This is an optimization exercise on Yosys and OpenROAD, whose aim is small area, not a production implementation. At most, simulation tests tie the RTL to the original design; equivalence was not proved. Not every run is shown, and edits may drop behaviour that the tests do not exercise. Function not checked in runs 5 to 10: the RTL went through the layout flow alone. Power figures rest on the tool's default switching activity, not on a simulated workload.

**flow/design.v**
```verilog
`timescale 1ns / 1ps
module rise_detect(
    input clk,
    input rst,
    input d,
    output rise
);
reg d_q;
always @(posedge clk) begin
    if(rst)
        d_q <= 0;
    else
        d_q <= d;
end
assign rise = d & ~d_q;
endmodule
`timescale 1ns / 1ps
module divider
#(parameter COUNT = 32'd499)
(
	input clk,
    input rst,
    input en,
    output divided_clk
    );
reg [31:0] count;
reg div_temp;
always @(posedge clk) begin
    if(rst) begin
        count <= 0;
        div_temp <= 0;
    end else if(en) begin
        count <= count + 1;
	    if(count == COUNT)
	    begin
	       count <= 0;
	       div_temp <= ~div_temp;
	    end
    end
end 
assign divided_clk = div_temp;
endmodule
`timescale 1ns / 1ps
module eight_bit_counter
#(parameter COUNT = 5)
(
    input wire clk,
    input wire rst,
    input wire tick,
    input wire reset_count,
    output wire rollover,
    output wire [7:0] count_out
);
reg int_rollover;
reg [7:0] int_count;
always @(posedge clk) begin
    if(rst || reset_count) begin
        int_count <= 0;
        int_rollover <= 0;
    end else if(tick) begin
        if(int_count == COUNT) begin
            int_count <= 0;
            int_rollover <= 1;
        end else begin
            int_count <= int_count + 1;
            int_rollover <= 0;
        end
    end 
end
assign rollover = int_rollover;
assign count_out = int_count;
endmodule
`timescale 1ns / 1ps
module bin_to_decimal(
	input [15:0] B,
	output reg [19:0] bcdout
	);
	reg [35:0] z;
	integer i;
always @(*)
  begin
    for(i = 0; i <= 35; i = i+1)
	z[i] = 0;
    z[18:3] = B;  
    repeat(13)
	 begin
	if(z[19:16] > 4)	
		z[19:16] = z[19:16] + 3;
	if(z[23:20] > 4) 	
		z[23:20] = z[23:20] + 3;
	if(z[27:24] > 4) 	
		z[27:24] = z[27:24] + 3;
	if(z[31:28] > 4) 	
		z[31:28] = z[31:28] + 3;
	if(z[35:32] > 4) 	
		z[35:32] = z[35:32] + 3;
	z[35:1] = z[34:0];
    end      
    bcdout = z[35:16]; 
  end         
endmodule
`timescale 1ns / 1ps
module increment_selector(
input selector,
input in_0,
input in_1,
output signal
    );
reg signal_temp;
always @(*) begin
    if(selector) begin
        signal_temp <= in_0;
    end else begin
        signal_temp <= in_1;
    end
end
assign signal = signal_temp;
endmodule
`timescale 1ns / 1ps
module count_time(
input master_clock,
input rst,
input set_time,
input increment_hours,
input increment_minutes,
output [5:0] raw_value_mins,
output [5:0] raw_value_hrs,
output [7:0] hours_bcd,
output [7:0] minutes_bcd,
output [7:0] seconds_bcd
    );
wire minutes_increment;
wire hours_increment;
wire seconds_ticker;
wire minutes_ticker;
wire hours_ticker;
wire [7:0] seconds_raw_value;
wire [7:0] minutes_raw_value;
wire [7:0] hours_raw_value;
wire seconds_tick;
wire minutes_tick;
wire hours_tick;
assign raw_value_hrs = hours_raw_value[5:0];
assign raw_value_mins = minutes_raw_value[5:0];
divider u1(
.clk(master_clock),
.rst(rst),
.en(1'b1),
.divided_clk(seconds_ticker)
);
rise_detect u1_edge(
.clk(master_clock),
.rst(rst),
.d(seconds_ticker),
.rise(seconds_tick)
);
eight_bit_counter #(.COUNT(59)) u2 (
.clk(master_clock),
.rst(rst),
.tick(seconds_tick),
.reset_count(1'b0),
.rollover(minutes_ticker),
.count_out(seconds_raw_value[7:0])
);
increment_selector u3(
.selector(set_time),
.in_0(increment_minutes),
.in_1(minutes_ticker),
.signal(minutes_increment)
);
rise_detect u3_edge(
.clk(master_clock),
.rst(rst),
.d(minutes_increment),
.rise(minutes_tick)
);
eight_bit_counter #(.COUNT(59)) u4 (
.clk(master_clock),
.rst(rst),
.tick(minutes_tick),
.reset_count(1'b0),
.count_out(minutes_raw_value[7:0]),
.rollover(hours_ticker)
);
increment_selector u5(
.selector(set_time),
.in_0(increment_hours),
.in_1(hours_ticker),
.signal(hours_increment)
);
rise_detect u5_edge(
.clk(master_clock),
.rst(rst),
.d(hours_increment),
.rise(hours_tick)
);
eight_bit_counter #(.COUNT(23)) u6 (
.clk(master_clock),
.rst(rst),
.tick(hours_tick),
.reset_count(1'b0),
.rollover(),
.count_out(hours_raw_value)
);
bin_to_decimal u7(
.B(seconds_raw_value[7:0]),
.bcdout(seconds_bcd)
);
bin_to_decimal u8(
.B(minutes_raw_value[7:0]),
.bcdout(minutes_bcd)
);
bin_to_decimal u9(
.B(hours_raw_value[7:0]),
.bcdout(hours_bcd)
);
endmodule
`timescale 1ns / 1ps
module debounce_button(
input clk,
input rst,
input debounce_in,
output debounce_out
    );
wire q_temp1;
wire q_temp2;
wire q_temp3;
wire q_temp3_bar;
wire slow_clk;
wire slow_tick;
assign q_temp3_bar = ~q_temp3;
assign debounce_out = q_temp3_bar & q_temp2;
d_flipflop u1(
.clk(clk),
.rst(rst),
.en(slow_tick),
.D(debounce_in),
.Q(q_temp1)
);
d_flipflop u2(
.clk(clk),
.rst(rst),
.en(slow_tick),
.D(q_temp1),
.Q(q_temp2)
);
d_flipflop u3(
.clk(clk),
.rst(rst),
.en(slow_tick),
.D(q_temp2),
.Q(q_temp3)
);
divider #(.COUNT(32'd15)) u4(
.clk(clk),
.rst(rst),
.en(1'b1),
.divided_clk(slow_clk)
);
rise_detect u4_edge(
.clk(clk),
.rst(rst),
.d(slow_clk),
.rise(slow_tick)
);
endmodule
module d_flipflop(
input clk,
input rst,
input en,
input D,
output reg Q
);
always @(posedge clk)begin
    if(rst)
        Q <= 0;
    else if(en)
        Q <= D;
end
endmodule
`timescale 1ns / 1ps
module set_time(
input master_clk,
input rst,
input change_selection,
input increment_selection,
output reg set_minutes,
output reg set_hours
    );
reg previous_change_selection_state;
reg previous_increment_selection_state;
reg mode;
always @(posedge master_clk) begin
    if(rst) begin
        mode <= 0;
        previous_change_selection_state <= 0;
    end else if(change_selection && !previous_change_selection_state) begin
        mode <= ~mode;
        previous_change_selection_state <= 1;
    end else if (!change_selection && previous_change_selection_state) begin
        mode <= mode;
        previous_change_selection_state <= 0;
    end else begin
        mode <= mode;
        previous_change_selection_state <= previous_change_selection_state;
    end
end
always @(posedge master_clk) begin
    if(rst) begin
        set_minutes <= 0;
        set_hours <= 0;
        previous_increment_selection_state <= 0;
    end else if(increment_selection && (!previous_increment_selection_state)) begin
        if(mode) begin
             set_minutes <= 1;
             set_hours <= 0;         
        end else begin
             set_minutes <= 0;
             set_hours <= 1;   
        end
        previous_increment_selection_state <= 1;
    end else if(!increment_selection && previous_increment_selection_state) begin
        set_minutes <= 0;
        set_hours <= 0; 
        previous_increment_selection_state <= 0;
    end else begin
        set_minutes <= 0;
        set_hours <= 0; 
        previous_increment_selection_state <= previous_increment_selection_state;
    end    
end    
endmodule
`timescale 1ns / 1ps
module stopwatch(
input master_clock,
input rst,
input enable,
input trigger,
input reset,
output [7:0] seconds_bcd,
output [7:0] milliseconds_bcd
    );
reg master_clock_mux;
reg trigger_enable;
reg previous_state;
wire milliseconds_tick;
wire seconds_tick;
wire milliseconds_ticker;
wire seconds_ticker;
wire [7:0] milliseconds_raw_value;
wire [7:0] seconds_raw_value;
always @(posedge master_clock) begin
    if(rst) begin
        trigger_enable <= 0;
        previous_state <= 0;
    end else if(trigger && !previous_state) begin
        trigger_enable <= ~trigger_enable;
        previous_state <= 1;
    end else if (!trigger && previous_state) begin
        trigger_enable <= trigger_enable;
        previous_state <= 0;
    end else begin
        trigger_enable <= trigger_enable;
        previous_state <= previous_state;
    end
end
always @(*) begin
    if(enable && trigger_enable) begin
        master_clock_mux = 1'b1;
    end
    else begin
        master_clock_mux = 1'b0;
    end
end
divider #(.COUNT(32'd4)) u1(
.clk(master_clock),
.rst(rst),
.en(master_clock_mux),
.divided_clk(milliseconds_ticker)
);
rise_detect u1_edge(
.clk(master_clock),
.rst(rst),
.d(milliseconds_ticker),
.rise(milliseconds_tick)
);
eight_bit_counter #(.COUNT(99)) u2 (
.clk(master_clock),
.rst(rst),
.tick(milliseconds_tick),
.reset_count(reset),
.count_out(milliseconds_raw_value[7:0]),
.rollover(seconds_ticker)
);
rise_detect u2_edge(
.clk(master_clock),
.rst(rst),
.d(seconds_ticker),
.rise(seconds_tick)
);
eight_bit_counter #(.COUNT(99)) u3 (
.clk(master_clock),
.rst(rst),
.tick(seconds_tick),
.rollover(),
.reset_count(reset),
.count_out(seconds_raw_value[7:0])
);
bin_to_decimal u4(
.B(milliseconds_raw_value[7:0]),
.bcdout(milliseconds_bcd)
);
bin_to_decimal u5(
.B(seconds_raw_value[7:0]),
.bcdout(seconds_bcd)
);
endmodule
`timescale 1ns / 1ps
module alarm(
input [5:0] alarm_mins,
input [5:0] alarm_hours,
input [5:0] mins_value,
input [5:0] hours_value,
output reg [15:0] flash
    );
always @(*) begin
    if((mins_value == alarm_mins) && (hours_value == alarm_hours)) begin
        flash <= 16'b1111111111111111;
    end else begin
        flash <= 0;
    end
end    
endmodule
`timescale 1ns / 1ps
module converter(
input [1:0] converter_input,
output reg [3:0] converter_output
    );
always @(*) begin
    case(converter_input)
        2'b00 : converter_output <= 4'b0001;
        2'b01 : converter_output <= 4'b0010;
        2'b10 : converter_output <= 4'b0100;
        default : converter_output <= 4'b1000;
    endcase
end   
endmodule
`timescale 1ns / 1ps
module mux
(
input selector,
input [15:0] group0,
input [15:0] group1,
output [15:0] group_out
);
reg [15:0] group_temp;    
assign group_out[15:0] = group_temp[15:0];  
always @(*) begin
    if(selector == 0) begin
        group_temp[15:0] <= group0[15:0];
    end
    else begin
        group_temp[15:0] <= group1[15:0];
    end
end    
endmodule
`timescale 1ns / 1ps
module display_demux(
input [1:0] mode,
input [15:0] clock_module_bcd,
input [15:0] stop_watch_bcd,
input [15:0] set_alarm_bcd,
output reg [15:0] output_bcd
);
always @(*) begin
    case(mode)
        2'b00 : output_bcd <= clock_module_bcd;
        2'b01 : output_bcd <= stop_watch_bcd;
        2'b10 : output_bcd <= clock_module_bcd;
        default : output_bcd <= set_alarm_bcd;
    endcase
end
endmodule
`timescale 1ns / 1ps
module seg7decimal(
	 input [15:0] x,
    input clk,
    input rst,
    input clr,
    output reg [6:0] a_to_g,
    output reg [3:0] an,
    output wire dp 
	 );
wire [1:0] s;	 
reg [3:0] digit;
wire [3:0] aen;
reg [3:0] clkdiv;
assign dp = 1;
assign s = clkdiv[3:2];
assign aen = 4'b1111;  
always @(posedge clk) 
	if (rst) digit <= 4'd0; else
	case(s)
	0:digit <= x[3:0];  
	1:digit <= x[7:4];  
	2:digit <= x[11:8];  
	3:digit <= x[15:12];  
	default:digit <= x[3:0];
	endcase
	always @(*)
case(digit)
0:a_to_g = 7'b1000000; 
1:a_to_g = 7'b1111001; 
2:a_to_g = 7'b0100100; 
3:a_to_g = 7'b0110000; 
4:a_to_g = 7'b0011001; 
5:a_to_g = 7'b0010010; 
6:a_to_g = 7'b0000010; 
7:a_to_g = 7'b1111000; 
8:a_to_g = 7'b0000000; 
9:a_to_g = 7'b0010000; 
'hA:a_to_g = 7'b0111111;  
'hB:a_to_g = 7'b1111111;  
'hC:a_to_g = 7'b1110111;
default: a_to_g = 7'b0000000;  
endcase
always @(*)begin
an=4'b1111;
if(aen[s] == 1)
an[s] = 0;
end
always @(posedge clk) begin
if ( clr == 1 || rst == 1)
clkdiv <= 0;
else
clkdiv <= clkdiv+1;
end
endmodule
`timescale 1ns / 1ps
 module Basys3_Abacus_Top(
	 input clk,
	 input rst,
    input btnC,
    input btnR,
    input btnU,
    input [15:0] sw,
     output [6:0] seg,
     output dp,
     output [3:0] an,
     output [15:0] led
 );
wire[15:0] seven_seg_input;
wire[15:0] clock_module_mux_output;
wire[15:0] joiner;
wire [7:0] hours_bcd;
wire [7:0] minutes_bcd;
wire [7:0] seconds_bcd;
wire [7:0] stopwatch_ms_bcd;
wire [7:0] stopwatch_s_bcd;
wire clock_mode;
wire stop_watch_mode;
wire set_time_mode;
wire set_alarm_mode;
wire set_time_inc_mins;
wire set_time_inc_hours;
wire [5:0] raw_value_mins;
wire [5:0] raw_value_hrs;
wire btnC_debounced;
wire btnU_debounced;
wire btnR_debounced;
debounce_button u_btnc(
.clk(clk),
.rst(rst),
.debounce_in(btnC),
.debounce_out(btnC_debounced)
);
debounce_button u_btnu(
.clk(clk),
.rst(rst),
.debounce_in(btnU),
.debounce_out(btnU_debounced)
);
debounce_button u_btnR(
.clk(clk),
.rst(rst),
.debounce_in(btnR),
.debounce_out(btnR_debounced)
);
converter u_mode(
.converter_input({sw[1],sw[0]}),
.converter_output({set_alarm_mode, set_time_mode, stop_watch_mode, clock_mode})
);
alarm u_alarm(
.alarm_mins(sw[9:4]),
.alarm_hours(sw[15:10]),
.mins_value(raw_value_mins),
.hours_value(raw_value_hrs),
.flash(led)
);
count_time u1(
.master_clock(clk),
.rst(rst),
.set_time(set_time_mode),
.increment_hours(set_time_inc_hours),
.increment_minutes(set_time_inc_mins),
.raw_value_mins(raw_value_mins),
.raw_value_hrs(raw_value_hrs),
.hours_bcd(hours_bcd),
.minutes_bcd(minutes_bcd),
.seconds_bcd(seconds_bcd)
);
mux u2(
.selector(btnC),
.group0({hours_bcd[7:0], minutes_bcd[7:0]}),
.group1(seconds_bcd[7:0]),
.group_out(clock_module_mux_output[15:0])
);
stopwatch u3
(
.master_clock(clk),
.rst(rst),
.enable(stop_watch_mode),
.trigger(btnC_debounced),
.reset(btnR_debounced),
.seconds_bcd(stopwatch_s_bcd),
.milliseconds_bcd(stopwatch_ms_bcd)
);
set_time u_set_time(
.master_clk(clk),
.rst(rst),
.change_selection(btnR_debounced),
.increment_selection(btnU_debounced),
.set_minutes(set_time_inc_mins),
.set_hours(set_time_inc_hours)
    );
display_demux u_display_demux(
.mode({sw[1],sw[0]}),
.clock_module_bcd(clock_module_mux_output),
.stop_watch_bcd({stopwatch_s_bcd, stopwatch_ms_bcd}),
.set_alarm_bcd(16'd0),
.output_bcd(seven_seg_input)
);
seg7decimal u5 (
.x(seven_seg_input[15:0]),
.clk(clk),
.rst(rst),
.clr(1'b0),
.a_to_g(seg),
.an(an),
.dp(dp)
);
endmodule
```
**flow/run.sh**
```bash
#!/bin/bash
# synth_recipe.tcl (not shown) runs the flow's synth.tcl, then flattens the netlist and writes it again
# the make line also repeats each setting of config.mk as NAME=value (left out here)
make -C /OpenROAD-flow-scripts/flow DESIGN_CONFIG=/design/flow/config.mk WORK_HOME=/design/flow/orfs CLKGATE_MAP_FILE= SYNTH_SCRIPT=/design/flow/synth_recipe.tcl finish
```
**flow/config.mk**
```make
export PLATFORM = sky130hd
export DESIGN_NAME = Basys3_Abacus_Top
export DESIGN_NICKNAME = Basys3_Abacus_Top
export VERILOG_FILES = /design/flow/design.v
export SDC_FILE = /design/flow/constraint.sdc
export NUM_CORES = 4
export LEC_CHECK = 0
export CAP_MARGIN = 20
export CORE_MARGIN = 2
export CORE_UTILIZATION = 40
export SLEW_MARGIN = 20
```
**flow/constraint.sdc**
```tcl
create_clock -name core_clock -period 10.0 [get_ports {clk}]
set_input_delay 2.0000 -clock core_clock [delete_from_list [all_inputs] [get_ports {clk}]]
set_output_delay 2.0000 -clock core_clock [all_outputs]
set_load 0.01 [all_outputs]
```
### Placement view, run 1

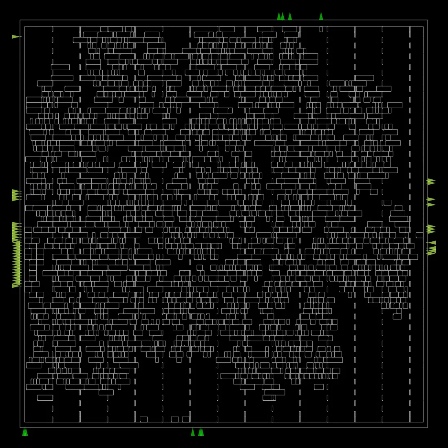
FP Rows: 73
FFs & Latches: 243
Non-Filler Instances: 2,557
num tapcells: 525

### Signal metal coverage by tile, run 1

The bar under the picture is 50 um long. The die is cut into 20 by 20 equal tiles; dark purple is low, yellow is high, scaled to the fullest tile. Values are wire area over tile area, all layers added.
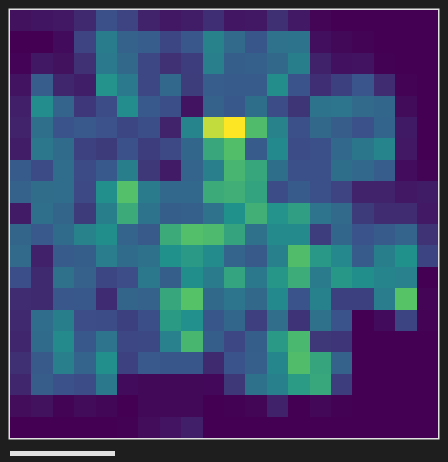
The densest ninth of the die: middle. The mean over all tiles is 0.14. 9.8% of the tiles are over half the peak. 17% of the tiles are nearly empty.

### Cells colored by class, run 1

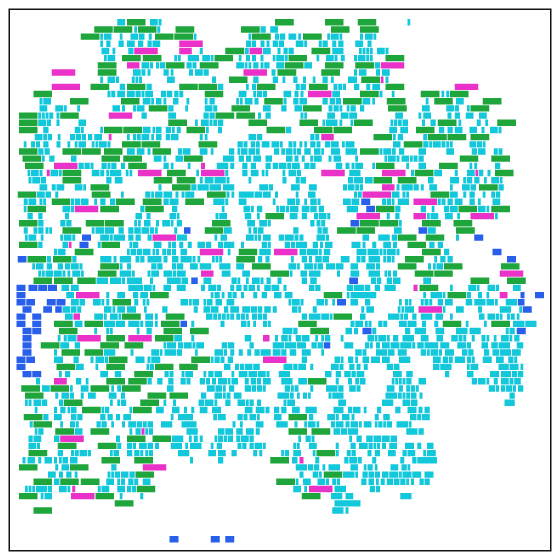
Magenta stands for clock drivers and dummy loads, cells 53, share of their area 5.8%. Green stands for flip-flops, cells 243, share of their area 28%. Cyan stands for all other logic, cells 1,685, share of their area 63%. Blue stands for other buffers and delay cells, cells 51, share of their area 2.9%.

==> results.yml, run 1 <==
drt:
  routed_wl_um: 37200
  via_per_inst: 5.53
  wl_met3_um: 1580
  highest_layer: "met4"
  wl_per_cell_um: 14.6
synthesis:
  yosys_warnings: 28
  synth_seq_cells: 243
  ys_seq_area_share_pct: 30.2
  synth.avg_cell_area_um2: 7.90
  syn_nets: 2139
  synth-main-ff-cell: "dfxtp_1"
timing:
  fmax_mhz: 155
  rsz0062_at_grt: "false"
  drv_slew: 0
  period_needed_ns: 6.45
  setup_violations: 0
clock_network:
  cts.clk_slew.worst_paths_ns: 0.06
  cts_tree: "yes"
  numCtsBuffers: 30
  htreeDepth: 1
floorplanning:
  die_h_um: 205
  die_w_um: 205
  initial_utilization_pct: 40.5
  die-area_mm2: 0.0418
worst_setup_path:
  crit_start: "u3.u2.int_count[5]"
  crit_type: "reg2reg"
  cp_max_fo: 8
  critPathBufInv: 4
  crit_cells: 30
  critPathMaxStageDelay_ns: 0.52
  critPathTopFamily: "simple AND/OR/NAND/NOR gates"
  r2r-end: "seg[1]"
hold_path:
  hp-class: "reg2reg"
  hold_start: "u5.clkdiv[0]"
  hold_path_depth: 1
  hold_path_end: "u5.clkdiv[0]"
power_and_ir_drop:
  total_power_mw: 2.11
layout:
  drive_gt1_share_pct: 4.87
  layout_commonest_cell: "nor2_1"
  finalInstanceArea_mm2: 0.0177
outcome:
  status: "no timing/DRC/antenna violations"
global_routing:
  grt_max_degree: 60
  globalRouteOverflowTotal: 0
  grt_pass1_wl_um: 62700
placed_design:
  place_inst: 2504
  portBuffers: 45
job:
  cap_viol_max_count: 0
-- run 1: area by class of cell --
| class | count | area (um2) |
|---|---|---|
| multi-input cells | 1606 | 10400 |
| fillers | 3997 | 22000 |
| clock inverters | 8 | 98.8 |
| inverters | 79 | 297 |
| repair buffers | 51 | 490 |
| clock buffers | 45 | 887 |
| well taps | 525 | 657 |
| flip-flops and latches | 243 | 4860 |
-- run 1: metal layers --
metal  global-route usage [%]  vias to the layer above
met1                     24.7                     6660
met2                     28.0                      265
met5                        0                        -
met3                     2.78                       48
met4                     4.43                        0
li1                         -                     7171
-- run 1: cells by family (layout without fill, tap and decap cells) --
logic type	Yosys count	count (layout)	synth area share [%]
flip-flops	243	243	30.2
adder cells (fa/ha/maj)	81	81	6.30
AO/OA/AOI/OAI	359	359	15.8
other	1	1	0.0233
multiplexers	46	46	2.90
AND/OR/NAND/NOR	901	901	27.7
buffers and inverters	188	183	4.88
XOR/XNOR	218	218	12.2
-- run 1: power by group --
group / total, mW / internal, mW / switching, mW
sequential: 0.982 / 0.975 / 0.00614
clock: 1.07 / 0.637 / 0.430
combinational: 0.0650 / 0.0255 / 0.0395
total: 2.11 / 1.64 / 0.476
### Gate families picked out, run 1

The bar under the picture is 50 um long.
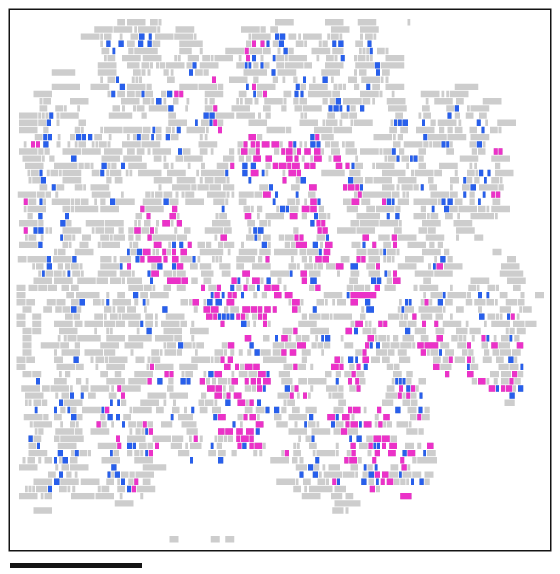

--- run 2 (changed files replaced; the others as in run 1) ---
==> flow/design.v <==
`timescale 1ns / 1ps
module Basys3_Abacus_Top(
    input clk,
    input rst,
    input btnC,
    input btnR,
    input btnU,
    input [15:0] sw,
    output [6:0] seg,
    output dp,
    output [3:0] an,
    output [15:0] led
);
reg [4:0] c;
reg [6:0] u;
always @(posedge clk) begin
    if (rst) c <= 5'd0;
    else c <= c + 5'd1;
end
always @(posedge clk) begin
    if (rst) u <= 7'd0;
    else if (c[2:0] == 3'd7) u <= (u == 7'd124) ? 7'd0 : u + 7'd1;
end
wire slow_tick = (c == 5'd16);    
wire deb_new   = (c == 5'd17);    
wire set_pulse = (c == 5'd18);    
wire sec_tick  = (u == 7'd62) && (c[2:0] == 3'd4);
reg [2:0] qc, qr, qu;
always @(posedge clk) begin
    if (rst) begin
        qc <= 3'd0; qr <= 3'd0; qu <= 3'd0;
    end else if (slow_tick) begin
        qc <= {qc[1:0], btnC};
        qr <= {qr[1:0], btnR};
        qu <= {qu[1:0], btnU};
    end
end
wire degC = qc[1] & ~qc[2];
wire degR = qr[1] & ~qr[2];
wire degU = qu[1] & ~qu[2];
wire set_time_mode = sw[1] & ~sw[0];
reg sel;
always @(posedge clk) begin
    if (rst) sel <= 1'b0;
    else if (degR & deb_new) sel <= ~sel;
end
wire sel_prev = sel ^ degR;
wire set_minutes = set_pulse & degU & sel_prev;
wire set_hours   = set_pulse & degU & ~sel_prev;
reg [5:0] sec, mn;
reg [4:0] hr;
reg sec_roll, mn_roll, mn_prev, hr_prev;
always @(posedge clk) begin
    if (rst) begin
        sec <= 6'd0; sec_roll <= 1'b0;
    end else if (sec_tick) begin
        if (sec == 6'd59) begin sec <= 6'd0; sec_roll <= 1'b1; end
        else begin sec <= sec + 6'd1; sec_roll <= 1'b0; end
    end
end
wire mn_inc = set_time_mode ? set_minutes : sec_roll;
wire mn_tick = mn_inc & ~mn_prev;
always @(posedge clk) begin
    if (rst) begin
        mn <= 6'd0; mn_roll <= 1'b0; mn_prev <= 1'b0;
    end else begin
        mn_prev <= mn_inc;
        if (mn_tick) begin
            if (mn == 6'd59) begin mn <= 6'd0; mn_roll <= 1'b1; end
            else begin mn <= mn + 6'd1; mn_roll <= 1'b0; end
        end
    end
end
wire hr_inc = set_time_mode ? set_hours : mn_roll;
wire hr_tick = hr_inc & ~hr_prev;
always @(posedge clk) begin
    if (rst) begin
        hr <= 5'd0; hr_prev <= 1'b0;
    end else begin
        hr_prev <= hr_inc;
        if (hr_tick) hr <= (hr == 5'd23) ? 5'd0 : hr + 5'd1;
    end
end
assign led = {16{(mn == sw[9:4]) && ({1'b0, hr} == sw[15:10])}};
reg run;
always @(posedge clk) begin
    if (rst) run <= 1'b0;
    else if (degC & deb_new) run <= ~run;
end
wire sw_en = ~sw[1] & sw[0] & run;
reg [2:0] dcnt;
reg dtmp, dq;
always @(posedge clk) begin
    if (rst) begin
        dcnt <= 3'd0; dtmp <= 1'b0; dq <= 1'b0;
    end else begin
        dq <= dtmp;
        if (sw_en) begin
            if (dcnt == 3'd4) begin dcnt <= 3'd0; dtmp <= ~dtmp; end
            else dcnt <= dcnt + 3'd1;
        end
    end
end
wire ms_tick = dtmp & ~dq;
reg [6:0] ms, ss;
reg ms_roll, ss_prev;
always @(posedge clk) begin
    if (rst || degR) begin
        ms <= 7'd0; ms_roll <= 1'b0;
    end else if (ms_tick) begin
        if (ms == 7'd99) begin ms <= 7'd0; ms_roll <= 1'b1; end
        else begin ms <= ms + 7'd1; ms_roll <= 1'b0; end
    end
end
always @(posedge clk) begin
    if (rst) ss_prev <= 1'b0;
    else ss_prev <= ms_roll;
end
wire ss_tick = ms_roll & ~ss_prev;
always @(posedge clk) begin
    if (rst || degR) ss <= 7'd0;
    else if (ss_tick) ss <= (ss == 7'd99) ? 7'd0 : ss + 7'd1;
end
wire [1:0] s = c[3:2];
reg [6:0] v;
always @(*) begin
    case (sw[1:0])
        2'b01: v = s[1] ? ss : ms;
        2'b11: v = 7'd0;
        default: v = btnC ? (s[1] ? 7'd0 : {1'b0, sec}) : (s[1] ? {2'b0, hr} : {1'b0, mn});
    endcase
end
wire [3:0] tens = v / 7'd10;
wire [3:0] ones = v % 7'd10;
reg [3:0] digit;
always @(posedge clk) begin
    if (rst) digit <= 4'd0;
    else digit <= s[0] ? tens : ones;
end
reg [6:0] a_to_g;
always @(*) begin
    case (digit)
        4'd0: a_to_g = 7'b1000000;
        4'd1: a_to_g = 7'b1111001;
        4'd2: a_to_g = 7'b0100100;
        4'd3: a_to_g = 7'b0110000;
        4'd4: a_to_g = 7'b0011001;
        4'd5: a_to_g = 7'b0010010;
        4'd6: a_to_g = 7'b0000010;
        4'd7: a_to_g = 7'b1111000;
        4'd8: a_to_g = 7'b0000000;
        4'd9: a_to_g = 7'b0010000;
        4'hA: a_to_g = 7'b0111111;
        4'hB: a_to_g = 7'b1111111;
        4'hC: a_to_g = 7'b1110111;
        default: a_to_g = 7'b0000000;
    endcase
end
assign seg = a_to_g;
assign dp = 1'b1;
assign an = ~(4'b0001 << s);
endmodule
### Gate families picked out, run 2

The bar under the picture is 20 um long.
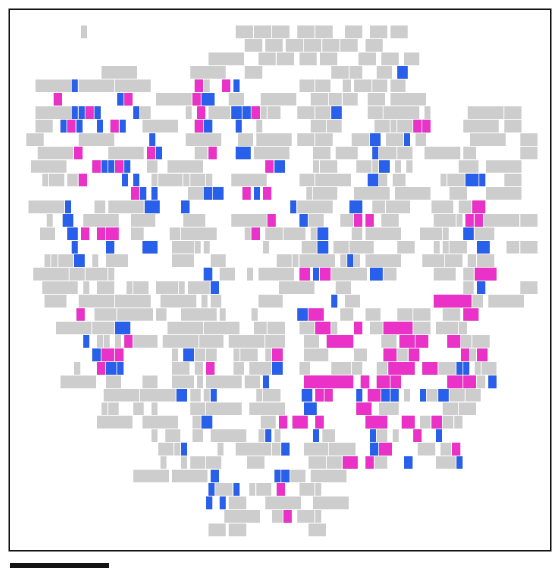
Magenta stands for inverting AOI/OAI gates, cells 82. Blue stands for NAND gates, cells 100, where all over the die.

### Register map, names as in the netlist, run 2

The bar under the picture is 20 um long. Other sequential cells in the stronger gray, the rest of the logic in the fainter gray.
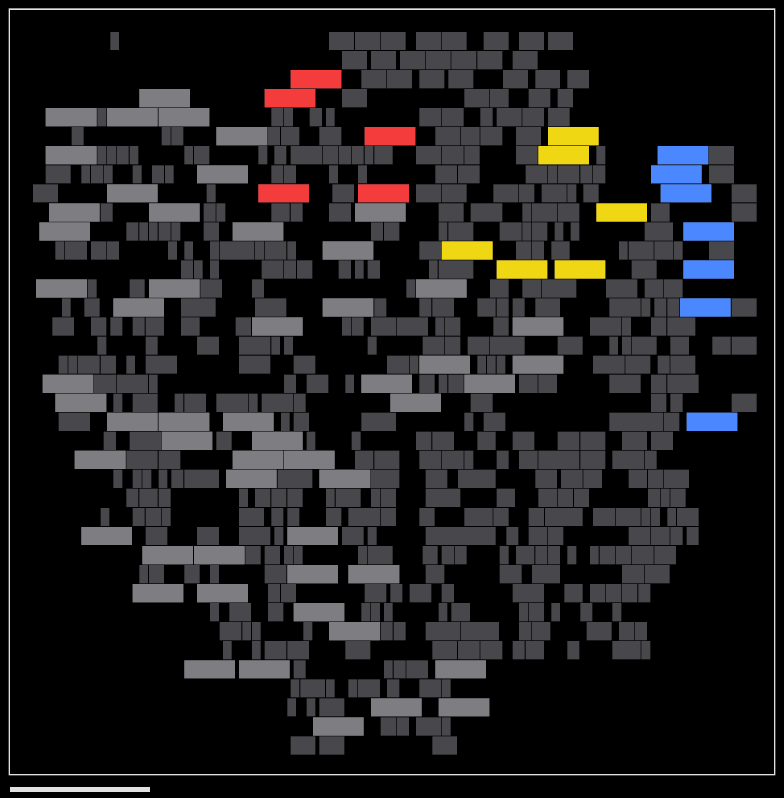
Yellow stands for mn, placed flops 6. Red stands for hr, placed flops 5, where top middle. Blue stands for seg, placed flops 7.
Power Sequential: 0.294 mW
fraction of area in registers: 28.9%
Reg area: 0.00144 mm2
final core utilization: 46.2%

==> run 2 against run 1 <==
  * Fmax fell by 8.0%
  * Synthesized area fell by 73%
  * Synthesized cell count fell by 75%
  * Die area fell by 72%
  * Sequential power fell by about 70%
  * Clock power fell by 81%
  * Final area fell by 72%
  * Setup slack got worse by 0.56 ns
  * Count of clock-buffer cells in the layout fell by 35
  * First-iteration DRC count fell by 88%
  * Worst hold slack improved by 0.015 ns
  * Critical endpoint unchanged
  * Largest cell class unchanged
  * Largest power group is now registers
==> results.yml, run 2 <==
floorplanning:
  die_w_um: 109
  initial_utilization_pct: 41.0
  die-area_mm2: 0.0119
  die_h_um: 109
worst_setup_path:
  crit_start: "sw[0]"
  crit_type: "in2reg"
  r2r-end: "seg[1]"
  cp_max_fo: 21
  rrSetupSlack_ns: 5.08
global_routing:
  grt_pass1_wl_um: 15600
  use_met3_pct: 3.35
  use_met2_pct: 27.2
  busiest_layer: "met2"
  grt_max_degree: 45
  globalRouteOverflowTotal: 0
  grt_pass1_vias: 3348
  grt_util_met1_pct: 20.9
hold_path:
  hp-class: "reg2reg"
  hold_start: "qc[2]"
  hold_path_end: "qc[2]"
  hold_path_depth: 2
clock_network:
  cts_tree: "yes"
  htreeDepth: 3
  clockBufferDepth: 2
  numCtsBuffers: 9
  cts.clk_slew.worst_paths_ns: 0.08
power_and_ir_drop:
  switching_share_pct: 25.8
  switchingPower_mw: 0.141
  internal_power_mw: 0.407
  top_power_group: "registers"
  pg_clk_mw: 0.203
  total_power_mw: 0.548
  pg_comb_mw: 0.0519
  power.share.sequential_pct: 53.5
  clockPowerShare_pct: 37.0
  p_comb_share_pct: 9.5
layout:
  multi_input_area_mm2: 0.00267
  n_fill_cell: 1090
  n_all_inverters: 16
  drive_gt1_share_pct: 8.27
  layout_commonest_cell: "dfxtp_1"
  nonClkBufAreaFrac_pct: 9.49
  clk_share_pct: 3.44
  clock_buffers: 10
  nMultiInputCombCells: 392
  antenna-diode-count: 0
  multi_input_area_share_pct: 53.5
  dominant_cells: "multi-input combinational cells"
  finalInstanceArea_mm2: 0.00499
  buffers: 48
  area_delta_synth_final_pct: 12.7
synthesis:
  ys_seq_area_share_pct: 32.6
  yosysTopAreaCellShare_pct: 32.6
  synth_compound_area_share_pct: 16.5
  synthAdderAreaFrac_pct: 6.17
  synth_top_family_by_area: "simple AND/OR/NAND/NOR gates"
  synth-main-ff-cell: "dfxtp_1"
  synthMuxAreaShare_pct: 6.39
  synth_commonest_cells: "72 x dfxtp_1, 50 x nand2_1, 50 x nor2_1"
  yosys_warnings: 1
  syn_nets: 561
  synthXorXnorAreaFrac_pct: 8.51
  synth-simple-area-share_pct: 22.6
  synth_seq_cells: 72
  synth.avg_cell_area_um2: 8.52
outcome:
  status: "no timing/DRC/antenna violations"
drt:
  wl_per_cell_um: 13.6
  highest_layer: "met4"
  drt_iter0_markers: 120
  routed_wl_um: 9310
  via_per_inst: 5.28
  wl_met3_um: 275
  drc: 0
  ant_nets: 0
placed_design:
  place_inst: 668
  hpwl_um: 6920
  portBuffers: 45
timing:
  fmax_mhz: 143
  drv_slew: 0
  rsz0062_at_grt: "false"
  setup_violations: 0
  period_needed_ns: 7.02
job:
  cap_viol_max_count: 0
### Placement view, run 2

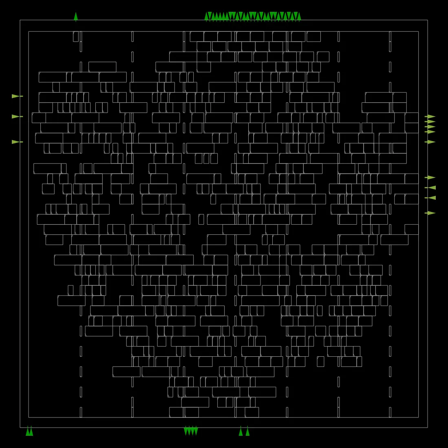
num tapcells: 140
FP Rows: 38
FFs & Latches: 72
Non-Filler Instances: 684

[run 2: changes by cell type in the layout (fill, tap and decap cells not counted), sizes merged, moves of 60 or more]
cell / previous run / this run
xnor2: 103 / 20
nand2: 134 / 51
nor2: 319 / 52
xor2: 115 / 23
inv: 78 / 17
ha: 81 / 21
dfxtp: 243 / 72
nand3: 94 / 18
[run 2: worst max-delay path, stage by stage]
cell,delay [ns]
clkdlybuf4s50_1,1.02
nor2b_1,0.75
or2b_1,0.37
o21a_1,0.31
and3_1,0.23
a31oi_1,0.14
and3_1,0.21
ha_1,0.35
nor2_1,0.16
a221oi_2,0.29
a32o_2,0.25
o211a_1,0.19
mux2i_1,0.09
o21ai_2,0.42
mux2_2,0.42
o31ai_1,0.07
[run 2: kinds of logic (layout without fill, tap and decap cells)]
| kind of cell | Yosys count | in the layout |
|---|---|---|
| AO/OA/AOI/OAI | 100 | 100 |
| buffers and inverters | 55 | 80 |
| adder cells (fa/ha/maj) | 22 | 22 |
| AND/OR/NAND/NOR | 199 | 199 |
| flip-flops | 72 | 72 |
| other | 1 | 1 |
| XOR/XNOR | 43 | 43 |
| multiplexers | 27 | 27 |
### Signal metal coverage by tile, run 2

The bar under the picture is 20 um long. The die is cut into 22 by 22 equal tiles; dark purple is low, yellow is high, scaled to the fullest tile. Values are wire area over tile area, all layers added.
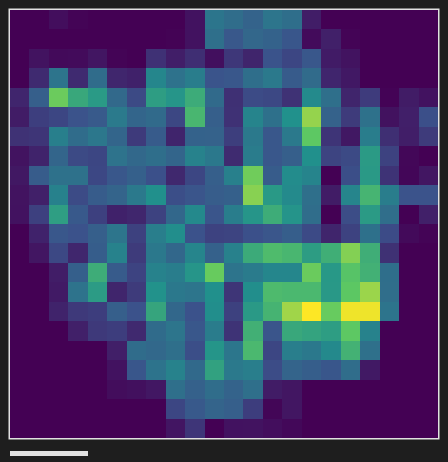

--- run 3 (diff from run 2) ---
==> flow/flow/run.sh (new file) <==
#!/bin/bash
# Own layout flow: the standard synthesis, then the combinational logic re-mapped for
# area (registers untouched, equivalence proven by Yosys), then the standard layout.
set -euo pipefail
W=$PWD
R=$W/orfs/results/${FLOW_PLATFORM:-sky130hd}/Basys3_Abacus_Top/base
bash standard.sh synth > $W/standard_synth.log 2>&1
cp $R/1_2_yosys.v $W/std_netlist.v
if bash flow/reopt.sh $W/std_netlist.v $W/reopt_netlist.v $W/reopt > $W/reopt.log 2>&1 \
   && grep -q "Equivalence successfully proven" $W/reopt/equiv_yosys.log \
   && [[ ! -s $W/reopt/regs.diff ]]; then
  echo "using the re-mapped netlist" >> $W/reopt.log
  cp $W/reopt_netlist.v $R/1_2_yosys.v
  rm -f $R/1_synth.odb $R/1_synth.sdc
else
  echo "keeping the standard netlist" >> $W/reopt.log
fi
if [[ -f flow/port_buffer ]]; then
  export BUFFER_PORTS_ARGS="-buffer_cell $(cat flow/port_buffer)"
fi
bash standard.sh finish > $W/standard_finish.log 2>&1
==> flow/flow/area.abc (new file) <==
strash
&get -n
&deepsyn -T 20
&put
dch -f
map -a
==> flow/flow/dont_use.txt (new file) <==
sky130_fd_sc_hd__lpflow_bleeder_1
sky130_fd_sc_hd__lpflow_clkbufkapwr_1
sky130_fd_sc_hd__lpflow_clkbufkapwr_16
sky130_fd_sc_hd__lpflow_clkbufkapwr_2
sky130_fd_sc_hd__lpflow_clkbufkapwr_4
sky130_fd_sc_hd__lpflow_clkbufkapwr_8
sky130_fd_sc_hd__lpflow_clkinvkapwr_1
sky130_fd_sc_hd__lpflow_clkinvkapwr_16
sky130_fd_sc_hd__lpflow_clkinvkapwr_2
sky130_fd_sc_hd__lpflow_clkinvkapwr_4
sky130_fd_sc_hd__lpflow_clkinvkapwr_8
sky130_fd_sc_hd__lpflow_decapkapwr_12
sky130_fd_sc_hd__lpflow_decapkapwr_3
sky130_fd_sc_hd__lpflow_decapkapwr_4
sky130_fd_sc_hd__lpflow_decapkapwr_6
sky130_fd_sc_hd__lpflow_decapkapwr_8
sky130_fd_sc_hd__lpflow_inputiso0n_1
sky130_fd_sc_hd__lpflow_inputiso0p_1
sky130_fd_sc_hd__lpflow_inputiso1n_1
sky130_fd_sc_hd__lpflow_inputiso1p_1
sky130_fd_sc_hd__lpflow_inputisolatch_1
sky130_fd_sc_hd__lpflow_isobufsrc_1
sky130_fd_sc_hd__lpflow_isobufsrc_16
sky130_fd_sc_hd__lpflow_isobufsrc_2
sky130_fd_sc_hd__lpflow_isobufsrc_4
sky130_fd_sc_hd__lpflow_isobufsrc_8
sky130_fd_sc_hd__lpflow_isobufsrckapwr_16
sky130_fd_sc_hd__lpflow_lsbuf_lh_hl_isowell_tap_1
sky130_fd_sc_hd__lpflow_lsbuf_lh_hl_isowell_tap_2
sky130_fd_sc_hd__lpflow_lsbuf_lh_hl_isowell_tap_4
sky130_fd_sc_hd__lpflow_lsbuf_lh_isowell_4
sky130_fd_sc_hd__lpflow_lsbuf_lh_isowell_tap_1
sky130_fd_sc_hd__lpflow_lsbuf_lh_isowell_tap_2
sky130_fd_sc_hd__lpflow_lsbuf_lh_isowell_tap_4
sky130_fd_sc_hd__probe_p_8
sky130_fd_sc_hd__probec_p_8
==> flow/flow/reopt.sh (new file) <==
#!/bin/bash
# Re-map the combinational logic of the standard synthesis netlist for area.
# Flip-flops are kept as black boxes, so their instance names and cell types stay as
# the standard synthesis made them.
# usage: reopt.sh IN.v OUT.v WORKDIR
set -euo pipefail
IN=$1; OUT=$2; D=$3
HERE=$(cd "$(dirname "$0")" && pwd)
YOSYS=${YOSYS_EXE:-/OpenROAD-flow-scripts/tools/install/yosys/bin/yosys}
LIB=${FLOW_HOME:-/OpenROAD-flow-scripts/flow}/platforms/sky130hd/lib/sky130_fd_sc_hd__tt_025C_1v80.lib
mkdir -p $D
SEQ=$(grep -o 'sky130_fd_sc_hd__[a-z0-9_]*' $IN | sort -u | grep -E '__(df|edf|sdf|dl|sdl|edfxbp)' || true)
DONT=""
for c in $(cat $HERE/dont_use.txt); do DONT="$DONT -dont_use $c"; done
cp $HERE/area.abc $D/area.abc
{
  echo "read_liberty -ignore_miss_func $LIB"
  for c in $SEQ; do echo "blackbox $c"; done
  echo "read_verilog $IN"
  echo "hierarchy -top Basys3_Abacus_Top"
  echo "flatten"
  echo "opt -purge"
  echo "abc -script $D/area.abc -liberty $LIB $DONT"
  echo "opt_clean -purge"
  echo "hilomap -singleton -hicell sky130_fd_sc_hd__conb_1 HI -locell sky130_fd_sc_hd__conb_1 LO"
  echo "insbuf -buf sky130_fd_sc_hd__buf_1 A X"
  echo "opt_clean -purge"
  echo "tee -o $D/reopt_stat.txt stat -liberty $LIB"
  echo "write_verilog -noattr -nohex -nodec $OUT"
} > $D/reopt.ys
$YOSYS -s $D/reopt.ys > $D/reopt_yosys.log 2>&1
# prove the new netlist equal to the standard one, register for register
{
  echo "read_liberty -ignore_miss_func $LIB"
  echo "read_verilog $IN"
  echo "rename Basys3_Abacus_Top gold"
  echo "read_verilog $OUT"
  echo "rename Basys3_Abacus_Top gate"
  echo "hierarchy -check"
  echo "flatten gold gate"
  echo "opt_clean"
  echo "equiv_make gold gate equiv"
  echo "hierarchy -top equiv"
  echo "equiv_simple -undef"
  echo "equiv_induct -undef"
  echo "equiv_status -assert"
} > $D/equiv.ys
$YOSYS -s $D/equiv.ys > $D/equiv_yosys.log 2>&1
# the same registers, by name and cell type
diff <(grep -E '^\s*sky130_fd_sc_hd__(df|edf|sdf|dl|sdl)' $IN | awk '{print $1, $2}' | sort) \
     <(grep -E '^\s*sky130_fd_sc_hd__(df|edf|sdf|dl|sdl)' $OUT | awk '{print $1, $2}' | sort) > $D/regs.diff
==> flow/standard.sh (new file) <==
#!/bin/bash
# synth_recipe.tcl (not shown) runs the flow's synth.tcl, then flattens the netlist and writes it again
# the make line also repeats each setting of config.mk as NAME=value (left out here)
make -C /OpenROAD-flow-scripts/flow DESIGN_CONFIG=/design/flow/config.mk WORK_HOME=/design/flow/orfs CLKGATE_MAP_FILE= SYNTH_SCRIPT=/design/flow/synth_recipe.tcl "${@:-finish}"
--- a/flow/config.mk
+++ b/flow/config.mk
@@ -5,7 +5,9 @@
 export SDC_FILE = /design/flow/constraint.sdc
 export NUM_CORES = 4
 export LEC_CHECK = 0
+export ABC_AREA = 1
 export CAP_MARGIN = 20
 export CORE_MARGIN = 2
 export CORE_UTILIZATION = 40
+export CTS_BUF_LIST = sky130_fd_sc_hd__clkbuf_4
 export SLEW_MARGIN = 20
removed: flow/run.sh
### Signal metal coverage by tile, run 3

The bar under the picture is 20 um long. The die is cut into 19 by 19 equal tiles; dark purple is low, yellow is high, scaled to the fullest tile. Values are wire area over tile area, all layers added.
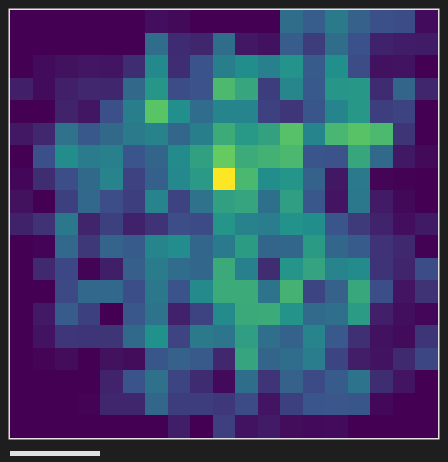
18% of the tiles are nearly empty. The emptiest ninth of the die: bottom left. The mean over all tiles is 0.13. The densest ninth of the die: middle. 13% of the tiles are over half the peak. The fullest tile reaches 0.54.

### Placement view, run 3

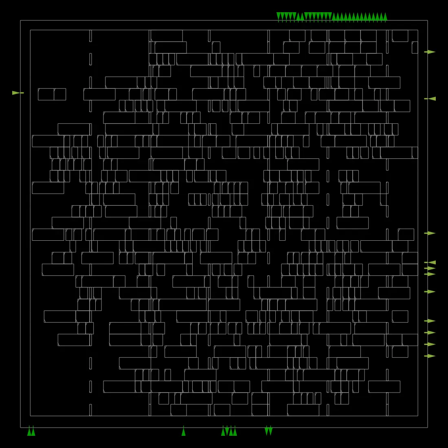
FP Rows: 33
fraction of area in registers: 36.1%
final core utilization: 49.3%

==> run 3 against run 2 <==
  * Synthesized cell count shrank 9.1%
  * Power is 3.6% lower
  * Largest cell class unchanged
  * Critical path depth is 10 lower
  * Critical path type is now in2out
  * Sequential share of layout area increased by 7.2 points
  * Combinational power decreased by 35%
  * Sequential power about the same
  * Count of clock-buffer cells in the layout is 1 lower
  * Critical endpoint is now led[11]
==> results.yml, run 3 <==
outcome:
  status: "no timing/DRC/antenna violations"
layout:
  nets: 534
  finalInstanceArea_mm2: 0.00399
  fin_cells: 621
  layout_commonest_cell: "nor2_1"
  n_fill_cell: 834
  antenna-diode-count: 0
  area_delta_synth_final_pct: 21.1
  drive_gt1_share_pct: 4.26
  mostFrequentLayoutCells: "88 x nor2_1, 82 x clkinv_1, 72 x dfxtp_1"
job:
  cap_viol_max_count: 0
floorplanning:
  io_pins: 49
  die-area_mm2: 0.00897
  die_w_um: 94.7
  initial_utilization_pct: 40.7
  die_h_um: 94.7
  core-area_mm2: 0.00809
worst_setup_path:
  crit_path_end_kind: "output port"
  r2r_start: "c[3]"
  rrSetupSlack_ns: 6.14
  endpoint: "led[11]"
  crit_start: "sw[4]"
  worst_r2r_path_depth: 20
  cp-start-kind: "primary input"
  cp_max_fo: 16
  worstPathArrival_ns: 4.21
  crit_required_ns: 8.00
  crit_type: "in2out"
  r2r-end: "seg[3]"
placed_design:
  pre_cts_ws_ns: 3.45
  placed_area_mm2: 0.00383
  portBuffers: 45
  hpwl_um: 5800
  gp_congestion: 0.824
  place_inst: 607
synthesis:
  yosys_warnings: 1
  synthesis.area_mm2: 0.00329
  synth.avg_cell_area_um2: 6.97
  syn_inst: 472
  syn_nets: 493
timing:
  drv_slew: 0
  period_needed_ns: 6.21
  fin_crit_sh_pct: 62.1
  skew_ns: 0.0166
  fin_ws_ns: 3.79
  relSlewSlack_pct: 49.2
  holdWs_ns: 0.447
  hold_viol: 0
  tightest_slew_ns: 0.755
  timing.setup.tns_ns: 0
  rsz0062_at_grt: "false"
  fmax_mhz: 161
  setup_violations: 0
clock_network:
  numCtsBuffers: 9
  postCtsSetupRepairBufs: 0
  cts_root_buf: "clkbuf_4"
  cts.clk_slew.worst_paths_ns: 0.11
  clockBufferDepth: 2
  cts_resized: 0
  cts_sinks: 72
  htreeDepth: 3
  hold_buffers: 0
  insertion_delay_ns: 0.42
  cts_tree: "yes"
power_and_ir_drop:
  switching_share_pct: 23.5
  vdd_drop_max_uv: 72.4
  leakage_nw: 1.32
  powerDensity_mw_per_mm2: 133
  p_comb_share_pct: 6.4
  total_power_mw: 0.529
  clockPowerShare_pct: 38.5
  power.share.sequential_pct: 55.1
  internal_power_mw: 0.405
  switchingPower_mw: 0.124
drt:
  drc: 0
  via_per_inst: 4.98
  via_count: 3090
  routed_wl_um: 7540
  dr.pass1.iters: 4
  drt_iter0_markers: 147
  wl_per_cell_um: 12.1
  ant_nets: 0
global_routing:
  grt_max_degree: 25
  grt_pass1_wl_um: 12400
  grt_usage_pct: 17.8
  globalRouteOverflowTotal: 0
  antenna_found_initial: 0
  grt_pass1_vias: 2753
hold_path:
  hold_start: "ms_roll"
  hold_path_end: "ss_prev"
  hold_path_depth: 2
  hp-class: "reg2reg"
### Cells colored by class, run 3

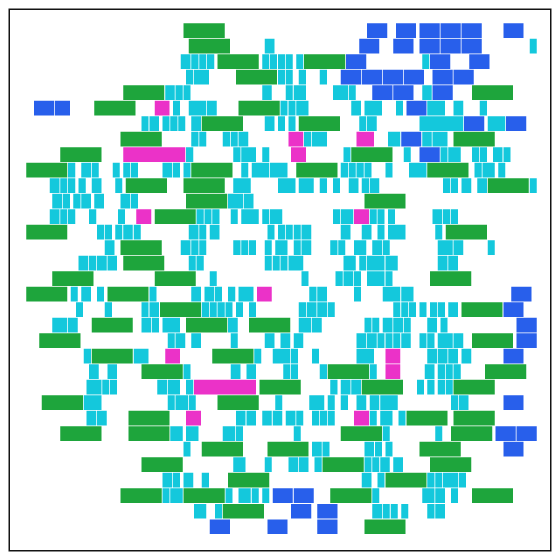
Magenta stands for clock drivers and dummy loads, cells 14, share of their area 3.9%. Green stands for flip-flops, cells 72, share of their area 37%. Cyan stands for all other logic, cells 384, share of their area 47%. Blue stands for other buffers and delay cells, cells 46, share of their area 12%.

## run 3: area by class of cell
| class | instances | area, um2 | share of cell area [%] |
|---|---|---|---|
| inverter | 82 | 308 | 7.72 |
| clock inverter | 5 | 83.8 | 2.10 |
| clock buffer | 9 | 67.6 | 1.69 |
| timing repair buffer | 46 | 458 | 11.5 |
| multi-input combinational | 302 | 1500 | 37.6 |
| tap | 105 | 131 | 3.29 |
| sequential | 72 | 1440 | 36.1 |
## run 3: per-layer routing
metal,up-vias,part of all wire (%),global-route usage (%)
li1,1640,-,-
met1,1399,48,23.7
met2,44,48,28.9
met3,7,3.6,2.95
met4,0,0.99,6.40
met5,-,0,0
## run 3: power by group through the flow
stage	logic (mW)	registers [mW]	clock network [mW]
final	0.0338	0.292	0.204
after floorplan	0.0142	0.299	0
after CTS	0.0338	0.292	0.211
after global placement	0.0335	0.298	0
after global routing	0.0377	0.292	0.223
after detailed placement	0.0337	0.298	0
## run 3: critical path: stages
cell and delay (ns):
clkdlybuf4s50_1 0.46, clkinv_1 0.08, a22oi_1 0.18, nand4_1 0.16, nor4_4 0.65, clkdlybuf4s50_1 0.68
### Register map, names as in the netlist, run 3

The bar under the picture is 20 um long. Other sequential cells in the stronger gray, the rest of the logic in the fainter gray.
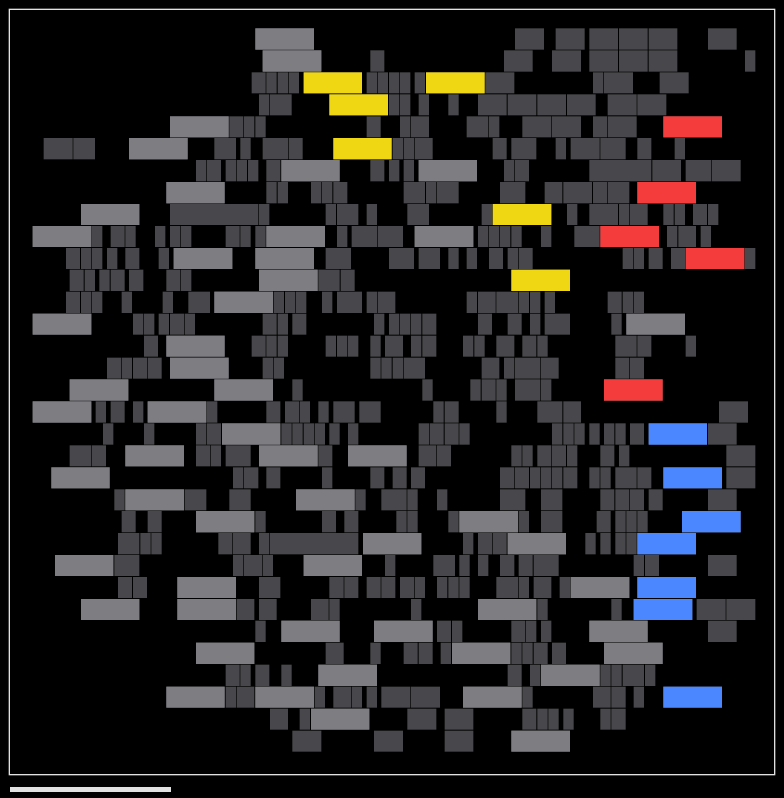

--- run 4 (diff from run 3) ---
--- a/flow/design.v
+++ b/flow/design.v
@@ -137,25 +137,14 @@
     if (rst) digit <= 4'd0;
     else digit <= s[0] ? tens : ones;
 end
-reg [6:0] a_to_g;
-always @(*) begin
-    case (digit)
-        4'd0: a_to_g = 7'b1000000;
-        4'd1: a_to_g = 7'b1111001;
-        4'd2: a_to_g = 7'b0100100;
-        4'd3: a_to_g = 7'b0110000;
-        4'd4: a_to_g = 7'b0011001;
-        4'd5: a_to_g = 7'b0010010;
-        4'd6: a_to_g = 7'b0000010;
-        4'd7: a_to_g = 7'b1111000;
-        4'd8: a_to_g = 7'b0000000;
-        4'd9: a_to_g = 7'b0010000;
-        4'hA: a_to_g = 7'b0111111;
-        4'hB: a_to_g = 7'b1111111;
-        4'hC: a_to_g = 7'b1110111;
-        default: a_to_g = 7'b0000000;
-    endcase
-end
+wire [6:0] a_to_g;
+assign a_to_g[0] = (digit[0] & ~digit[1] & ~digit[2] & ~digit[3]) | (~digit[0] & ~digit[1] & digit[2]);
+assign a_to_g[1] = (digit[0] & ~digit[1] & digit[2]) | (~digit[0] & digit[1] & digit[2]);
+assign a_to_g[2] = (~digit[0] & digit[1] & ~digit[2]);
+assign a_to_g[3] = (digit[0] & ~digit[1] & ~digit[2] & ~digit[3]) | (~digit[0] & ~digit[1] & digit[2]) | (digit[0] & digit[1] & digit[2]);
+assign a_to_g[4] = (digit[0]) | (~digit[1] & digit[2]);
+assign a_to_g[5] = (digit[0] & ~digit[2] & ~digit[3]) | (digit[1] & ~digit[2]) | (digit[0] & digit[1]);
+assign a_to_g[6] = (~digit[1] & ~digit[2] & ~digit[3]) | (digit[0] & digit[1] & digit[2]);
 assign seg = a_to_g;
 assign dp = 1'b1;
 assign an = ~(4'b0001 << s);
--- a/flow/flow/run.sh
+++ b/flow/flow/run.sh
@@ -8,6 +8,7 @@
 cp $R/1_2_yosys.v $W/std_netlist.v
 if bash flow/reopt.sh $W/std_netlist.v $W/reopt_netlist.v $W/reopt > $W/reopt.log 2>&1 \
    && grep -q "Equivalence successfully proven" $W/reopt/equiv_yosys.log \
+   && ! grep -q '\$' $W/reopt/reopt_stat.txt \
    && [[ ! -s $W/reopt/regs.diff ]]; then
   echo "using the re-mapped netlist" >> $W/reopt.log
   cp $W/reopt_netlist.v $R/1_2_yosys.v
@@ -15,6 +16,9 @@
 else
   echo "keeping the standard netlist" >> $W/reopt.log
 fi
+if [[ -f flow/cts_args ]]; then
+  export CTS_ARGS="$(cat flow/cts_args)"
+fi
 if [[ -f flow/port_buffer ]]; then
   export BUFFER_PORTS_ARGS="-buffer_cell $(cat flow/port_buffer)"
 fi
==> flow/flow/area.abc (replaced) <==
strash
&get -n
&deepsyn -J 100
&dch -f
&nf -R 1000
&put
==> flow/flow/cts_args (new file) <==
-sink_clustering_enable -repair_clock_nets -buf_list {sky130_fd_sc_hd__clkbuf_4 sky130_fd_sc_hd__clkbuf_8} -dont_use_dummy_load
==> flow/flow/port_buffer (new file) <==
sky130_fd_sc_hd__buf_1
--- a/flow/flow/reopt.sh
+++ b/flow/flow/reopt.sh
@@ -12,7 +12,7 @@
 SEQ=$(grep -o 'sky130_fd_sc_hd__[a-z0-9_]*' $IN | sort -u | grep -E '__(df|edf|sdf|dl|sdl|edfxbp)' || true)
 DONT=""
 for c in $(cat $HERE/dont_use.txt); do DONT="$DONT -dont_use $c"; done
-cp $HERE/area.abc $D/area.abc
+cp ${ABC_SCRIPT:-$HERE/area.abc} $D/area.abc
 {
   echo "read_liberty -ignore_miss_func $LIB"
   for c in $SEQ; do echo "blackbox $c"; done
@@ -37,6 +37,7 @@
   echo "read_verilog $OUT"
   echo "rename Basys3_Abacus_Top gate"
   echo "hierarchy -check"
+  echo "rename -hide gold/w:_* gold/c:_* gate/w:_* gate/c:_*"
   echo "flatten gold gate"
   echo "opt_clean"
   echo "equiv_make gold gate equiv"
--- a/flow/config.mk
+++ b/flow/config.mk
@@ -9,5 +9,4 @@
 export CAP_MARGIN = 20
 export CORE_MARGIN = 2
 export CORE_UTILIZATION = 40
-export CTS_BUF_LIST = sky130_fd_sc_hd__clkbuf_4
 export SLEW_MARGIN = 20
### Register map, names as in the netlist, run 4

The bar under the picture is 20 um long. Other sequential cells in the stronger gray, the rest of the logic in the fainter gray.
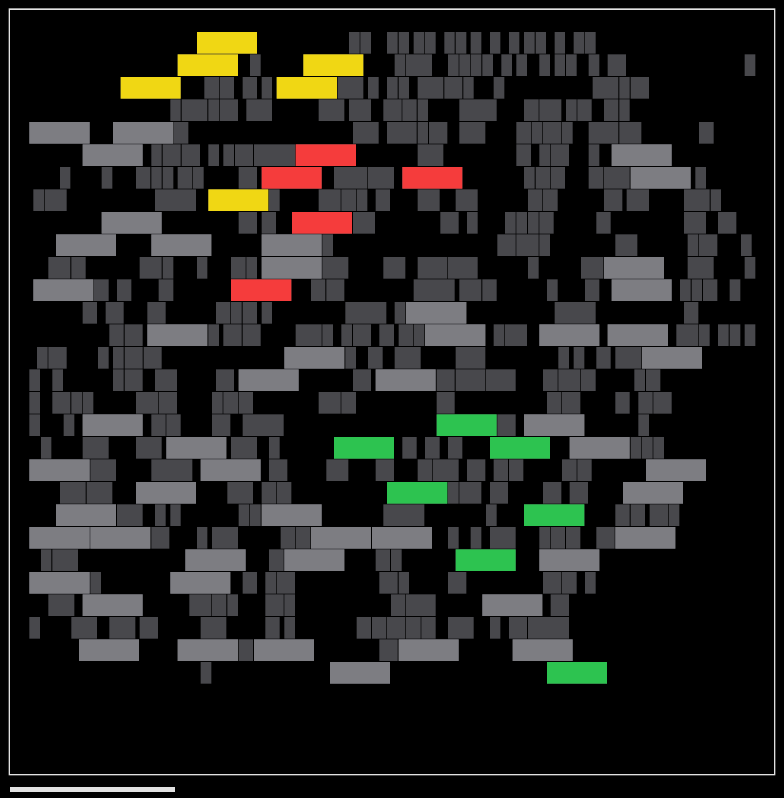
Yellow stands for mn, placed flops 6. Green stands for ms, placed flops 7. Red stands for hr, placed flops 5, where top middle.
Another 51 sequential cells are not colored.
fraction of area in registers: 39.4%
Reg area: 0.00138 mm2
Power Sequential: 0.278 mW

### Gate families picked out, run 4

The bar under the picture is 20 um long.
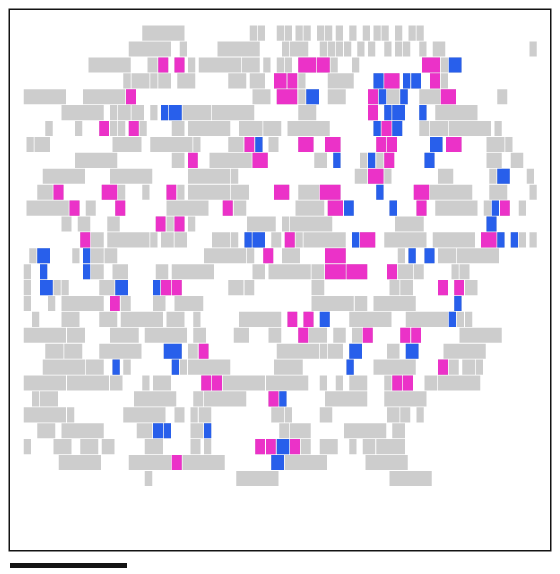
Blue stands for NAND gates, cells 54. Magenta stands for inverting AOI/OAI gates, cells 72.

==> run 4 against run 3 <==
  * Sequential share of layout area rose by 3.3 points
  * Die area shrank 4.9%
  * Non-clock buffer count rose by 1
  * Synthesized cell count shrank 19%
  * Wire length is 10% lower
  * Utilization decreased by 3.4 points
  * Setup slack improved by 0.39 ns
  * Critical endpoint is now led[8]
  * Largest cell class unchanged
==> results.yml, run 4 <==
global_routing:
  grt_usage_pct: 16.6
  grt_pass1_vias: 2514
  globalRouteOverflowTotal: 0
  antenna_found_initial: 0
clock_network:
  hold_buffers: 0
  cts.clk_slew.worst_paths_ns: 0.06
  htreeDepth: 3
  clockBufferDepth: 2
  insertion_delay_ns: 0.34
  cts_sinks: 69
  postCtsSetupRepairBufs: 0
  cts_root_buf: "clkbuf_8"
floorplanning:
  core-area_mm2: 0.00765
  io_pins: 49
  die_h_um: 92.4
  initial_utilization_pct: 40.8
layout:
  layout_commonest_cell: "dfxtp_1"
  antenna-diode-count: 0
  n_fill_cell: 779
  fin_cells: 523
  multi_input_area_mm2: 0.00164
  area_delta_synth_final_pct: 12.2
  mostFrequentLayoutCells: "69 x dfxtp_1, 46 x nor2_1, 45 x buf_1"
worst_setup_path:
  r2r_start: "c[3]"
  critPathTopFamily: "simple AND/OR/NAND/NOR gates"
  cp-start-kind: "primary input"
  worst_r2r_path_depth: 13
  crit_type: "in2out"
  worstPathArrival_ns: 3.82
  crit_cells: 6
  cp_max_fo: 16
  critPathBufInv: 3
  path_cells: "buf_1 -> clkinv_1 -> o22ai_1 -> or4_1 -> nor4_2 -> buf_1"
  crit_required_ns: 8.00
power_and_ir_drop:
  total_power_mw: 0.465
  powerDensity_mw_per_mm2: 133
drt:
  via_count: 2763
  drt_iter0_markers: 187
  wl_per_cell_um: 12.9
  via_per_inst: 5.28
outcome:
  status: "no timing/DRC/antenna violations"
placed_design:
  placed_area_mm2: 0.00338
  portBuffers: 45
synthesis:
  synthesis.area_mm2: 0.00312
  syn_nets: 402
  syn_inst: 381
  yosys_warnings: 1
job:
  cap_viol_max_count: 0
hold_path:
  hp-class: "reg2reg"
  hold_path_depth: 1
  hold_path_end: "dcnt[1]"
  hold_start: "dcnt[1]"
timing:
  skew_ns: 0.0224
  tightest_slew_ns: 0.943
  setup_violations: 0
  fin_crit_sh_pct: 58.2
  drv_slew: 0
  holdWs_ns: 0.472
  hold_viol: 0
### Signal metal coverage by tile, run 4

The bar under the picture is 20 um long. The die is cut into 18 by 18 equal tiles; dark purple is low, yellow is high, scaled to the fullest tile. Values are wire area over tile area, all layers added.
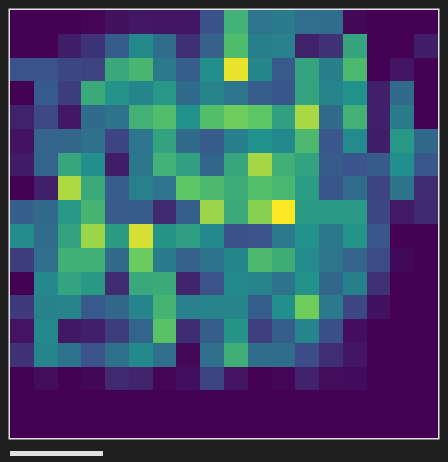
The densest ninth of the die: middle. 22% of the tiles are over half the peak. The fullest tile reaches 0.42. The emptiest ninth of the die: bottom right. The mean over all tiles is 0.12.

==> run 4: per-layer routing <==
metal	part of all wire (%)	track usage, %	wire length (um)
met3	4.4	4.72	295
met1	49	21.7	3290
met2	46	26.9	3140
met5	0	0	0
met4	0.78	4.60	53
==> run 4: worst max-delay path by stage <==
stage | slack, ns | end | from
after floorplan | 3.79 | led[10] | sw[7]
after detailed placement | 4.16 | led[8] | sw[7]
after global routing | 3.97 | led[5] | sw[7]
final | 4.18 | led[8] | sw[11]
after CTS | 4.16 | led[8] | sw[7]
after global placement | 4.22 | led[0] | sw[7]
==> run 4: final cells by class <==
| type | instances | share of cell area [%] |
|---|---|---|
| Inverter | 12 | 1.29 |
| Multi-Input combinational cell | 284 | 46.9 |
| Tap cell | 102 | 3.64 |
| Sequential cell | 69 | 39.4 |
| Timing Repair Buffer | 47 | 5.25 |
| Clock buffer | 9 | 3.53 |
==> run 4: power breakdown <==
part	internal (mW)	total (mW)	switching [mW]
clock network	0.0801	0.169	0.0887
logic	0.00605	0.0181	0.0120
registers	0.276	0.278	0.00257
total	0.362	0.465	0.103
### Placement view, run 4

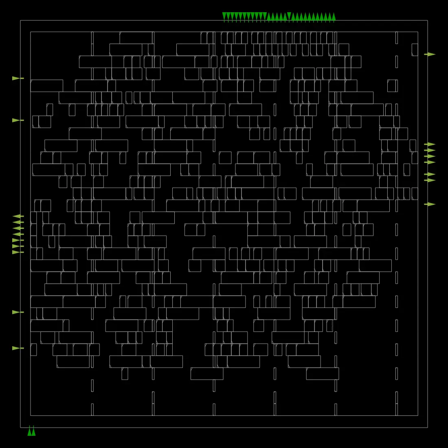

--- run 5 (diff from run 4) ---
--- a/flow/design.v
+++ b/flow/design.v
@@ -25,19 +25,25 @@
 wire deb_new   = (c == 5'd17);    
 wire set_pulse = (c == 5'd18);    
 wire sec_tick  = (u == 7'd62) && (c[2:0] == 3'd4);
-reg [2:0] qc, qr, qu;
+reg [1:0] qc, qr, qu;
+reg qc3, qr3, qu3;
 always @(posedge clk) begin
     if (rst) begin
-        qc <= 3'd0; qr <= 3'd0; qu <= 3'd0;
+        qc <= 2'd0; qr <= 2'd0; qu <= 2'd0;
     end else if (slow_tick) begin
-        qc <= {qc[1:0], btnC};
-        qr <= {qr[1:0], btnR};
-        qu <= {qu[1:0], btnU};
+        qc <= {qc[0], btnC};
+        qr <= {qr[0], btnR};
+        qu <= {qu[0], btnU};
     end
 end
-wire degC = qc[1] & ~qc[2];
-wire degR = qr[1] & ~qr[2];
-wire degU = qu[1] & ~qu[2];
+always @(posedge clk) begin
+    if (slow_tick) begin
+        qc3 <= qc[1]; qr3 <= qr[1]; qu3 <= qu[1];
+    end
+end
+wire degC = qc[1] & ~qc3;
+wire degR = qr[1] & ~qr3;
+wire degU = qu[1] & ~qu3;
 wire set_time_mode = sw[1] & ~sw[0];
 reg sel;
 always @(posedge clk) begin
@@ -60,11 +66,11 @@
 end
 wire mn_inc = set_time_mode ? set_minutes : sec_roll;
 wire mn_tick = mn_inc & ~mn_prev;
+always @(posedge clk) mn_prev <= mn_inc;
 always @(posedge clk) begin
     if (rst) begin
-        mn <= 6'd0; mn_roll <= 1'b0; mn_prev <= 1'b0;
+        mn <= 6'd0; mn_roll <= 1'b0;
     end else begin
-        mn_prev <= mn_inc;
         if (mn_tick) begin
             if (mn == 6'd59) begin mn <= 6'd0; mn_roll <= 1'b1; end
             else begin mn <= mn + 6'd1; mn_roll <= 1'b0; end
@@ -73,11 +79,11 @@
 end
 wire hr_inc = set_time_mode ? set_hours : mn_roll;
 wire hr_tick = hr_inc & ~hr_prev;
+always @(posedge clk) hr_prev <= hr_inc;
 always @(posedge clk) begin
     if (rst) begin
-        hr <= 5'd0; hr_prev <= 1'b0;
+        hr <= 5'd0;
     end else begin
-        hr_prev <= hr_inc;
         if (hr_tick) hr <= (hr == 5'd23) ? 5'd0 : hr + 5'd1;
     end
 end
@@ -92,15 +98,15 @@
 reg dtmp, dq;
 always @(posedge clk) begin
     if (rst) begin
-        dcnt <= 3'd0; dtmp <= 1'b0; dq <= 1'b0;
+        dcnt <= 3'd0; dtmp <= 1'b0;
     end else begin
-        dq <= dtmp;
         if (sw_en) begin
             if (dcnt == 3'd4) begin dcnt <= 3'd0; dtmp <= ~dtmp; end
             else dcnt <= dcnt + 3'd1;
         end
     end
 end
+always @(posedge clk) dq <= dtmp;
 wire ms_tick = dtmp & ~dq;
 reg [6:0] ms, ss;
 reg ms_roll, ss_prev;
@@ -113,8 +119,7 @@
     end
 end
 always @(posedge clk) begin
-    if (rst) ss_prev <= 1'b0;
-    else ss_prev <= ms_roll;
+    ss_prev <= ms_roll;
 end
 wire ss_tick = ms_roll & ~ss_prev;
 always @(posedge clk) begin
==> flow/flow/area.abc (replaced) <==
strash
&get -n
&deepsyn -J 100 -S @SEED@
&dch -f
&nf -R 1000
&put
==> flow/flow/reopt.sh (replaced) <==
#!/bin/bash
# Re-map the combinational logic of the standard synthesis netlist for area.
# Flip-flops are kept as black boxes, so their instance names and cell types stay as
# the standard synthesis made them. ABC runs with a few fixed random seeds and the
# smallest result is kept; Yosys then proves it equal to the standard netlist.
# usage: reopt.sh IN.v OUT.v WORKDIR
set -euo pipefail
IN=$1; OUT=$2; D=$3
HERE=$(cd "$(dirname "$0")" && pwd)
YOSYS=${YOSYS_EXE:-/OpenROAD-flow-scripts/tools/install/yosys/bin/yosys}
LIB=${FLOW_HOME:-/OpenROAD-flow-scripts/flow}/platforms/sky130hd/lib/sky130_fd_sc_hd__tt_025C_1v80.lib
SEEDS=${REOPT_SEEDS:-"0 1 2 3 4 5 6 7"}
JOBS=${NUM_CORES:-4}
mkdir -p $D
SEQ=$(grep -o 'sky130_fd_sc_hd__[a-z0-9_]*' $IN | sort -u | grep -E '__(df|edf|sdf|dl|sdl)' || true)
DONT=""
for c in $(cat $HERE/dont_use.txt); do DONT="$DONT -dont_use $c"; done
run_seed() {
  local s=$1
  sed "s/@SEED@/$s/" ${ABC_SCRIPT:-$HERE/area.abc} > $D/area_$s.abc
  {
    echo "read_liberty -ignore_miss_func $LIB"
    for c in $SEQ; do echo "blackbox $c"; done
    echo "read_verilog $IN"
    echo "hierarchy -top Basys3_Abacus_Top"
    echo "flatten"
    echo "opt -purge"
    echo "abc -script $D/area_$s.abc -liberty $LIB $DONT"
    echo "opt_clean -purge"
    echo "hilomap -singleton -hicell sky130_fd_sc_hd__conb_1 HI -locell sky130_fd_sc_hd__conb_1 LO"
    echo "insbuf -buf sky130_fd_sc_hd__buf_1 A X"
    echo "opt_clean -purge"
    echo "tee -o $D/stat_$s.txt stat -liberty $LIB"
    echo "write_verilog -noattr -nohex -nodec $D/out_$s.v"
  } > $D/reopt_$s.ys
  $YOSYS -s $D/reopt_$s.ys > $D/reopt_yosys_$s.log 2>&1 || true
}
n=0
for s in $SEEDS; do
  run_seed $s &
  n=$((n+1))
  if (( n % JOBS == 0 )); then wait; fi
done
wait
# smallest fully mapped result first
: > $D/ranking.txt
for s in $SEEDS; do
  if [[ -f $D/stat_$s.txt ]] && ! grep -q '\$' $D/stat_$s.txt; then
    echo "$(grep 'Chip area' $D/stat_$s.txt | awk '{print $NF}') $s" >> $D/ranking.txt
  fi
done
sort -g -o $D/ranking.txt $D/ranking.txt
for s in $(awk '{print $2}' $D/ranking.txt); do
  # prove the candidate equal to the standard netlist, register for register
  {
    echo "read_liberty -ignore_miss_func $LIB"
    echo "read_verilog $IN"
    echo "rename Basys3_Abacus_Top gold"
    echo "read_verilog $D/out_$s.v"
    echo "rename Basys3_Abacus_Top gate"
    echo "hierarchy -check"
    echo "rename -hide gold/w:_* gold/c:_* gate/w:_* gate/c:_*"
    echo "flatten gold gate"
    echo "opt_clean"
    echo "equiv_make gold gate equiv"
    echo "hierarchy -top equiv"
    echo "equiv_simple -undef"
    echo "equiv_induct -undef"
    echo "equiv_status -assert"
  } > $D/equiv_$s.ys
  if $YOSYS -s $D/equiv_$s.ys > $D/equiv_yosys_$s.log 2>&1 \
     && grep -q "Equivalence successfully proven" $D/equiv_yosys_$s.log; then
    # the same registers, by name and cell type
    if diff <(grep -E '^\s*sky130_fd_sc_hd__(df|edf|sdf|dl|sdl)' $IN | awk '{print $1, $2}' | sort) \
            <(grep -E '^\s*sky130_fd_sc_hd__(df|edf|sdf|dl|sdl)' $D/out_$s.v | awk '{print $1, $2}' | sort) > $D/regs_$s.diff; then
      cp $D/out_$s.v $OUT
      cp $D/equiv_yosys_$s.log $D/equiv_yosys.log
      cp $D/stat_$s.txt $D/reopt_stat.txt
      : > $D/regs.diff
      echo "chosen seed $s"
      exit 0
    fi
  fi
done
echo "no re-mapped netlist passed"
exit 1
### Placement view, run 5

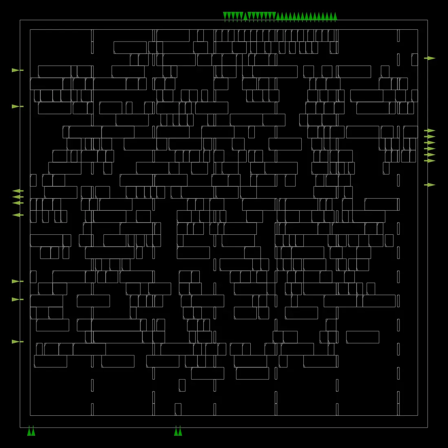
final core utilization: 45.7%
fraction of area in registers: 40.6%

### Gate families picked out, run 5

The bar under the picture is 20 um long.
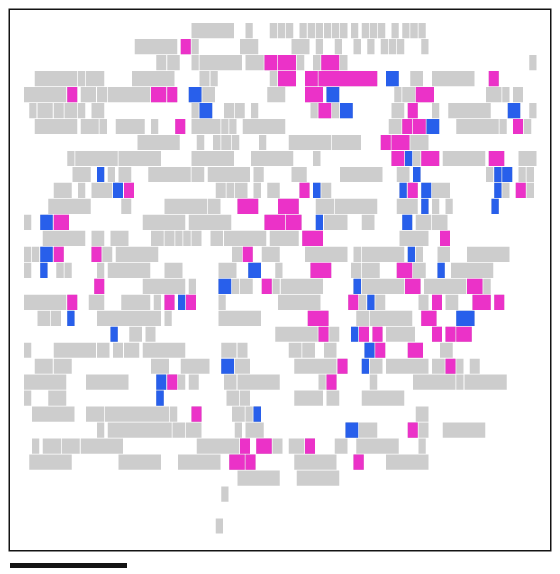
Blue stands for NAND gates, cells 42. Magenta stands for inverting AOI/OAI gates, cells 73.
Non-Filler Instances: 508
commonest non-fill, non-tap cell in the layout: dfxtp_1

==> run 5 against run 4 <==
  * Critical path depth unchanged
  * Setup slack better by 0.18 ns
  * Final area down 0.75%
  * Sequential power about the same
  * Via count down 2.5%
  * Sequential share of layout area up 1.2 points
  * Still clean on timing, DRC and antenna
  * Synthesized area down 1.0%
  * Synthesized cell count down 3.7%
==> results.yml, run 5 <==
outcome:
  status: "no timing/DRC/antenna violations"
layout:
  nets: 429
  mostFrequentLayoutCells: "66 x dfxtp_1, 45 x buf_1, 41 x nor2_1"
  finalInstanceArea_mm2: 0.00348
placed_design:
  gp_congestion: 0.786
  portBuffers: 45
  hpwl_um: 4800
  placed_area_mm2: 0.00334
  place_inst: 499
timing:
  setup_violations: 0
  fin_crit_sh_pct: 56.4
  period_needed_ns: 5.64
  holdWs_ns: 0.377
  hold_viol: 0
  skew_ns: 0.0269
  fin_ws_ns: 4.36
  fmax_mhz: 177
  timing.setup.tns_ns: 0
  rsz0062_at_grt: "false"
clock_network:
  clockBufferDepth: 2
  cts_resized: 0
  cts.clk_slew.worst_paths_ns: 0.05
  cts_tree: "yes"
  htreeDepth: 3
  numCtsBuffers: 9
worst_setup_path:
  crit_type: "in2out"
  worstPathArrival_ns: 3.64
  cp-start-kind: "primary input"
power_and_ir_drop:
  powerDensity_mw_per_mm2: 133
drt:
  ant_nets: 0
  drt_iter0_markers: 135
  wl_per_cell_um: 12.8
  via_per_inst: 5.30
  via_count: 2693
floorplanning:
  die-area_mm2: 0.00845
  rows: 32
  io_pins: 49
  die_w_um: 91.9
hold_path:
  hp-class: "reg2reg"
global_routing:
  grt_pass1_wl_um: 10700
  grt_pass1_vias: 2395
  antenna_found_initial: 0
synthesis:
  syn_nets: 388
  synthesis.area_mm2: 0.00309
job:
  cap_viol_max_count: 0
### Register map, names as in the netlist, run 5

The bar under the picture is 20 um long. Other sequential cells in the stronger gray, the rest of the logic in the fainter gray.
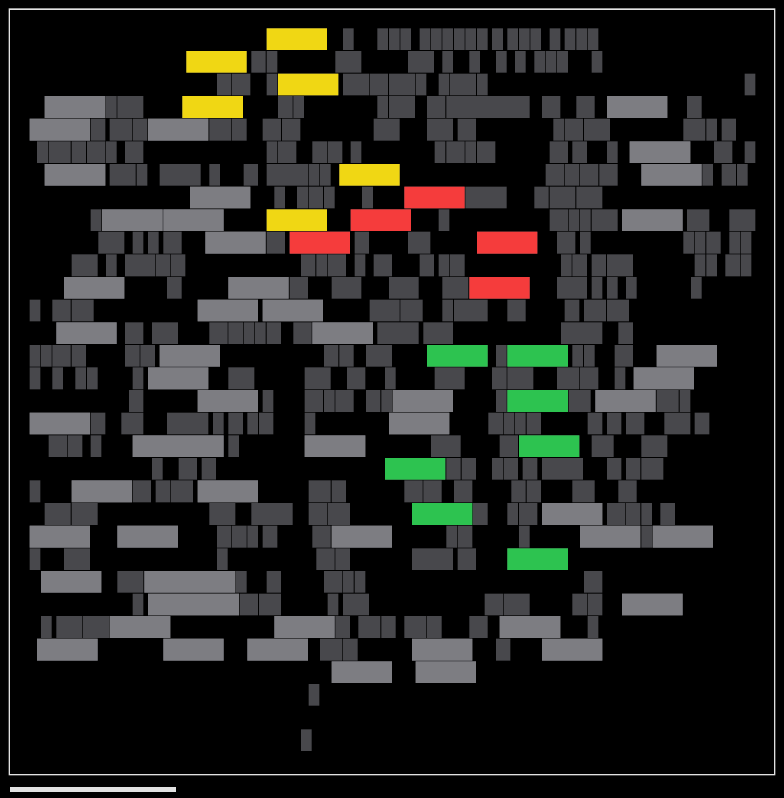
Red stands for hr, placed flops 5. Yellow stands for mn, placed flops 6. Green stands for ms, placed flops 7.
Another 51 sequential cells are not colored.
Power Sequential: 0.280 mW
Reg area: 0.00141 mm2

run 5: per-layer routing:
layer  up-vias  track usage [%]  share of wire, %
li1       1396                -                 -
met1      1229             19.5                46
met2        59             26.8                48
met3         9             5.18               4.7
met4         0             5.72               1.4
met5         -                0                 0
run 5: final timing paths:
path,from,depth (start not counted),to,slack (ns)
worst max-delay path,sw[10],6,led[0],4.36
worst min-delay path,dtmp,0,dq,0.38
worst max register to register,c[3],14,digit[2],6.14
worst min register to register,dtmp,0,dq,0.38
run 5: final cells by class:
class / instances / area [um2]
fillers: 767 / 4130
inverters: 17 / 63.8
multi-input cells: 265 / 1580
well taps: 102 / 128
flip-flops and latches: 69 / 1410
clock buffers: 9 / 124
repair buffers: 46 / 176
run 5: critical path, stage by stage:
cell and delay (ns):
buf_1 0.08, xor2_1 0.13, a2111oi_0 0.45, nand4_1 0.20
a2111oi_4 0.55, buf_1 0.22
run 5: where the power goes:
group	internal (mW)	switching, mW	leakage (nW)
registers	0.278	0.00251	0.556
logic	0.00626	0.0111	0.632
clock network	0.0800	0.0867	0.0647
### Cells colored by class, run 5

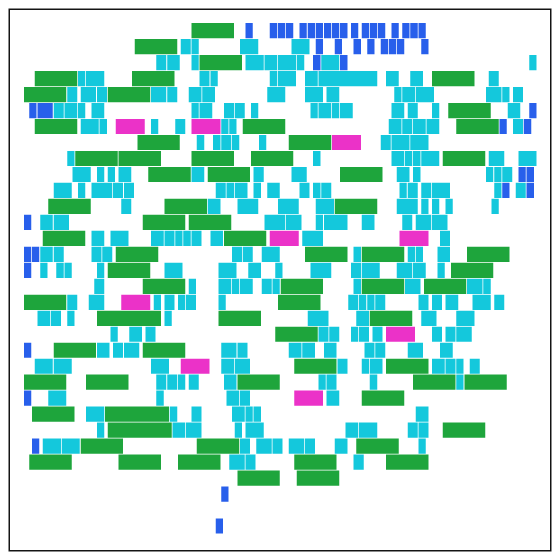

--- run 6 (diff from run 5) ---
--- a/flow/config.mk
+++ b/flow/config.mk
@@ -8,5 +8,6 @@
 export ABC_AREA = 1
 export CAP_MARGIN = 20
 export CORE_MARGIN = 2
-export CORE_UTILIZATION = 40
+export CORE_UTILIZATION = 70
+export PLACE_DENSITY = 0.8
 export SLEW_MARGIN = 20
### Cells colored by class, run 6

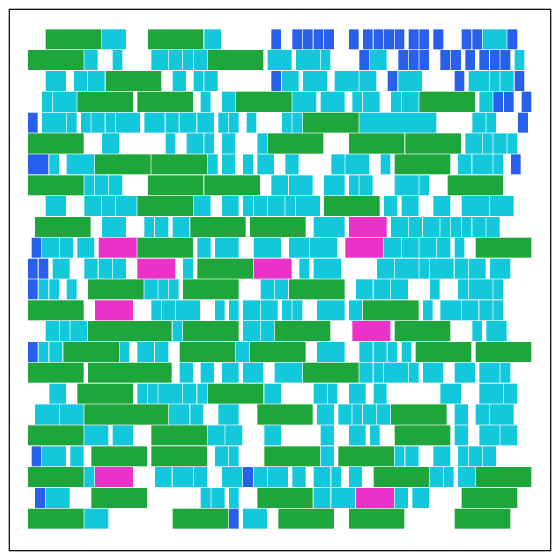
Green stands for flip-flops, cells 69, share of their area 42%. Blue stands for other buffers and delay cells, cells 46, share of their area 5.3%. Magenta stands for cells driving clock nets, cells 9, share of their area 3.7%. Cyan stands for all other logic, cells 282, share of their area 49%.

### Placement view, run 6

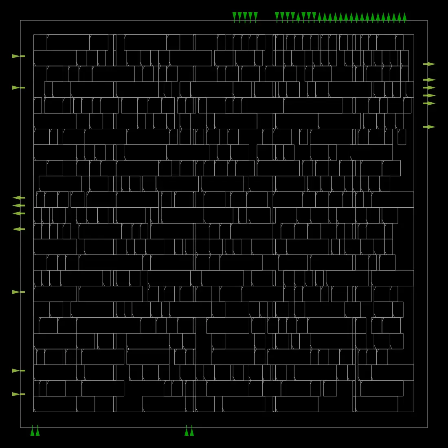
floorplan core area: 0.00429 mm2
FFs & Latches: 69
fraction of area in registers: 41.3%
final core utilization: 79.5%
FP Rows: 24

### Register map, names as in the netlist, run 6

The bar under the picture is 20 um long. Other sequential cells in the stronger gray, the rest of the logic in the fainter gray.
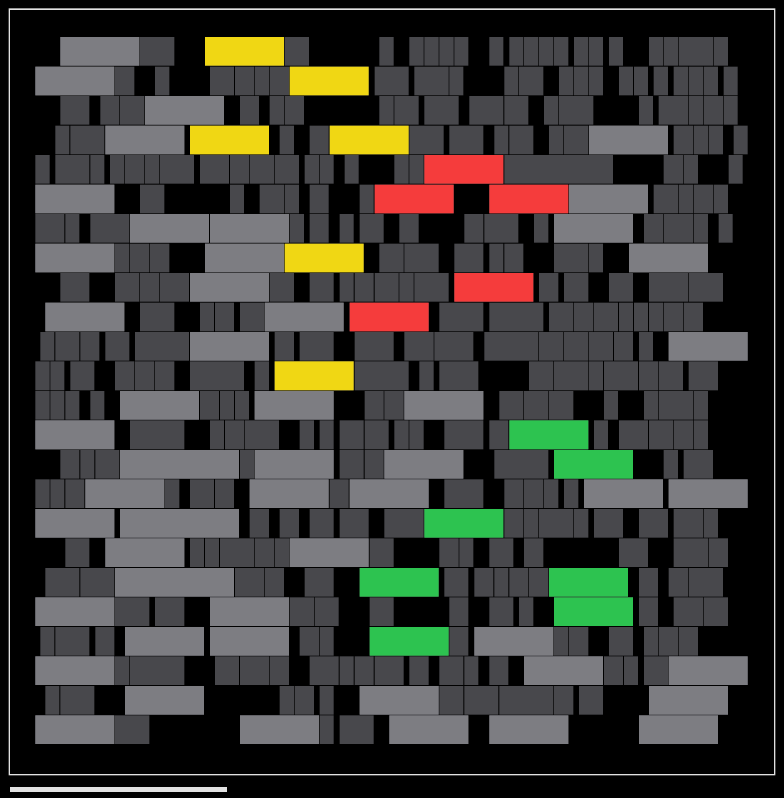
Yellow stands for mn, placed flops 6, where top middle. Red stands for hr, placed flops 5, where top middle. Green stands for ms, placed flops 7.

==> run 6 against run 5 <==
  * Still clean on timing, DRC and antenna
  * Cell count fell by 9.8%
  * Global-route usage is 11 points higher
  * Setup slack gained 0.026 ns
  * Worst hold slack better by 0.0038 ns
  * Via count rose by 1.8%
  * Flip-flop and latch count stayed put
  * Clock skew down 0.0049 ns
  * Power about the same
  * Wire length shrank 2.6%
  * Combinational power is essentially flat
  * Synthesized area is the same
  * Fmax is 0.46% higher
==> results.yml, run 6 <==
worst_setup_path:
  critPathBufInv: 2
  crit_type: "in2out"
  crit_path_end_kind: "output port"
  path_cells: "buf_1 -> xor2_1 -> a2111oi_0 -> nand4_1 -> a2111oi_4 -> buf_1"
  crit_required_ns: 8.00
  cp_max_fo: 16
  worstPathArrival_ns: 3.62
  cp-start-kind: "primary input"
  crit_path_top_delay_cell: "a2111oi_4"
  critPathTopFamily: "compound AO/OA/AOI/OAI gates"
  critPathMaxStageDelay_ns: 0.57
  crit_path_frequent_cell: "buf_1"
timing:
  drv_slew: 0
  hold_viol: 0
  fin_crit_sh_pct: 56.2
  rsz0062_at_grt: "false"
  relSlewSlack_pct: 40.9
  timing.setup.tns_ns: 0
  fmax_mhz: 178
  skew_ns: 0.0220
  period_needed_ns: 5.62
  tightest_slew_ns: 0.878
  setup_violations: 0
  fin_ws_ns: 4.38
layout:
  layout_commonest_cell: "dfxtp_1"
  reg_top3: "ms x7, ss x7, u x7"
  multi_input_area_mm2: 0.00158
  area_delta_synth_final_pct: 10.5
  antenna-diode-count: 0
  n_fill_cell: 308
  seq_area_mm2: 0.00141
  drive_gt1_share_pct: 2.71
  mostFrequentLayoutCells: "66 x dfxtp_1, 45 x buf_1, 41 x nor2_1"
  nets: 429
  finalInstanceArea_mm2: 0.00342
job:
  cap_viol_max_count: 0
floorplanning:
  die-area_mm2: 0.00496
  io_pins: 49
  die_w_um: 70.5
  die_h_um: 70.5
  initial_utilization_pct: 72.0
drt:
  via_count: 2742
  drc: 0
  dr.pass1.iters: 5
  ant_nets: 0
  drt_iter0_markers: 173
  wl_per_cell_um: 13.8
  via_per_inst: 5.99
  routed_wl_um: 6320
synthesis:
  syn_inst: 367
  synth.avg_cell_area_um2: 8.42
  synthesis.area_mm2: 0.00309
  yosys_warnings: 1
  syn_nets: 388
power_and_ir_drop:
  leakage_nw: 1.25
  total_power_mw: 0.464
  powerDensity_mw_per_mm2: 136
  vdd_drop_max_uv: 153
global_routing:
  grt_max_degree: 33
  grt_usage_pct: 27.5
  grt_pass1_vias: 2519
  globalRouteOverflowTotal: 0
  grt_pass1_wl_um: 10900
  antenna_found_initial: 0
clock_network:
  postCtsSetupRepairBufs: 0
  cts_tree: "yes"
  cts_root_buf: "clkbuf_8"
  insertion_delay_ns: 0.34
  cts_sinks: 69
  hold_buffers: 0
  cts.clk_slew.worst_paths_ns: 0.08
  htreeDepth: 3
  numCtsBuffers: 9
  clockBufferDepth: 2
  cts_resized: 0
placed_design:
  portBuffers: 45
  placed_area_mm2: 0.00328
  gp_congestion: 0.828
  hpwl_um: 4720
  pre_cts_ws_ns: 4.11
hold_path:
  hp-class: "reg2reg"
outcome:
  status: "no timing/DRC/antenna violations"
[run 6: stage by stage]
step | std cells | hold WS, ns
after detailed placement | 449 | 0.369
after global routing | 458 | 0.392
after floorplan | 367 | 0.360
after CTS | 458 | 0.380
after global placement | 449 | 0.366
final | 458 | 0.381
[run 6: layer usage]
layer  global-route usage (%)  vias up  wire, um
li1                         -     1406         -
met1                     34.3     1269      2770
met3                     4.04       13       233
met2                     47.1       54      3190
met4                     11.8        0       129
met5                        0        -         0
[run 6: path summary, 6_finish.rpt]
check              start       end  slack [ns]  depth (start not counted)
setup reg to reg    c[3]  digit[2]        6.23                         14
hold reg to reg     dtmp        dq        0.38                          0
setup / recovery  sw[10]    led[2]        4.38                          6
hold / removal      dtmp        dq        0.38                          0
[run 6: layout make-up]
type                            instances  area share (%)
Inverter                               17            1.87
Sequential cell                        69            41.3
Multi-Input combinational cell        265            46.1
Tap cell                               52            1.90
Clock buffer                            9            3.63
Timing Repair Buffer                   46            5.16
[run 6: power by group]
part	internal, mW	switching [mW]
registers	0.278	0.00260
clock network	0.0802	0.0868
logic	0.00626	0.0108
total	0.364	0.100
### Gate families picked out, run 6

The bar under the picture is 20 um long.
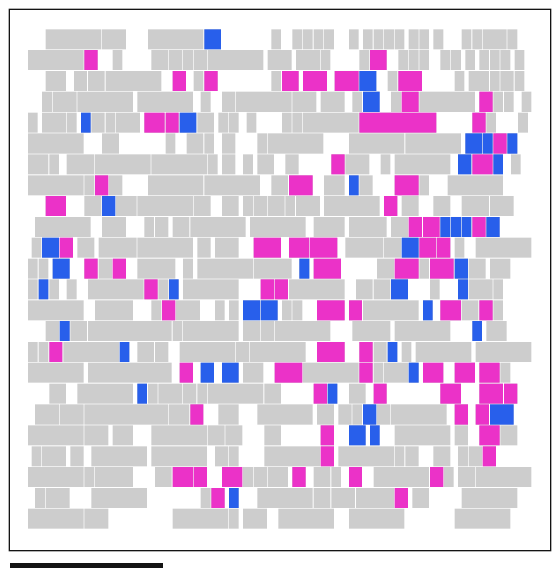

--- run 7 (diff from run 6) ---
==> flow/flow/cts_args (replaced) <==
-sink_clustering_enable -repair_clock_nets -buf_list {sky130_fd_sc_hd__clkbuf_4} -dont_use_dummy_load
### Gate families picked out, run 7

The bar under the picture is 20 um long.
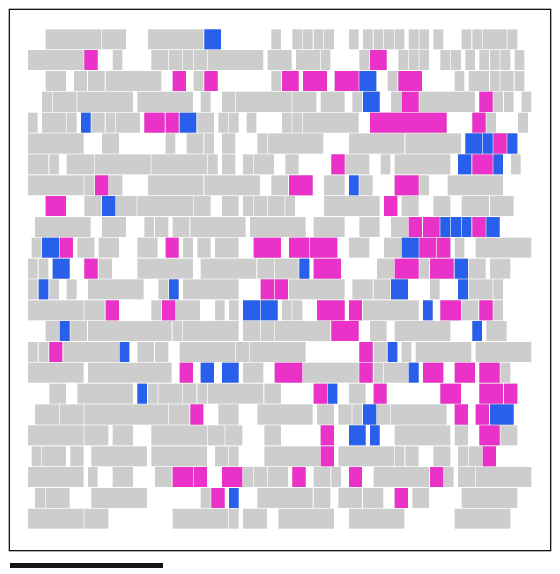
Magenta stands for inverting AOI/OAI gates, cells 73, where all over the die. Blue stands for NAND gates, cells 42.

### Signal metal coverage by tile, run 7

The bar under the picture is 20 um long. The die is cut into 14 by 14 equal tiles; dark purple is low, yellow is high, scaled to the fullest tile. Values are wire area over tile area, all layers added.
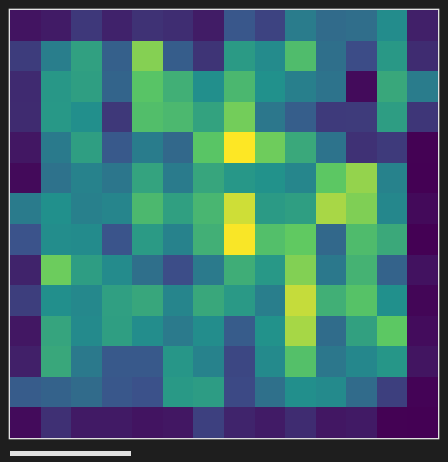
35% of the tiles are over half the peak. 3.6% of the tiles are nearly empty. The densest ninth of the die: middle. The mean over all tiles is 0.20. The fullest tile reaches 0.48.

==> run 7 against run 6 <==
  * Cell count unchanged
  * Fmax increased by 0.16%
  * Wire length decreased by 1.9%
  * Critical path type unchanged
  * Synthesized area unchanged
  * Still clean
  * Highest routed layer unchanged
  * Power decreased by 9.3%
  * Critical path depth unchanged
==> results.yml, run 7 <==
outcome:
  status: "no timing/DRC/antenna violations"
hold_path:
  hold_start: "dtmp"
placed_design:
  placed_area_mm2: 0.00328
  place_inst: 449
  gp_congestion: 0.828
  portBuffers: 45
power_and_ir_drop:
  top_power_group: "registers"
  switchingPower_mw: 0.0952
  leakage_nw: 1.23
  vdd_drop_max_uv: 104
  switching_share_pct: 22.6
  clockPowerShare_pct: 29.5
floorplanning:
  initial_utilization_pct: 72.0
  rows: 24
  die-area_mm2: 0.00496
clock_network:
  numCtsBuffers: 9
  htreeDepth: 3
  clockBufferDepth: 2
  cts_resized: 0
  cts_root_buf: "clkbuf_4"
  cts.clk_slew.worst_paths_ns: 0.11
job:
  cap_viol_max_count: 0
timing:
  skew_ns: 0.0344
  hold_viol: 0
  holdWs_ns: 0.387
  rsz0062_at_grt: "false"
  period_needed_ns: 5.61
  relSlewSlack_pct: 40.6
global_routing:
  grt_usage_pct: 26.7
  grt_pass1_wl_um: 10700
  grt_max_degree: 33
  globalRouteOverflowTotal: 0
  use_met3_pct: 4.04
synthesis:
  synth.avg_cell_area_um2: 8.42
  syn_inst: 367
  yosys_warnings: 1
worst_setup_path:
  r2r_start: "c[3]"
  crit_type: "in2out"
  r2r-end: "digit[2]"
layout:
  multi_input_area_mm2: 0.00158
  layout_commonest_cell: "dfxtp_1"
drt:
  drt_iter0_markers: 171
### Placement view, run 7

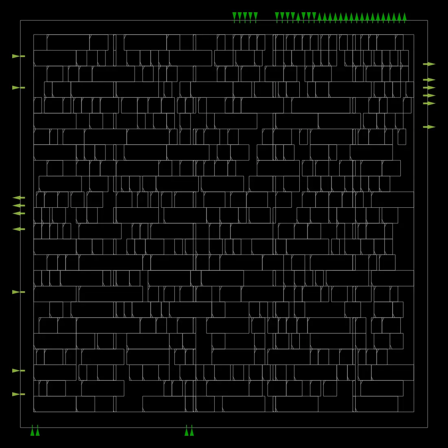
Non-Filler Instances: 458
fill count: 322
final core utilization: 78.2%

[run 7: changes by cell type in the layout (fill, tap and decap cells not counted)]
cell / before / now
clkbuf_4: 0 / 9
clkbuf_8: 9 / 0
[run 7: metrics by stage]
stage / setup slack [ns] / util, %
4_1_cts: 4.10 / 77.9
3_3_place_gp: 4.19 / 76.4
2_1_floorplan: 3.09 / -
5_1_grt: 4.20 / 78.2
3_5_place_dp: 4.11 / 76.4
6_report: 4.39 / 78.2
[run 7: critical path, stage by stage]
cell	delay, ns
buf_1	0.08
xor2_1	0.13
a2111oi_0	0.40
nand4_1	0.20
a2111oi_4	0.57
buf_1	0.22
[run 7: final cells by class]
type / instances / share of cell area, %
Tap cell: 52 / 1.94
Multi-Input combinational cell: 265 / 46.9
Timing Repair Buffer: 46 / 5.25
Clock buffer: 9 / 2.01
Sequential cell: 69 / 42.0
Inverter: 17 / 1.90
[run 7: per-layer routing]
layer  routed length (um)  vias up  part of all wire [%]
met5                    0        -                     0
li1                     -     1406                     -
met3                  189       10                   3.0
met4                  108        0                   1.7
met2                 3110       46                    50
met1                 2790     1274                    45
--- run 8 (diff from run 7) ---
--- a/flow/config.mk
+++ b/flow/config.mk
@@ -8,6 +8,6 @@
 export ABC_AREA = 1
 export CAP_MARGIN = 20
 export CORE_MARGIN = 2
-export CORE_UTILIZATION = 70
-export PLACE_DENSITY = 0.8
+export CORE_UTILIZATION = 85
+export PLACE_DENSITY = 0.92
 export SLEW_MARGIN = 20
==> run 8 against run 7 <==
  * The flow now stops in global placement without I/O (3_1_place_gp_skip_io)
  * Synthesized area unchanged
  * Synthesized cell count stayed put
==> results.yml, run 8 <==
outcome:
  status: "stopped before the end"
  stop_stage: "global placement without I/O (3_1_place_gp_skip_io)"
  error_line: "[ERROR GPL-0301] Utilization 103.780 % exceeds 100%."
synthesis:
  syn_inst: 367
  synthesis.area_mm2: 0.00309
  yosys_warnings: 1
  syn_nets: 388
  synth.avg_cell_area_um2: 8.42
floorplanning:
  die_w_um: 64.3
  rows: 21
  initial_utilization_pct: 90.5
  die_h_um: 64.3
--- run 9 (diff from run 8) ---
--- a/flow/design.v
+++ b/flow/design.v
@@ -18,13 +18,13 @@
     else c <= c + 5'd1;
 end
 always @(posedge clk) begin
-    if (rst) u <= 7'd0;
-    else if (c[2:0] == 3'd7) u <= (u == 7'd124) ? 7'd0 : u + 7'd1;
+    if (rst) u <= 7'b0000001;
+    else if (c[2:0] == 3'd7) u <= (u == 7'b1110000) ? 7'b0000001 : {u[5:0], u[6] ^ u[5]};
 end
 wire slow_tick = (c == 5'd16);    
 wire deb_new   = (c == 5'd17);    
 wire set_pulse = (c == 5'd18);    
-wire sec_tick  = (u == 7'd62) && (c[2:0] == 3'd4);
+wire sec_tick  = (u == 7'b1000100) && (c[2:0] == 3'd4);    
 reg [1:0] qc, qr, qu;
 reg qc3, qr3, qu3;
 always @(posedge clk) begin
--- a/flow/config.mk
+++ b/flow/config.mk
@@ -8,6 +8,6 @@
 export ABC_AREA = 1
 export CAP_MARGIN = 20
 export CORE_MARGIN = 2
-export CORE_UTILIZATION = 85
-export PLACE_DENSITY = 0.92
+export CORE_UTILIZATION = 70
+export PLACE_DENSITY = 0.8
 export SLEW_MARGIN = 20
### Signal metal coverage by tile, run 9

The bar under the picture is 20 um long. The die is cut into 14 by 14 equal tiles; dark purple is low, yellow is high, scaled to the fullest tile. Values are wire area over tile area, all layers added.
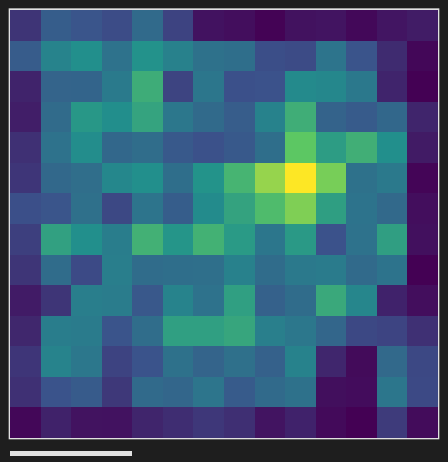
The fullest tile reaches 0.67. The emptiest ninth of the die: bottom right. 3.6% of the tiles are nearly empty.
post-DR wirelength/cell: 14.4 um
GR Util All Layers: 29.2%
DR vias: 2,787
DRT Wirelength: 6550 um

### Register map, names as in the netlist, run 9

The bar under the picture is 20 um long. Other sequential cells in the stronger gray, the rest of the logic in the fainter gray.
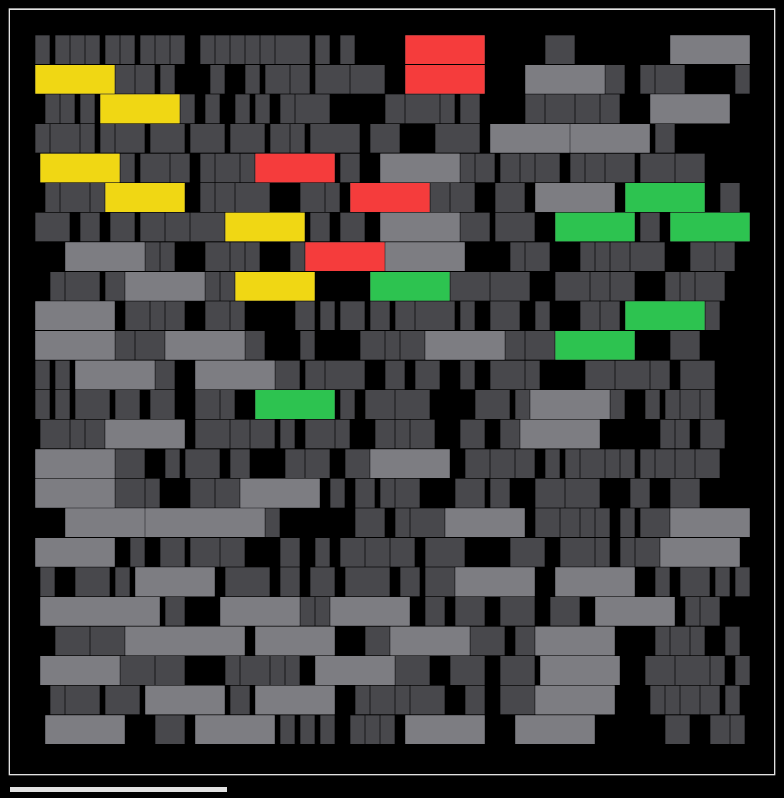
Yellow stands for mn, placed flops 6, where top left. Red stands for hr, placed flops 5, where top middle. Green stands for ms, placed flops 7.

### Placement view, run 9

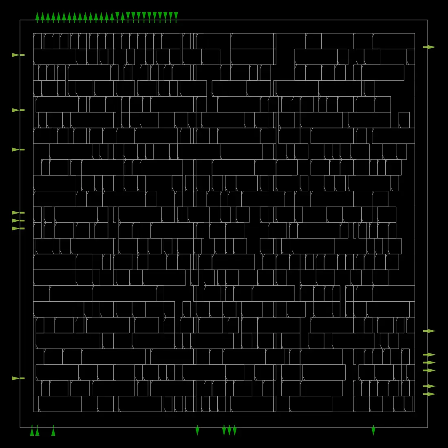
fill count: 331
Non-Filler Instances: 453
final core utilization: 77.7%
fraction of area in registers: 42.3%

==> run 9 against run 8 <==
  * The run now finishes clean
  * Synthesized cell count fell by 1.6%
  * Synthesized area shrank 0.49%
==> results.yml, run 9 <==
outcome:
  status: "no timing/DRC/antenna violations"
global_routing:
  use_met3_pct: 6.20
  busiest_layer: "met2"
  grt_max_degree: 32
  antenna_found_initial: 0
  use_met2_pct: 44.0
  grt_util_met1_pct: 39.0
  globalRouteOverflowTotal: 0
worst_setup_path:
  critPathMaxStageDelay_ns: 0.50
  crit_path_end_kind: "output port"
  crit_path_frequent_cell: "buf_1"
  crit_path_top_delay_cell: "nor4_2"
  worstPathArrival_ns: 3.70
  r2r_start: "c[3]"
  critPathBufInv: 3
  crit_start: "sw[4]"
  cp_max_fo: 9
  crit_type: "in2out"
  crit_cells: 7
  crit_required_ns: 8.00
timing:
  relSlewSlack_pct: 43.3
  tightest_slew_ns: 0.842
  fmax_mhz: 175
  timing.setup.tns_ns: 0
  rsz0062_at_grt: "false"
  hold_viol: 0
  skew_ns: 0.0281
  drv_slew: 0
  fin_crit_sh_pct: 57.0
clock_network:
  postCtsSetupRepairBufs: 0
  htreeDepth: 3
  cts.clk_slew.worst_paths_ns: 0.07
  cts_tree: "yes"
  cts_sinks: 69
  insertion_delay_ns: 0.41
  cts_root_buf: "clkbuf_4"
  clockBufferDepth: 2
  numCtsBuffers: 9
  hold_buffers: 0
drt:
  drc: 0
  highest_layer: "met4"
  routed-wl-met2_um: 3090
  wl_met1_um: 2950
  wl_met3_um: 374
  via_per_inst: 6.15
layout:
  finalInstanceArea_mm2: 0.00334
  antenna-diode-count: 0
  layout_commonest_cell: "dfxtp_1"
  mostFrequentLayoutCells: "66 x dfxtp_1, 45 x buf_1, 44 x nor2_1"
  reg_top3: "ms x7, ss x7, u x7"
power_and_ir_drop:
  vdd_drop_max_uv: 103
  total_power_mw: 0.422
  leakage_nw: 1.20
floorplanning:
  die-area_mm2: 0.00494
  die_w_um: 70.3
  io_pins: 49
  initial_utilization_pct: 71.6
  core-area_mm2: 0.00429
synthesis:
  yosys_warnings: 1
  syn_inst: 361
placed_design:
  portBuffers: 45
  hpwl_um: 4850
  placed_area_mm2: 0.00326
hold_path:
  hold_path_depth: 0
  hp-class: "reg2reg"
job:
  cap_viol_max_count: 0
run 9: where the power goes:
part	internal [mW]	switching, mW
Combinational	0.00650	0.0126
Clock	0.0418	0.0818
Sequential	0.277	0.00211
Total	0.326	0.0965
run 9: path summary, 6_finish.rpt:
check / endpoint / slack (ns)
worst max-delay path: led[13] / 4.30
worst min-delay path: dq / 0.38
worst max register to register: digit[0] / 6.67
worst min register to register: dq / 0.38
run 9: final cells by class:
| class | instances | area (um2) |
|---|---|---|
| tap | 52 | 65.1 |
| multi-input combinational | 262 | 1560 |
| inverter | 14 | 52.6 |
| clock buffer | 9 | 67.6 |
| fill | 331 | 957 |
| timing repair buffer | 47 | 181 |
| sequential | 69 | 1410 |
run 9: stage by stage:
step           utilization (%)  worst slack (ns)
2_1_floorplan                -              3.96
3_3_place_gp              76.0              4.31
3_5_place_dp              76.0              4.20
4_1_cts                   77.6              4.20
5_1_grt                   77.7              4.17
6_report                  77.7              4.30
run 9: worst register-to-register path, delay by kind of cell, from the launching register on:
| kind | cells | cell delay, ns |
|---|---|---|
| DFF | 1 | 0.42 |
| AOI/OAI and AO/OA | 5 | 1.33 |
| buffers and inverters | 1 | 0.09 |
| and+or+nand+nor | 5 | 1.35 |
### Cells colored by class, run 9

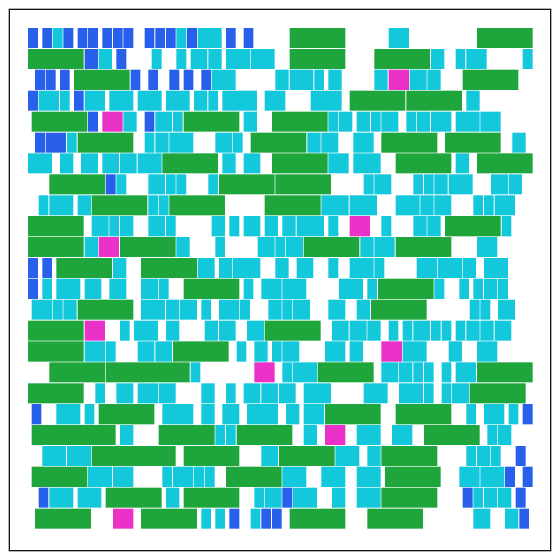

--- run 10 (diff from run 9) ---
--- a/flow/config.mk
+++ b/flow/config.mk
@@ -8,6 +8,6 @@
 export ABC_AREA = 1
 export CAP_MARGIN = 20
 export CORE_MARGIN = 2
-export CORE_UTILIZATION = 70
-export PLACE_DENSITY = 0.8
+export CORE_UTILIZATION = 75
+export PLACE_DENSITY = 0.95
 export SLEW_MARGIN = 20
### Cells colored by class, run 10

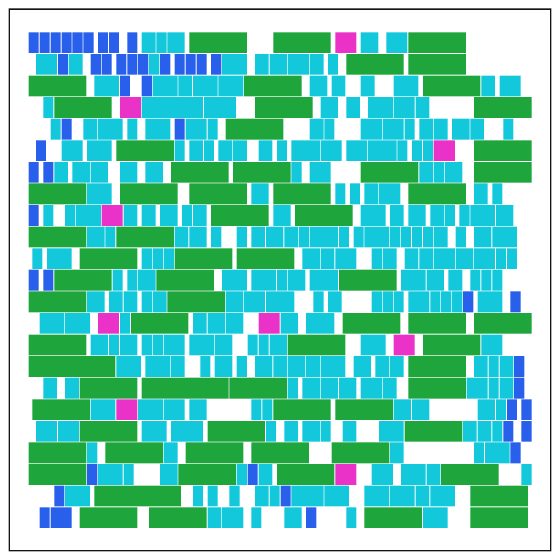
Cyan stands for all other logic, cells 276, share of their area 49%. Green stands for flip-flops, cells 69, share of their area 43%. Blue stands for other buffers and delay cells, cells 46, share of their area 5.4%. Magenta stands for cells driving clock nets, cells 9, share of their area 2.1%.
floorplan core area: 0.00397 mm2
final core utilization: 84.1%

### Gate families picked out, run 10

The bar under the picture is 20 um long.
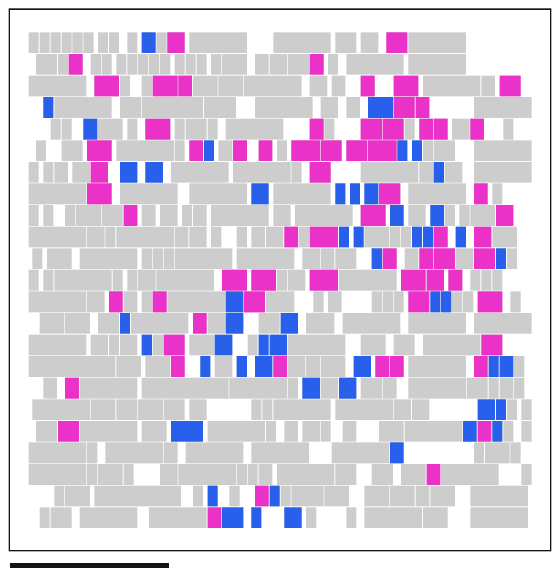
Magenta stands for inverting AOI/OAI gates, cells 68. Blue stands for NAND gates, cells 52.

==> run 10 against run 9 <==
  * Critical path depth decreased by 1
  * Sequential share of layout area about the same
  * Register-to-register slack got worse by 0.03 ns
  * Critical endpoint is now led[0]
  * Still clean on timing, DRC and antenna
  * Final area about the same
  * Highest routed layer unchanged
  * Flip-flop and latch count unchanged
  * Global-route usage increased by 3.1 points
  * Count of clock-buffer cells in the layout unchanged
  * Fmax increased by 1.2%
  * Setup slack improved by 0.067 ns
==> results.yml, run 10 <==
layout:
  n_all_inverters: 14
  nMultiInputCombCells: 262
  multi_input_area_mm2: 0.00157
  multi_input_area_share_pct: 47.0
  layout_commonest_cell: "dfxtp_1"
  drive_gt1_share_pct: 2.75
  nonClkBufAreaFrac_pct: 5.28
  dominant_cells: "multi-input combinational cells"
  nFlopsAndLatches: 69
  nets: 423
  mostFrequentLayoutCells: "66 x dfxtp_1, 45 x buf_1, 44 x nor2_1"
  antenna-diode-count: 0
  sh_seq_area_pct: 42.3
  area_delta_synth_final_pct: 8.50
  buffers: 46
hold_path:
  hold_start: "dtmp"
timing:
  relSlewSlack_pct: 38.5
  drv_slew: 0
  fin_crit_sh_pct: 56.3
  skew_ns: 0.0140
  rsz0062_at_grt: "false"
  fin_ws_ns: 4.37
  setup_violations: 0
  tightest_slew_ns: 0.915
  timing.setup.tns_ns: 0
  fmax_mhz: 178
drt:
  routed_wl_um: 7040
  wl_per_cell_um: 15.6
  ant_nets: 0
  dr.pass1.iters: 5
  drc: 0
  drt_iter0_markers: 382
worst_setup_path:
  crit_type: "in2out"
  crit_required_ns: 8.00
  rrSetupSlack_ns: 6.64
  crit_path_frequent_cell: "buf_1"
  cp-start-kind: "primary input"
  r2r_start: "c[3]"
  path_cells: "buf_1 -> o2bb2ai_1 -> a2111oi_0 -> nand3_1 -> nor4_4 -> buf_1"
  worstPathArrival_ns: 3.63
  crit_start: "sw[4]"
power_and_ir_drop:
  leakage_nw: 1.19
  vdd_drop_max_uv: 95.3
  total_power_mw: 0.425
  powerDensity_mw_per_mm2: 127
synthesis:
  synthesis.area_mm2: 0.00308
  syn_nets: 382
  yosys_warnings: 1
clock_network:
  cts.clk_slew.worst_paths_ns: 0.09
  cts_tree: "yes"
  numCtsBuffers: 9
  htreeDepth: 3
  hold_buffers: 0
  cts_resized: 0
placed_design:
  place_inst: 441
  hpwl_um: 5160
  pre_cts_ws_ns: 4.26
  gp_congestion: 0.906
  portBuffers: 45
floorplanning:
  initial_utilization_pct: 77.5
  rows: 23
  io_pins: 49
  die_w_um: 68.1
job:
  cap_viol_max_count: 0
global_routing:
  grt_max_degree: 32
  grt_pass1_wl_um: 11000
  grt_usage_pct: 32.3
outcome:
  status: "no timing/DRC/antenna violations"
### Register map, names as in the netlist, run 10

The bar under the picture is 20 um long. Other sequential cells in the stronger gray, the rest of the logic in the fainter gray.
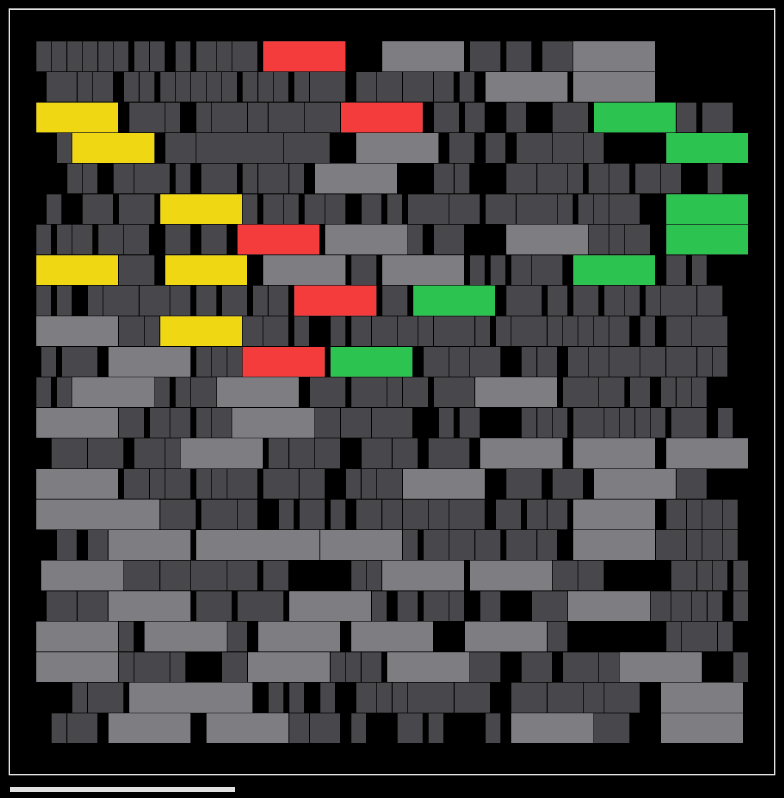
Red stands for hr, placed flops 5. Yellow stands for mn, placed flops 6. Green stands for ms, placed flops 7.

## run 10: power breakdown
part           switching, mW  internal, mW  total (mW)
registers            0.00214         0.277       0.279
clock network         0.0837        0.0417       0.125
logic                 0.0133       0.00653      0.0198
total                 0.0991         0.326       0.425
## run 10: worst paths after layout
kind,to,depth (start not counted)
setup / recovery,led[0],6
hold / removal,dq,0
setup reg to reg,digit[0],11
hold reg to reg,dq,0
## run 10: metal layers
metal | wire length (um) | vias up | global-route usage (%) | share of wire, %
li1 | - | 1395 | - | -
met4 | 151 | 0 | 15.3 | 2.1
met3 | 563 | 22 | 8.39 | 8.0
met1 | 2990 | 1325 | 40.3 | 42
met2 | 3340 | 139 | 51.9 | 47
met5 | 0 | - | 0 | 0
## run 10: critical path: cells and delay by family
kind,cells,cell delay [ns]
compound gates,2,0.62
simple gates,2,0.69
buf+inv,2,0.32
## run 10: stage by stage
stage / cell area [um2] / hold WS, ns
final: 3340 / 0.377
after CTS: 3330 / 0.378
after detailed placement: 3260 / 0.366
after floorplan: 3080 / 0.359
after global routing: 3340 / 0.388
after global placement: 3260 / 0.363
### Placement view, run 10

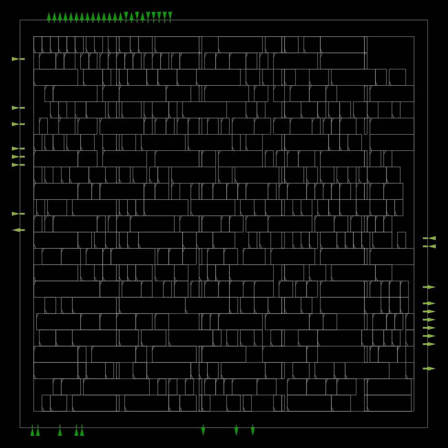

--- run 11 (diff from run 10) ---
--- a/flow/design.v
+++ b/flow/design.v
@@ -95,19 +95,17 @@
 end
 wire sw_en = ~sw[1] & sw[0] & run;
 reg [2:0] dcnt;
-reg dtmp, dq;
+reg dtmp;
 always @(posedge clk) begin
     if (rst) begin
         dcnt <= 3'd0; dtmp <= 1'b0;
-    end else begin
-        if (sw_en) begin
-            if (dcnt == 3'd4) begin dcnt <= 3'd0; dtmp <= ~dtmp; end
-            else dcnt <= dcnt + 3'd1;
-        end
-    end
+    end else if (sw_en) begin
+        if (dcnt == 3'd7) dcnt <= 3'd1;
+        else if (dcnt == 3'd4) begin dcnt <= dtmp ? 3'd0 : 3'd7; dtmp <= ~dtmp; end
+        else dcnt <= dcnt + 3'd1;
+    end else if (dcnt == 3'd7) dcnt <= 3'd0;
 end
-always @(posedge clk) dq <= dtmp;
-wire ms_tick = dtmp & ~dq;
+wire ms_tick = (dcnt == 3'd7);
 reg [6:0] ms, ss;
 reg ms_roll, ss_prev;
 always @(posedge clk) begin
### Placement view, run 11

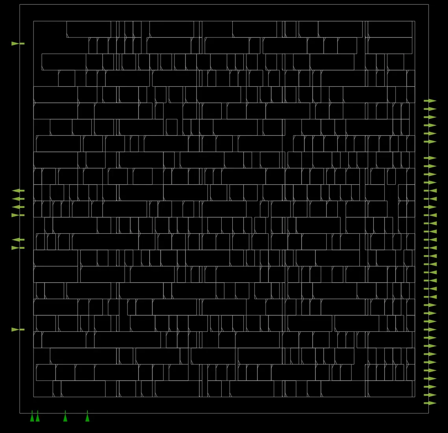
Non-Filler Instances: 460
num tapcells: 50
FP Rows: 23
FFs & Latches: 68
fill count: 272

### Gate families picked out, run 11

The bar under the picture is 20 um long.
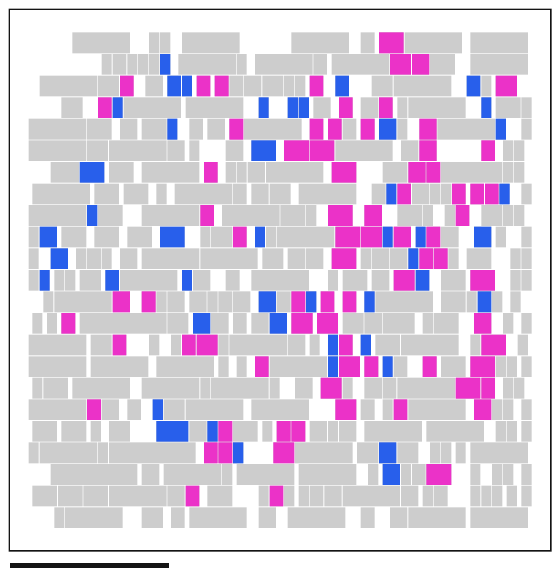
Magenta stands for inverting AOI/OAI gates, cells 77. Blue stands for NAND gates, cells 46.

==> run 11 against run 10 <==
  * Power fell by 1.9%
  * Critical endpoint is now led[10]
  * Non-clock buffer count did not move
  * Clock power barely moved
==> results.yml, run 11 <==
clock_network:
  cts_root_buf: "clkbuf_4"
  cts_sinks: 68
  clockBufferDepth: 2
  numCtsBuffers: 9
  cts.clk_slew.worst_paths_ns: 0.10
  htreeDepth: 3
  hold_buffers: 0
  postCtsSetupRepairBufs: 0
  cts_tree: "yes"
layout:
  drive_gt1_share_pct: 2.68
  nets: 433
  mostFrequentLayoutCells: "65 x dfxtp_1, 47 x nor2_1, 45 x buf_1"
  area_delta_synth_final_pct: 8.50
  reg_top3: "ms x7, ss x7, u x7"
  antenna-diode-count: 0
synthesis:
  yosys_warnings: 1
drt:
  via_per_inst: 6.08
  wl_met1_um: 2710
  ant_nets: 0
  routed_wl_um: 6510
  wl_per_cell_um: 14.1
  drt_iter0_markers: 168
  highest_layer: "met4"
  dr.pass1.iters: 4
  routed-wl-met2_um: 3100
floorplanning:
  io_pins: 49
  die_w_um: 68.1
  initial_utilization_pct: 77.5
  die_h_um: 68.1
timing:
  fin_crit_sh_pct: 55.9
  holdWs_ns: 0.389
  tightest_slew_ns: 0.827
  skew_ns: 0.0250
  setup_violations: 0
  period_needed_ns: 5.59
  fin_ws_ns: 4.41
  timing.setup.tns_ns: 0
  relSlewSlack_pct: 44.4
outcome:
  status: "no timing/DRC/antenna violations"
power_and_ir_drop:
  leakage_nw: 1.19
  vdd_drop_max_uv: 91.4
  total_power_mw: 0.417
  powerDensity_mw_per_mm2: 125
worst_setup_path:
  crit_start: "sw[10]"
  rrSetupSlack_ns: 6.13
  critPathMaxStageDelay_ns: 0.53
  crit_path_top_delay_cell: "nor4_4"
  worstPathArrival_ns: 3.59
  r2r_start: "c[3]"
  path_cells: "buf_1 -> xor2_1 -> a2111oi_0 -> nand3_1 -> nor4_4 -> buf_1"
  crit_path_end_kind: "output port"
  cp-start-kind: "primary input"
  crit_type: "in2out"
  critPathTopFamily: "simple AND/OR/NAND/NOR gates"
  critPathBufInv: 2
job:
  cap_viol_max_count: 0
hold_path:
  hp-class: "reg2reg"
  hold_path_end: "ss_prev"
global_routing:
  globalRouteOverflowTotal: 0
  grt_pass1_vias: 2392
  grt_util_met1_pct: 34.5
  use_met2_pct: 52.7
  grt_max_degree: 30
  busiest_layer: "met2"
placed_design:
  portBuffers: 45
  hpwl_um: 4760
### Cells colored by class, run 11

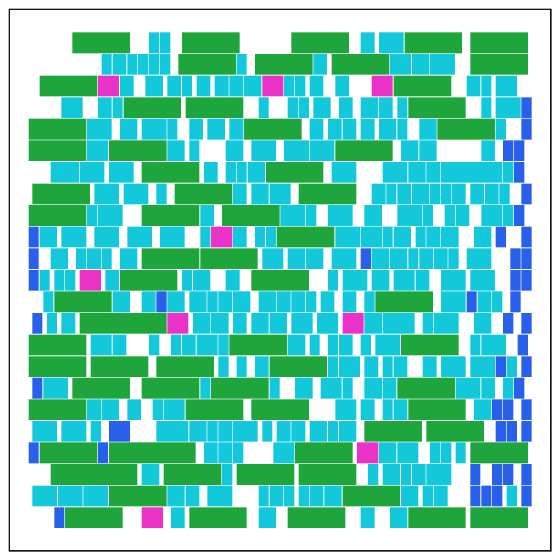
Cyan stands for all other logic, cells 287, share of their area 50%. Green stands for flip-flops, cells 68, share of their area 42%. Blue stands for other buffers and delay cells, cells 46, share of their area 5.4%. Magenta stands for cells driving clock nets, cells 9, share of their area 2.1%.

run 11: cell count changes in the layout (fill, tap and decap cells not counted), moves of 3 or more:
cell / previous run / this run
a211oi_1: 4 / 1
a21oi_1: 24 / 36
a221oi_1: 3 / 8
a222oi_1: 4 / 0
and2_0: 7 / 10
nand2b_1: 12 / 7
nor2_1: 44 / 47
nor2b_1: 6 / 9
or2_0: 1 / 4
run 11: stage by stage:
step                      cells  instance area (um2)  util, %
after floorplan             371                 3080        -
after global placement      451                 3260     82.2
after detailed placement    451                 3260     82.2
after CTS                   460                 3330     83.9
after global routing        460                 3340     84.1
final                       460                 3340     84.1
run 11: final cells by class:
type                            count  area (um2)  share of cell area, %
Multi-Input combinational cell    272        1590                   47.5
Inverter                           15        56.3                   1.69
Sequential cell                    68        1390                   41.7
Clock buffer                        9        67.6                   2.02
Timing Repair Buffer               46         176                   5.28
Tap cell                           50        62.6                   1.87
run 11: power breakdown:
group	switching, mW	internal [mW]
sequential	0.00245	0.273
combinational	0.0111	0.00596
clock	0.0823	0.0418
total	0.0958	0.321

==> screenshots <==
Cells colored by class.
image #1
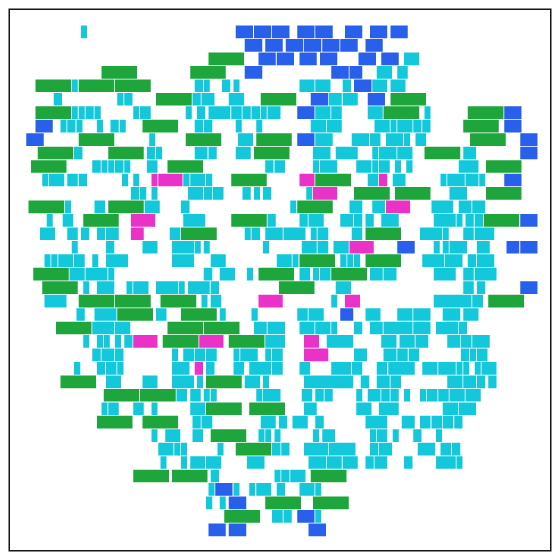
image #2
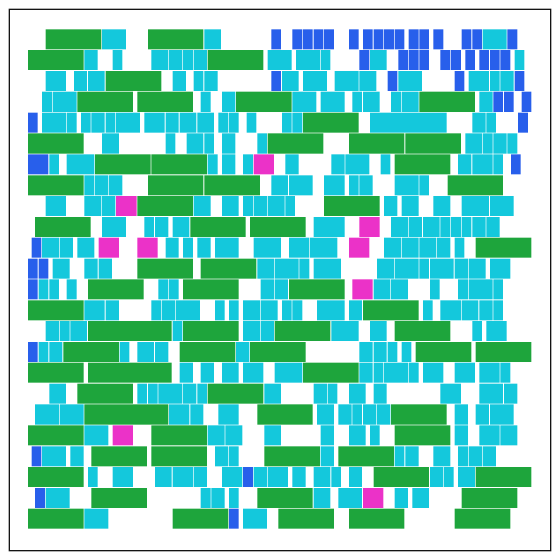
image #3
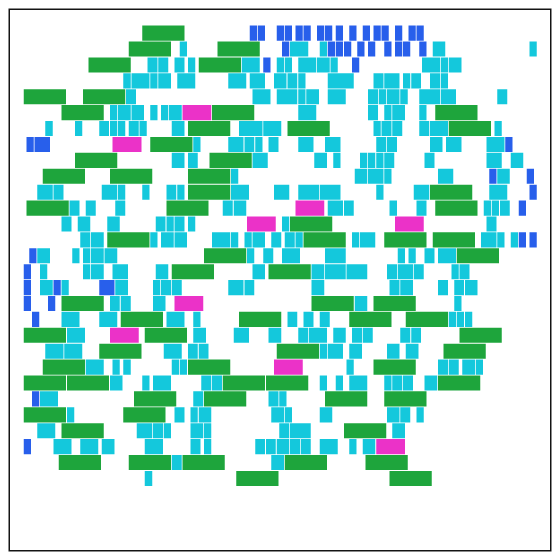
The one with the most cells is image #1.
The one with the highest utilization is image #2.
Image #3 is run 4.
Image #1 is run 2.
Image #2 is run 7.


==> notes/layouts.md <==
Pictures saved along the way, in no particular order.

Signal metal coverage by tile.
(a)
The bar under the picture is 20 um long. The die is cut into 14 by 14 equal tiles; dark purple is low, yellow is high, scaled to the fullest tile. Values are wire area over tile area, all layers added.
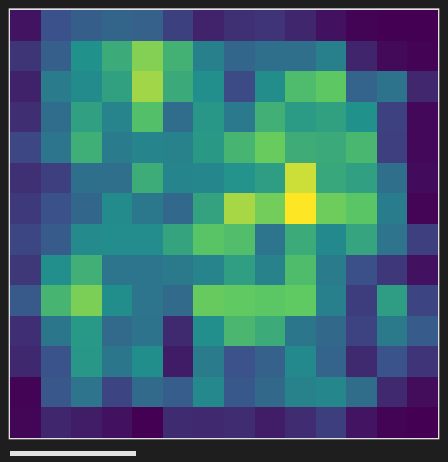
(b)
The bar under the picture is 20 um long. The die is cut into 14 by 14 equal tiles; dark purple is low, yellow is high, scaled to the fullest tile. Values are wire area over tile area, all layers added.
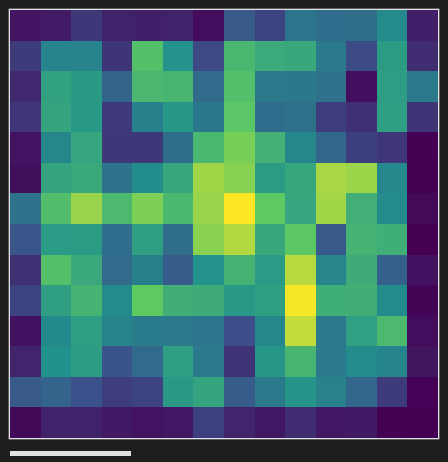
(c)
The bar under the picture is 20 um long. The die is cut into 14 by 14 equal tiles; dark purple is low, yellow is high, scaled to the fullest tile. Values are wire area over tile area, all layers added.
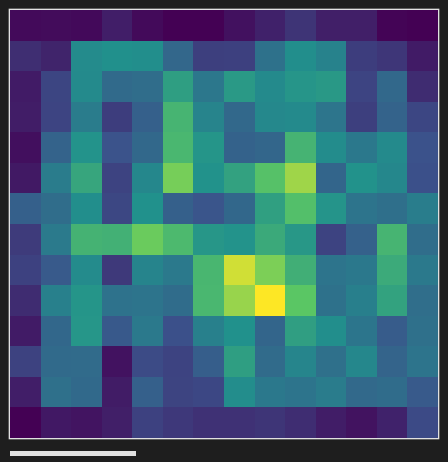
(d)
The bar under the picture is 20 um long. The die is cut into 18 by 18 equal tiles; dark purple is low, yellow is high, scaled to the fullest tile. Values are wire area over tile area, all layers added.
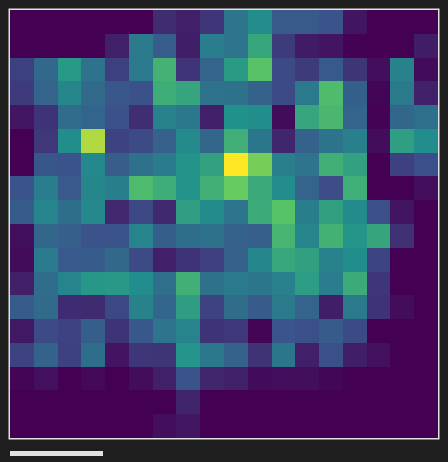
Of these, largest die: (d)
(b) -> run 6
(c) -> run 11
(a) -> run 10
(d) -> run 5

[re-timing with driven ports]
Ports are ideal in the flow. The routed layouts listed here were re-timed in OpenROAD.
Step 1 sets driving cells, clkbuf_16 on the clock port and buf_2 on the other inputs (assumed; they add their load-dependent delay and slew).
Step 2 moves the port delays by t, midway between the first and last clock arrival at a register: inputs arrive t later, outputs are due t later. That takes back most of the time a late clock gives input paths.
Slacks: no drivers / after step 1 / after step 2; pairs: no drivers / after step 1.
run | shift t [ns] | slack for setup (ns) | hold WS [ns]
run 1 | 0.621 | 3.549 / 3.549 / 3.549 | 0.439 / 0.439 / 0.439
run 2 | 0.366 | 2.985 / 2.996 / 2.629 | 0.454 / 0.454 / 0.454
run 3 | 0.436 | 3.789 / 3.765 / 3.765 | 0.447 / 0.447 / 0.447
run 4 | 0.355 | 4.178 / 4.157 / 4.157 | 0.472 / 0.472 / 0.472
run 5 | 0.357 | 4.359 / 4.336 / 4.336 | 0.377 / 0.377 / 0.377
run 6 | 0.353 | 4.385 / 4.365 / 4.365 | 0.381 / 0.381 / 0.381
run 7 | 0.403 | 4.393 / 4.373 / 4.373 | 0.387 / 0.387 / 0.387
run 9 | 0.422 | 4.301 / 4.275 / 4.275 | 0.376 / 0.376 / 0.376
run 10 | 0.441 | 4.368 / 4.348 / 4.348 | 0.377 / 0.377 / 0.377
run 11 | 0.423 | 4.412 / 4.386 / 4.386 | 0.389 / 0.389 / 0.389
After both steps setup and hold are still met in every run listed. For run 2, which loses most, drivers alone change the setup slack by +0.011 ns; drivers and shift together by -0.356 ns.
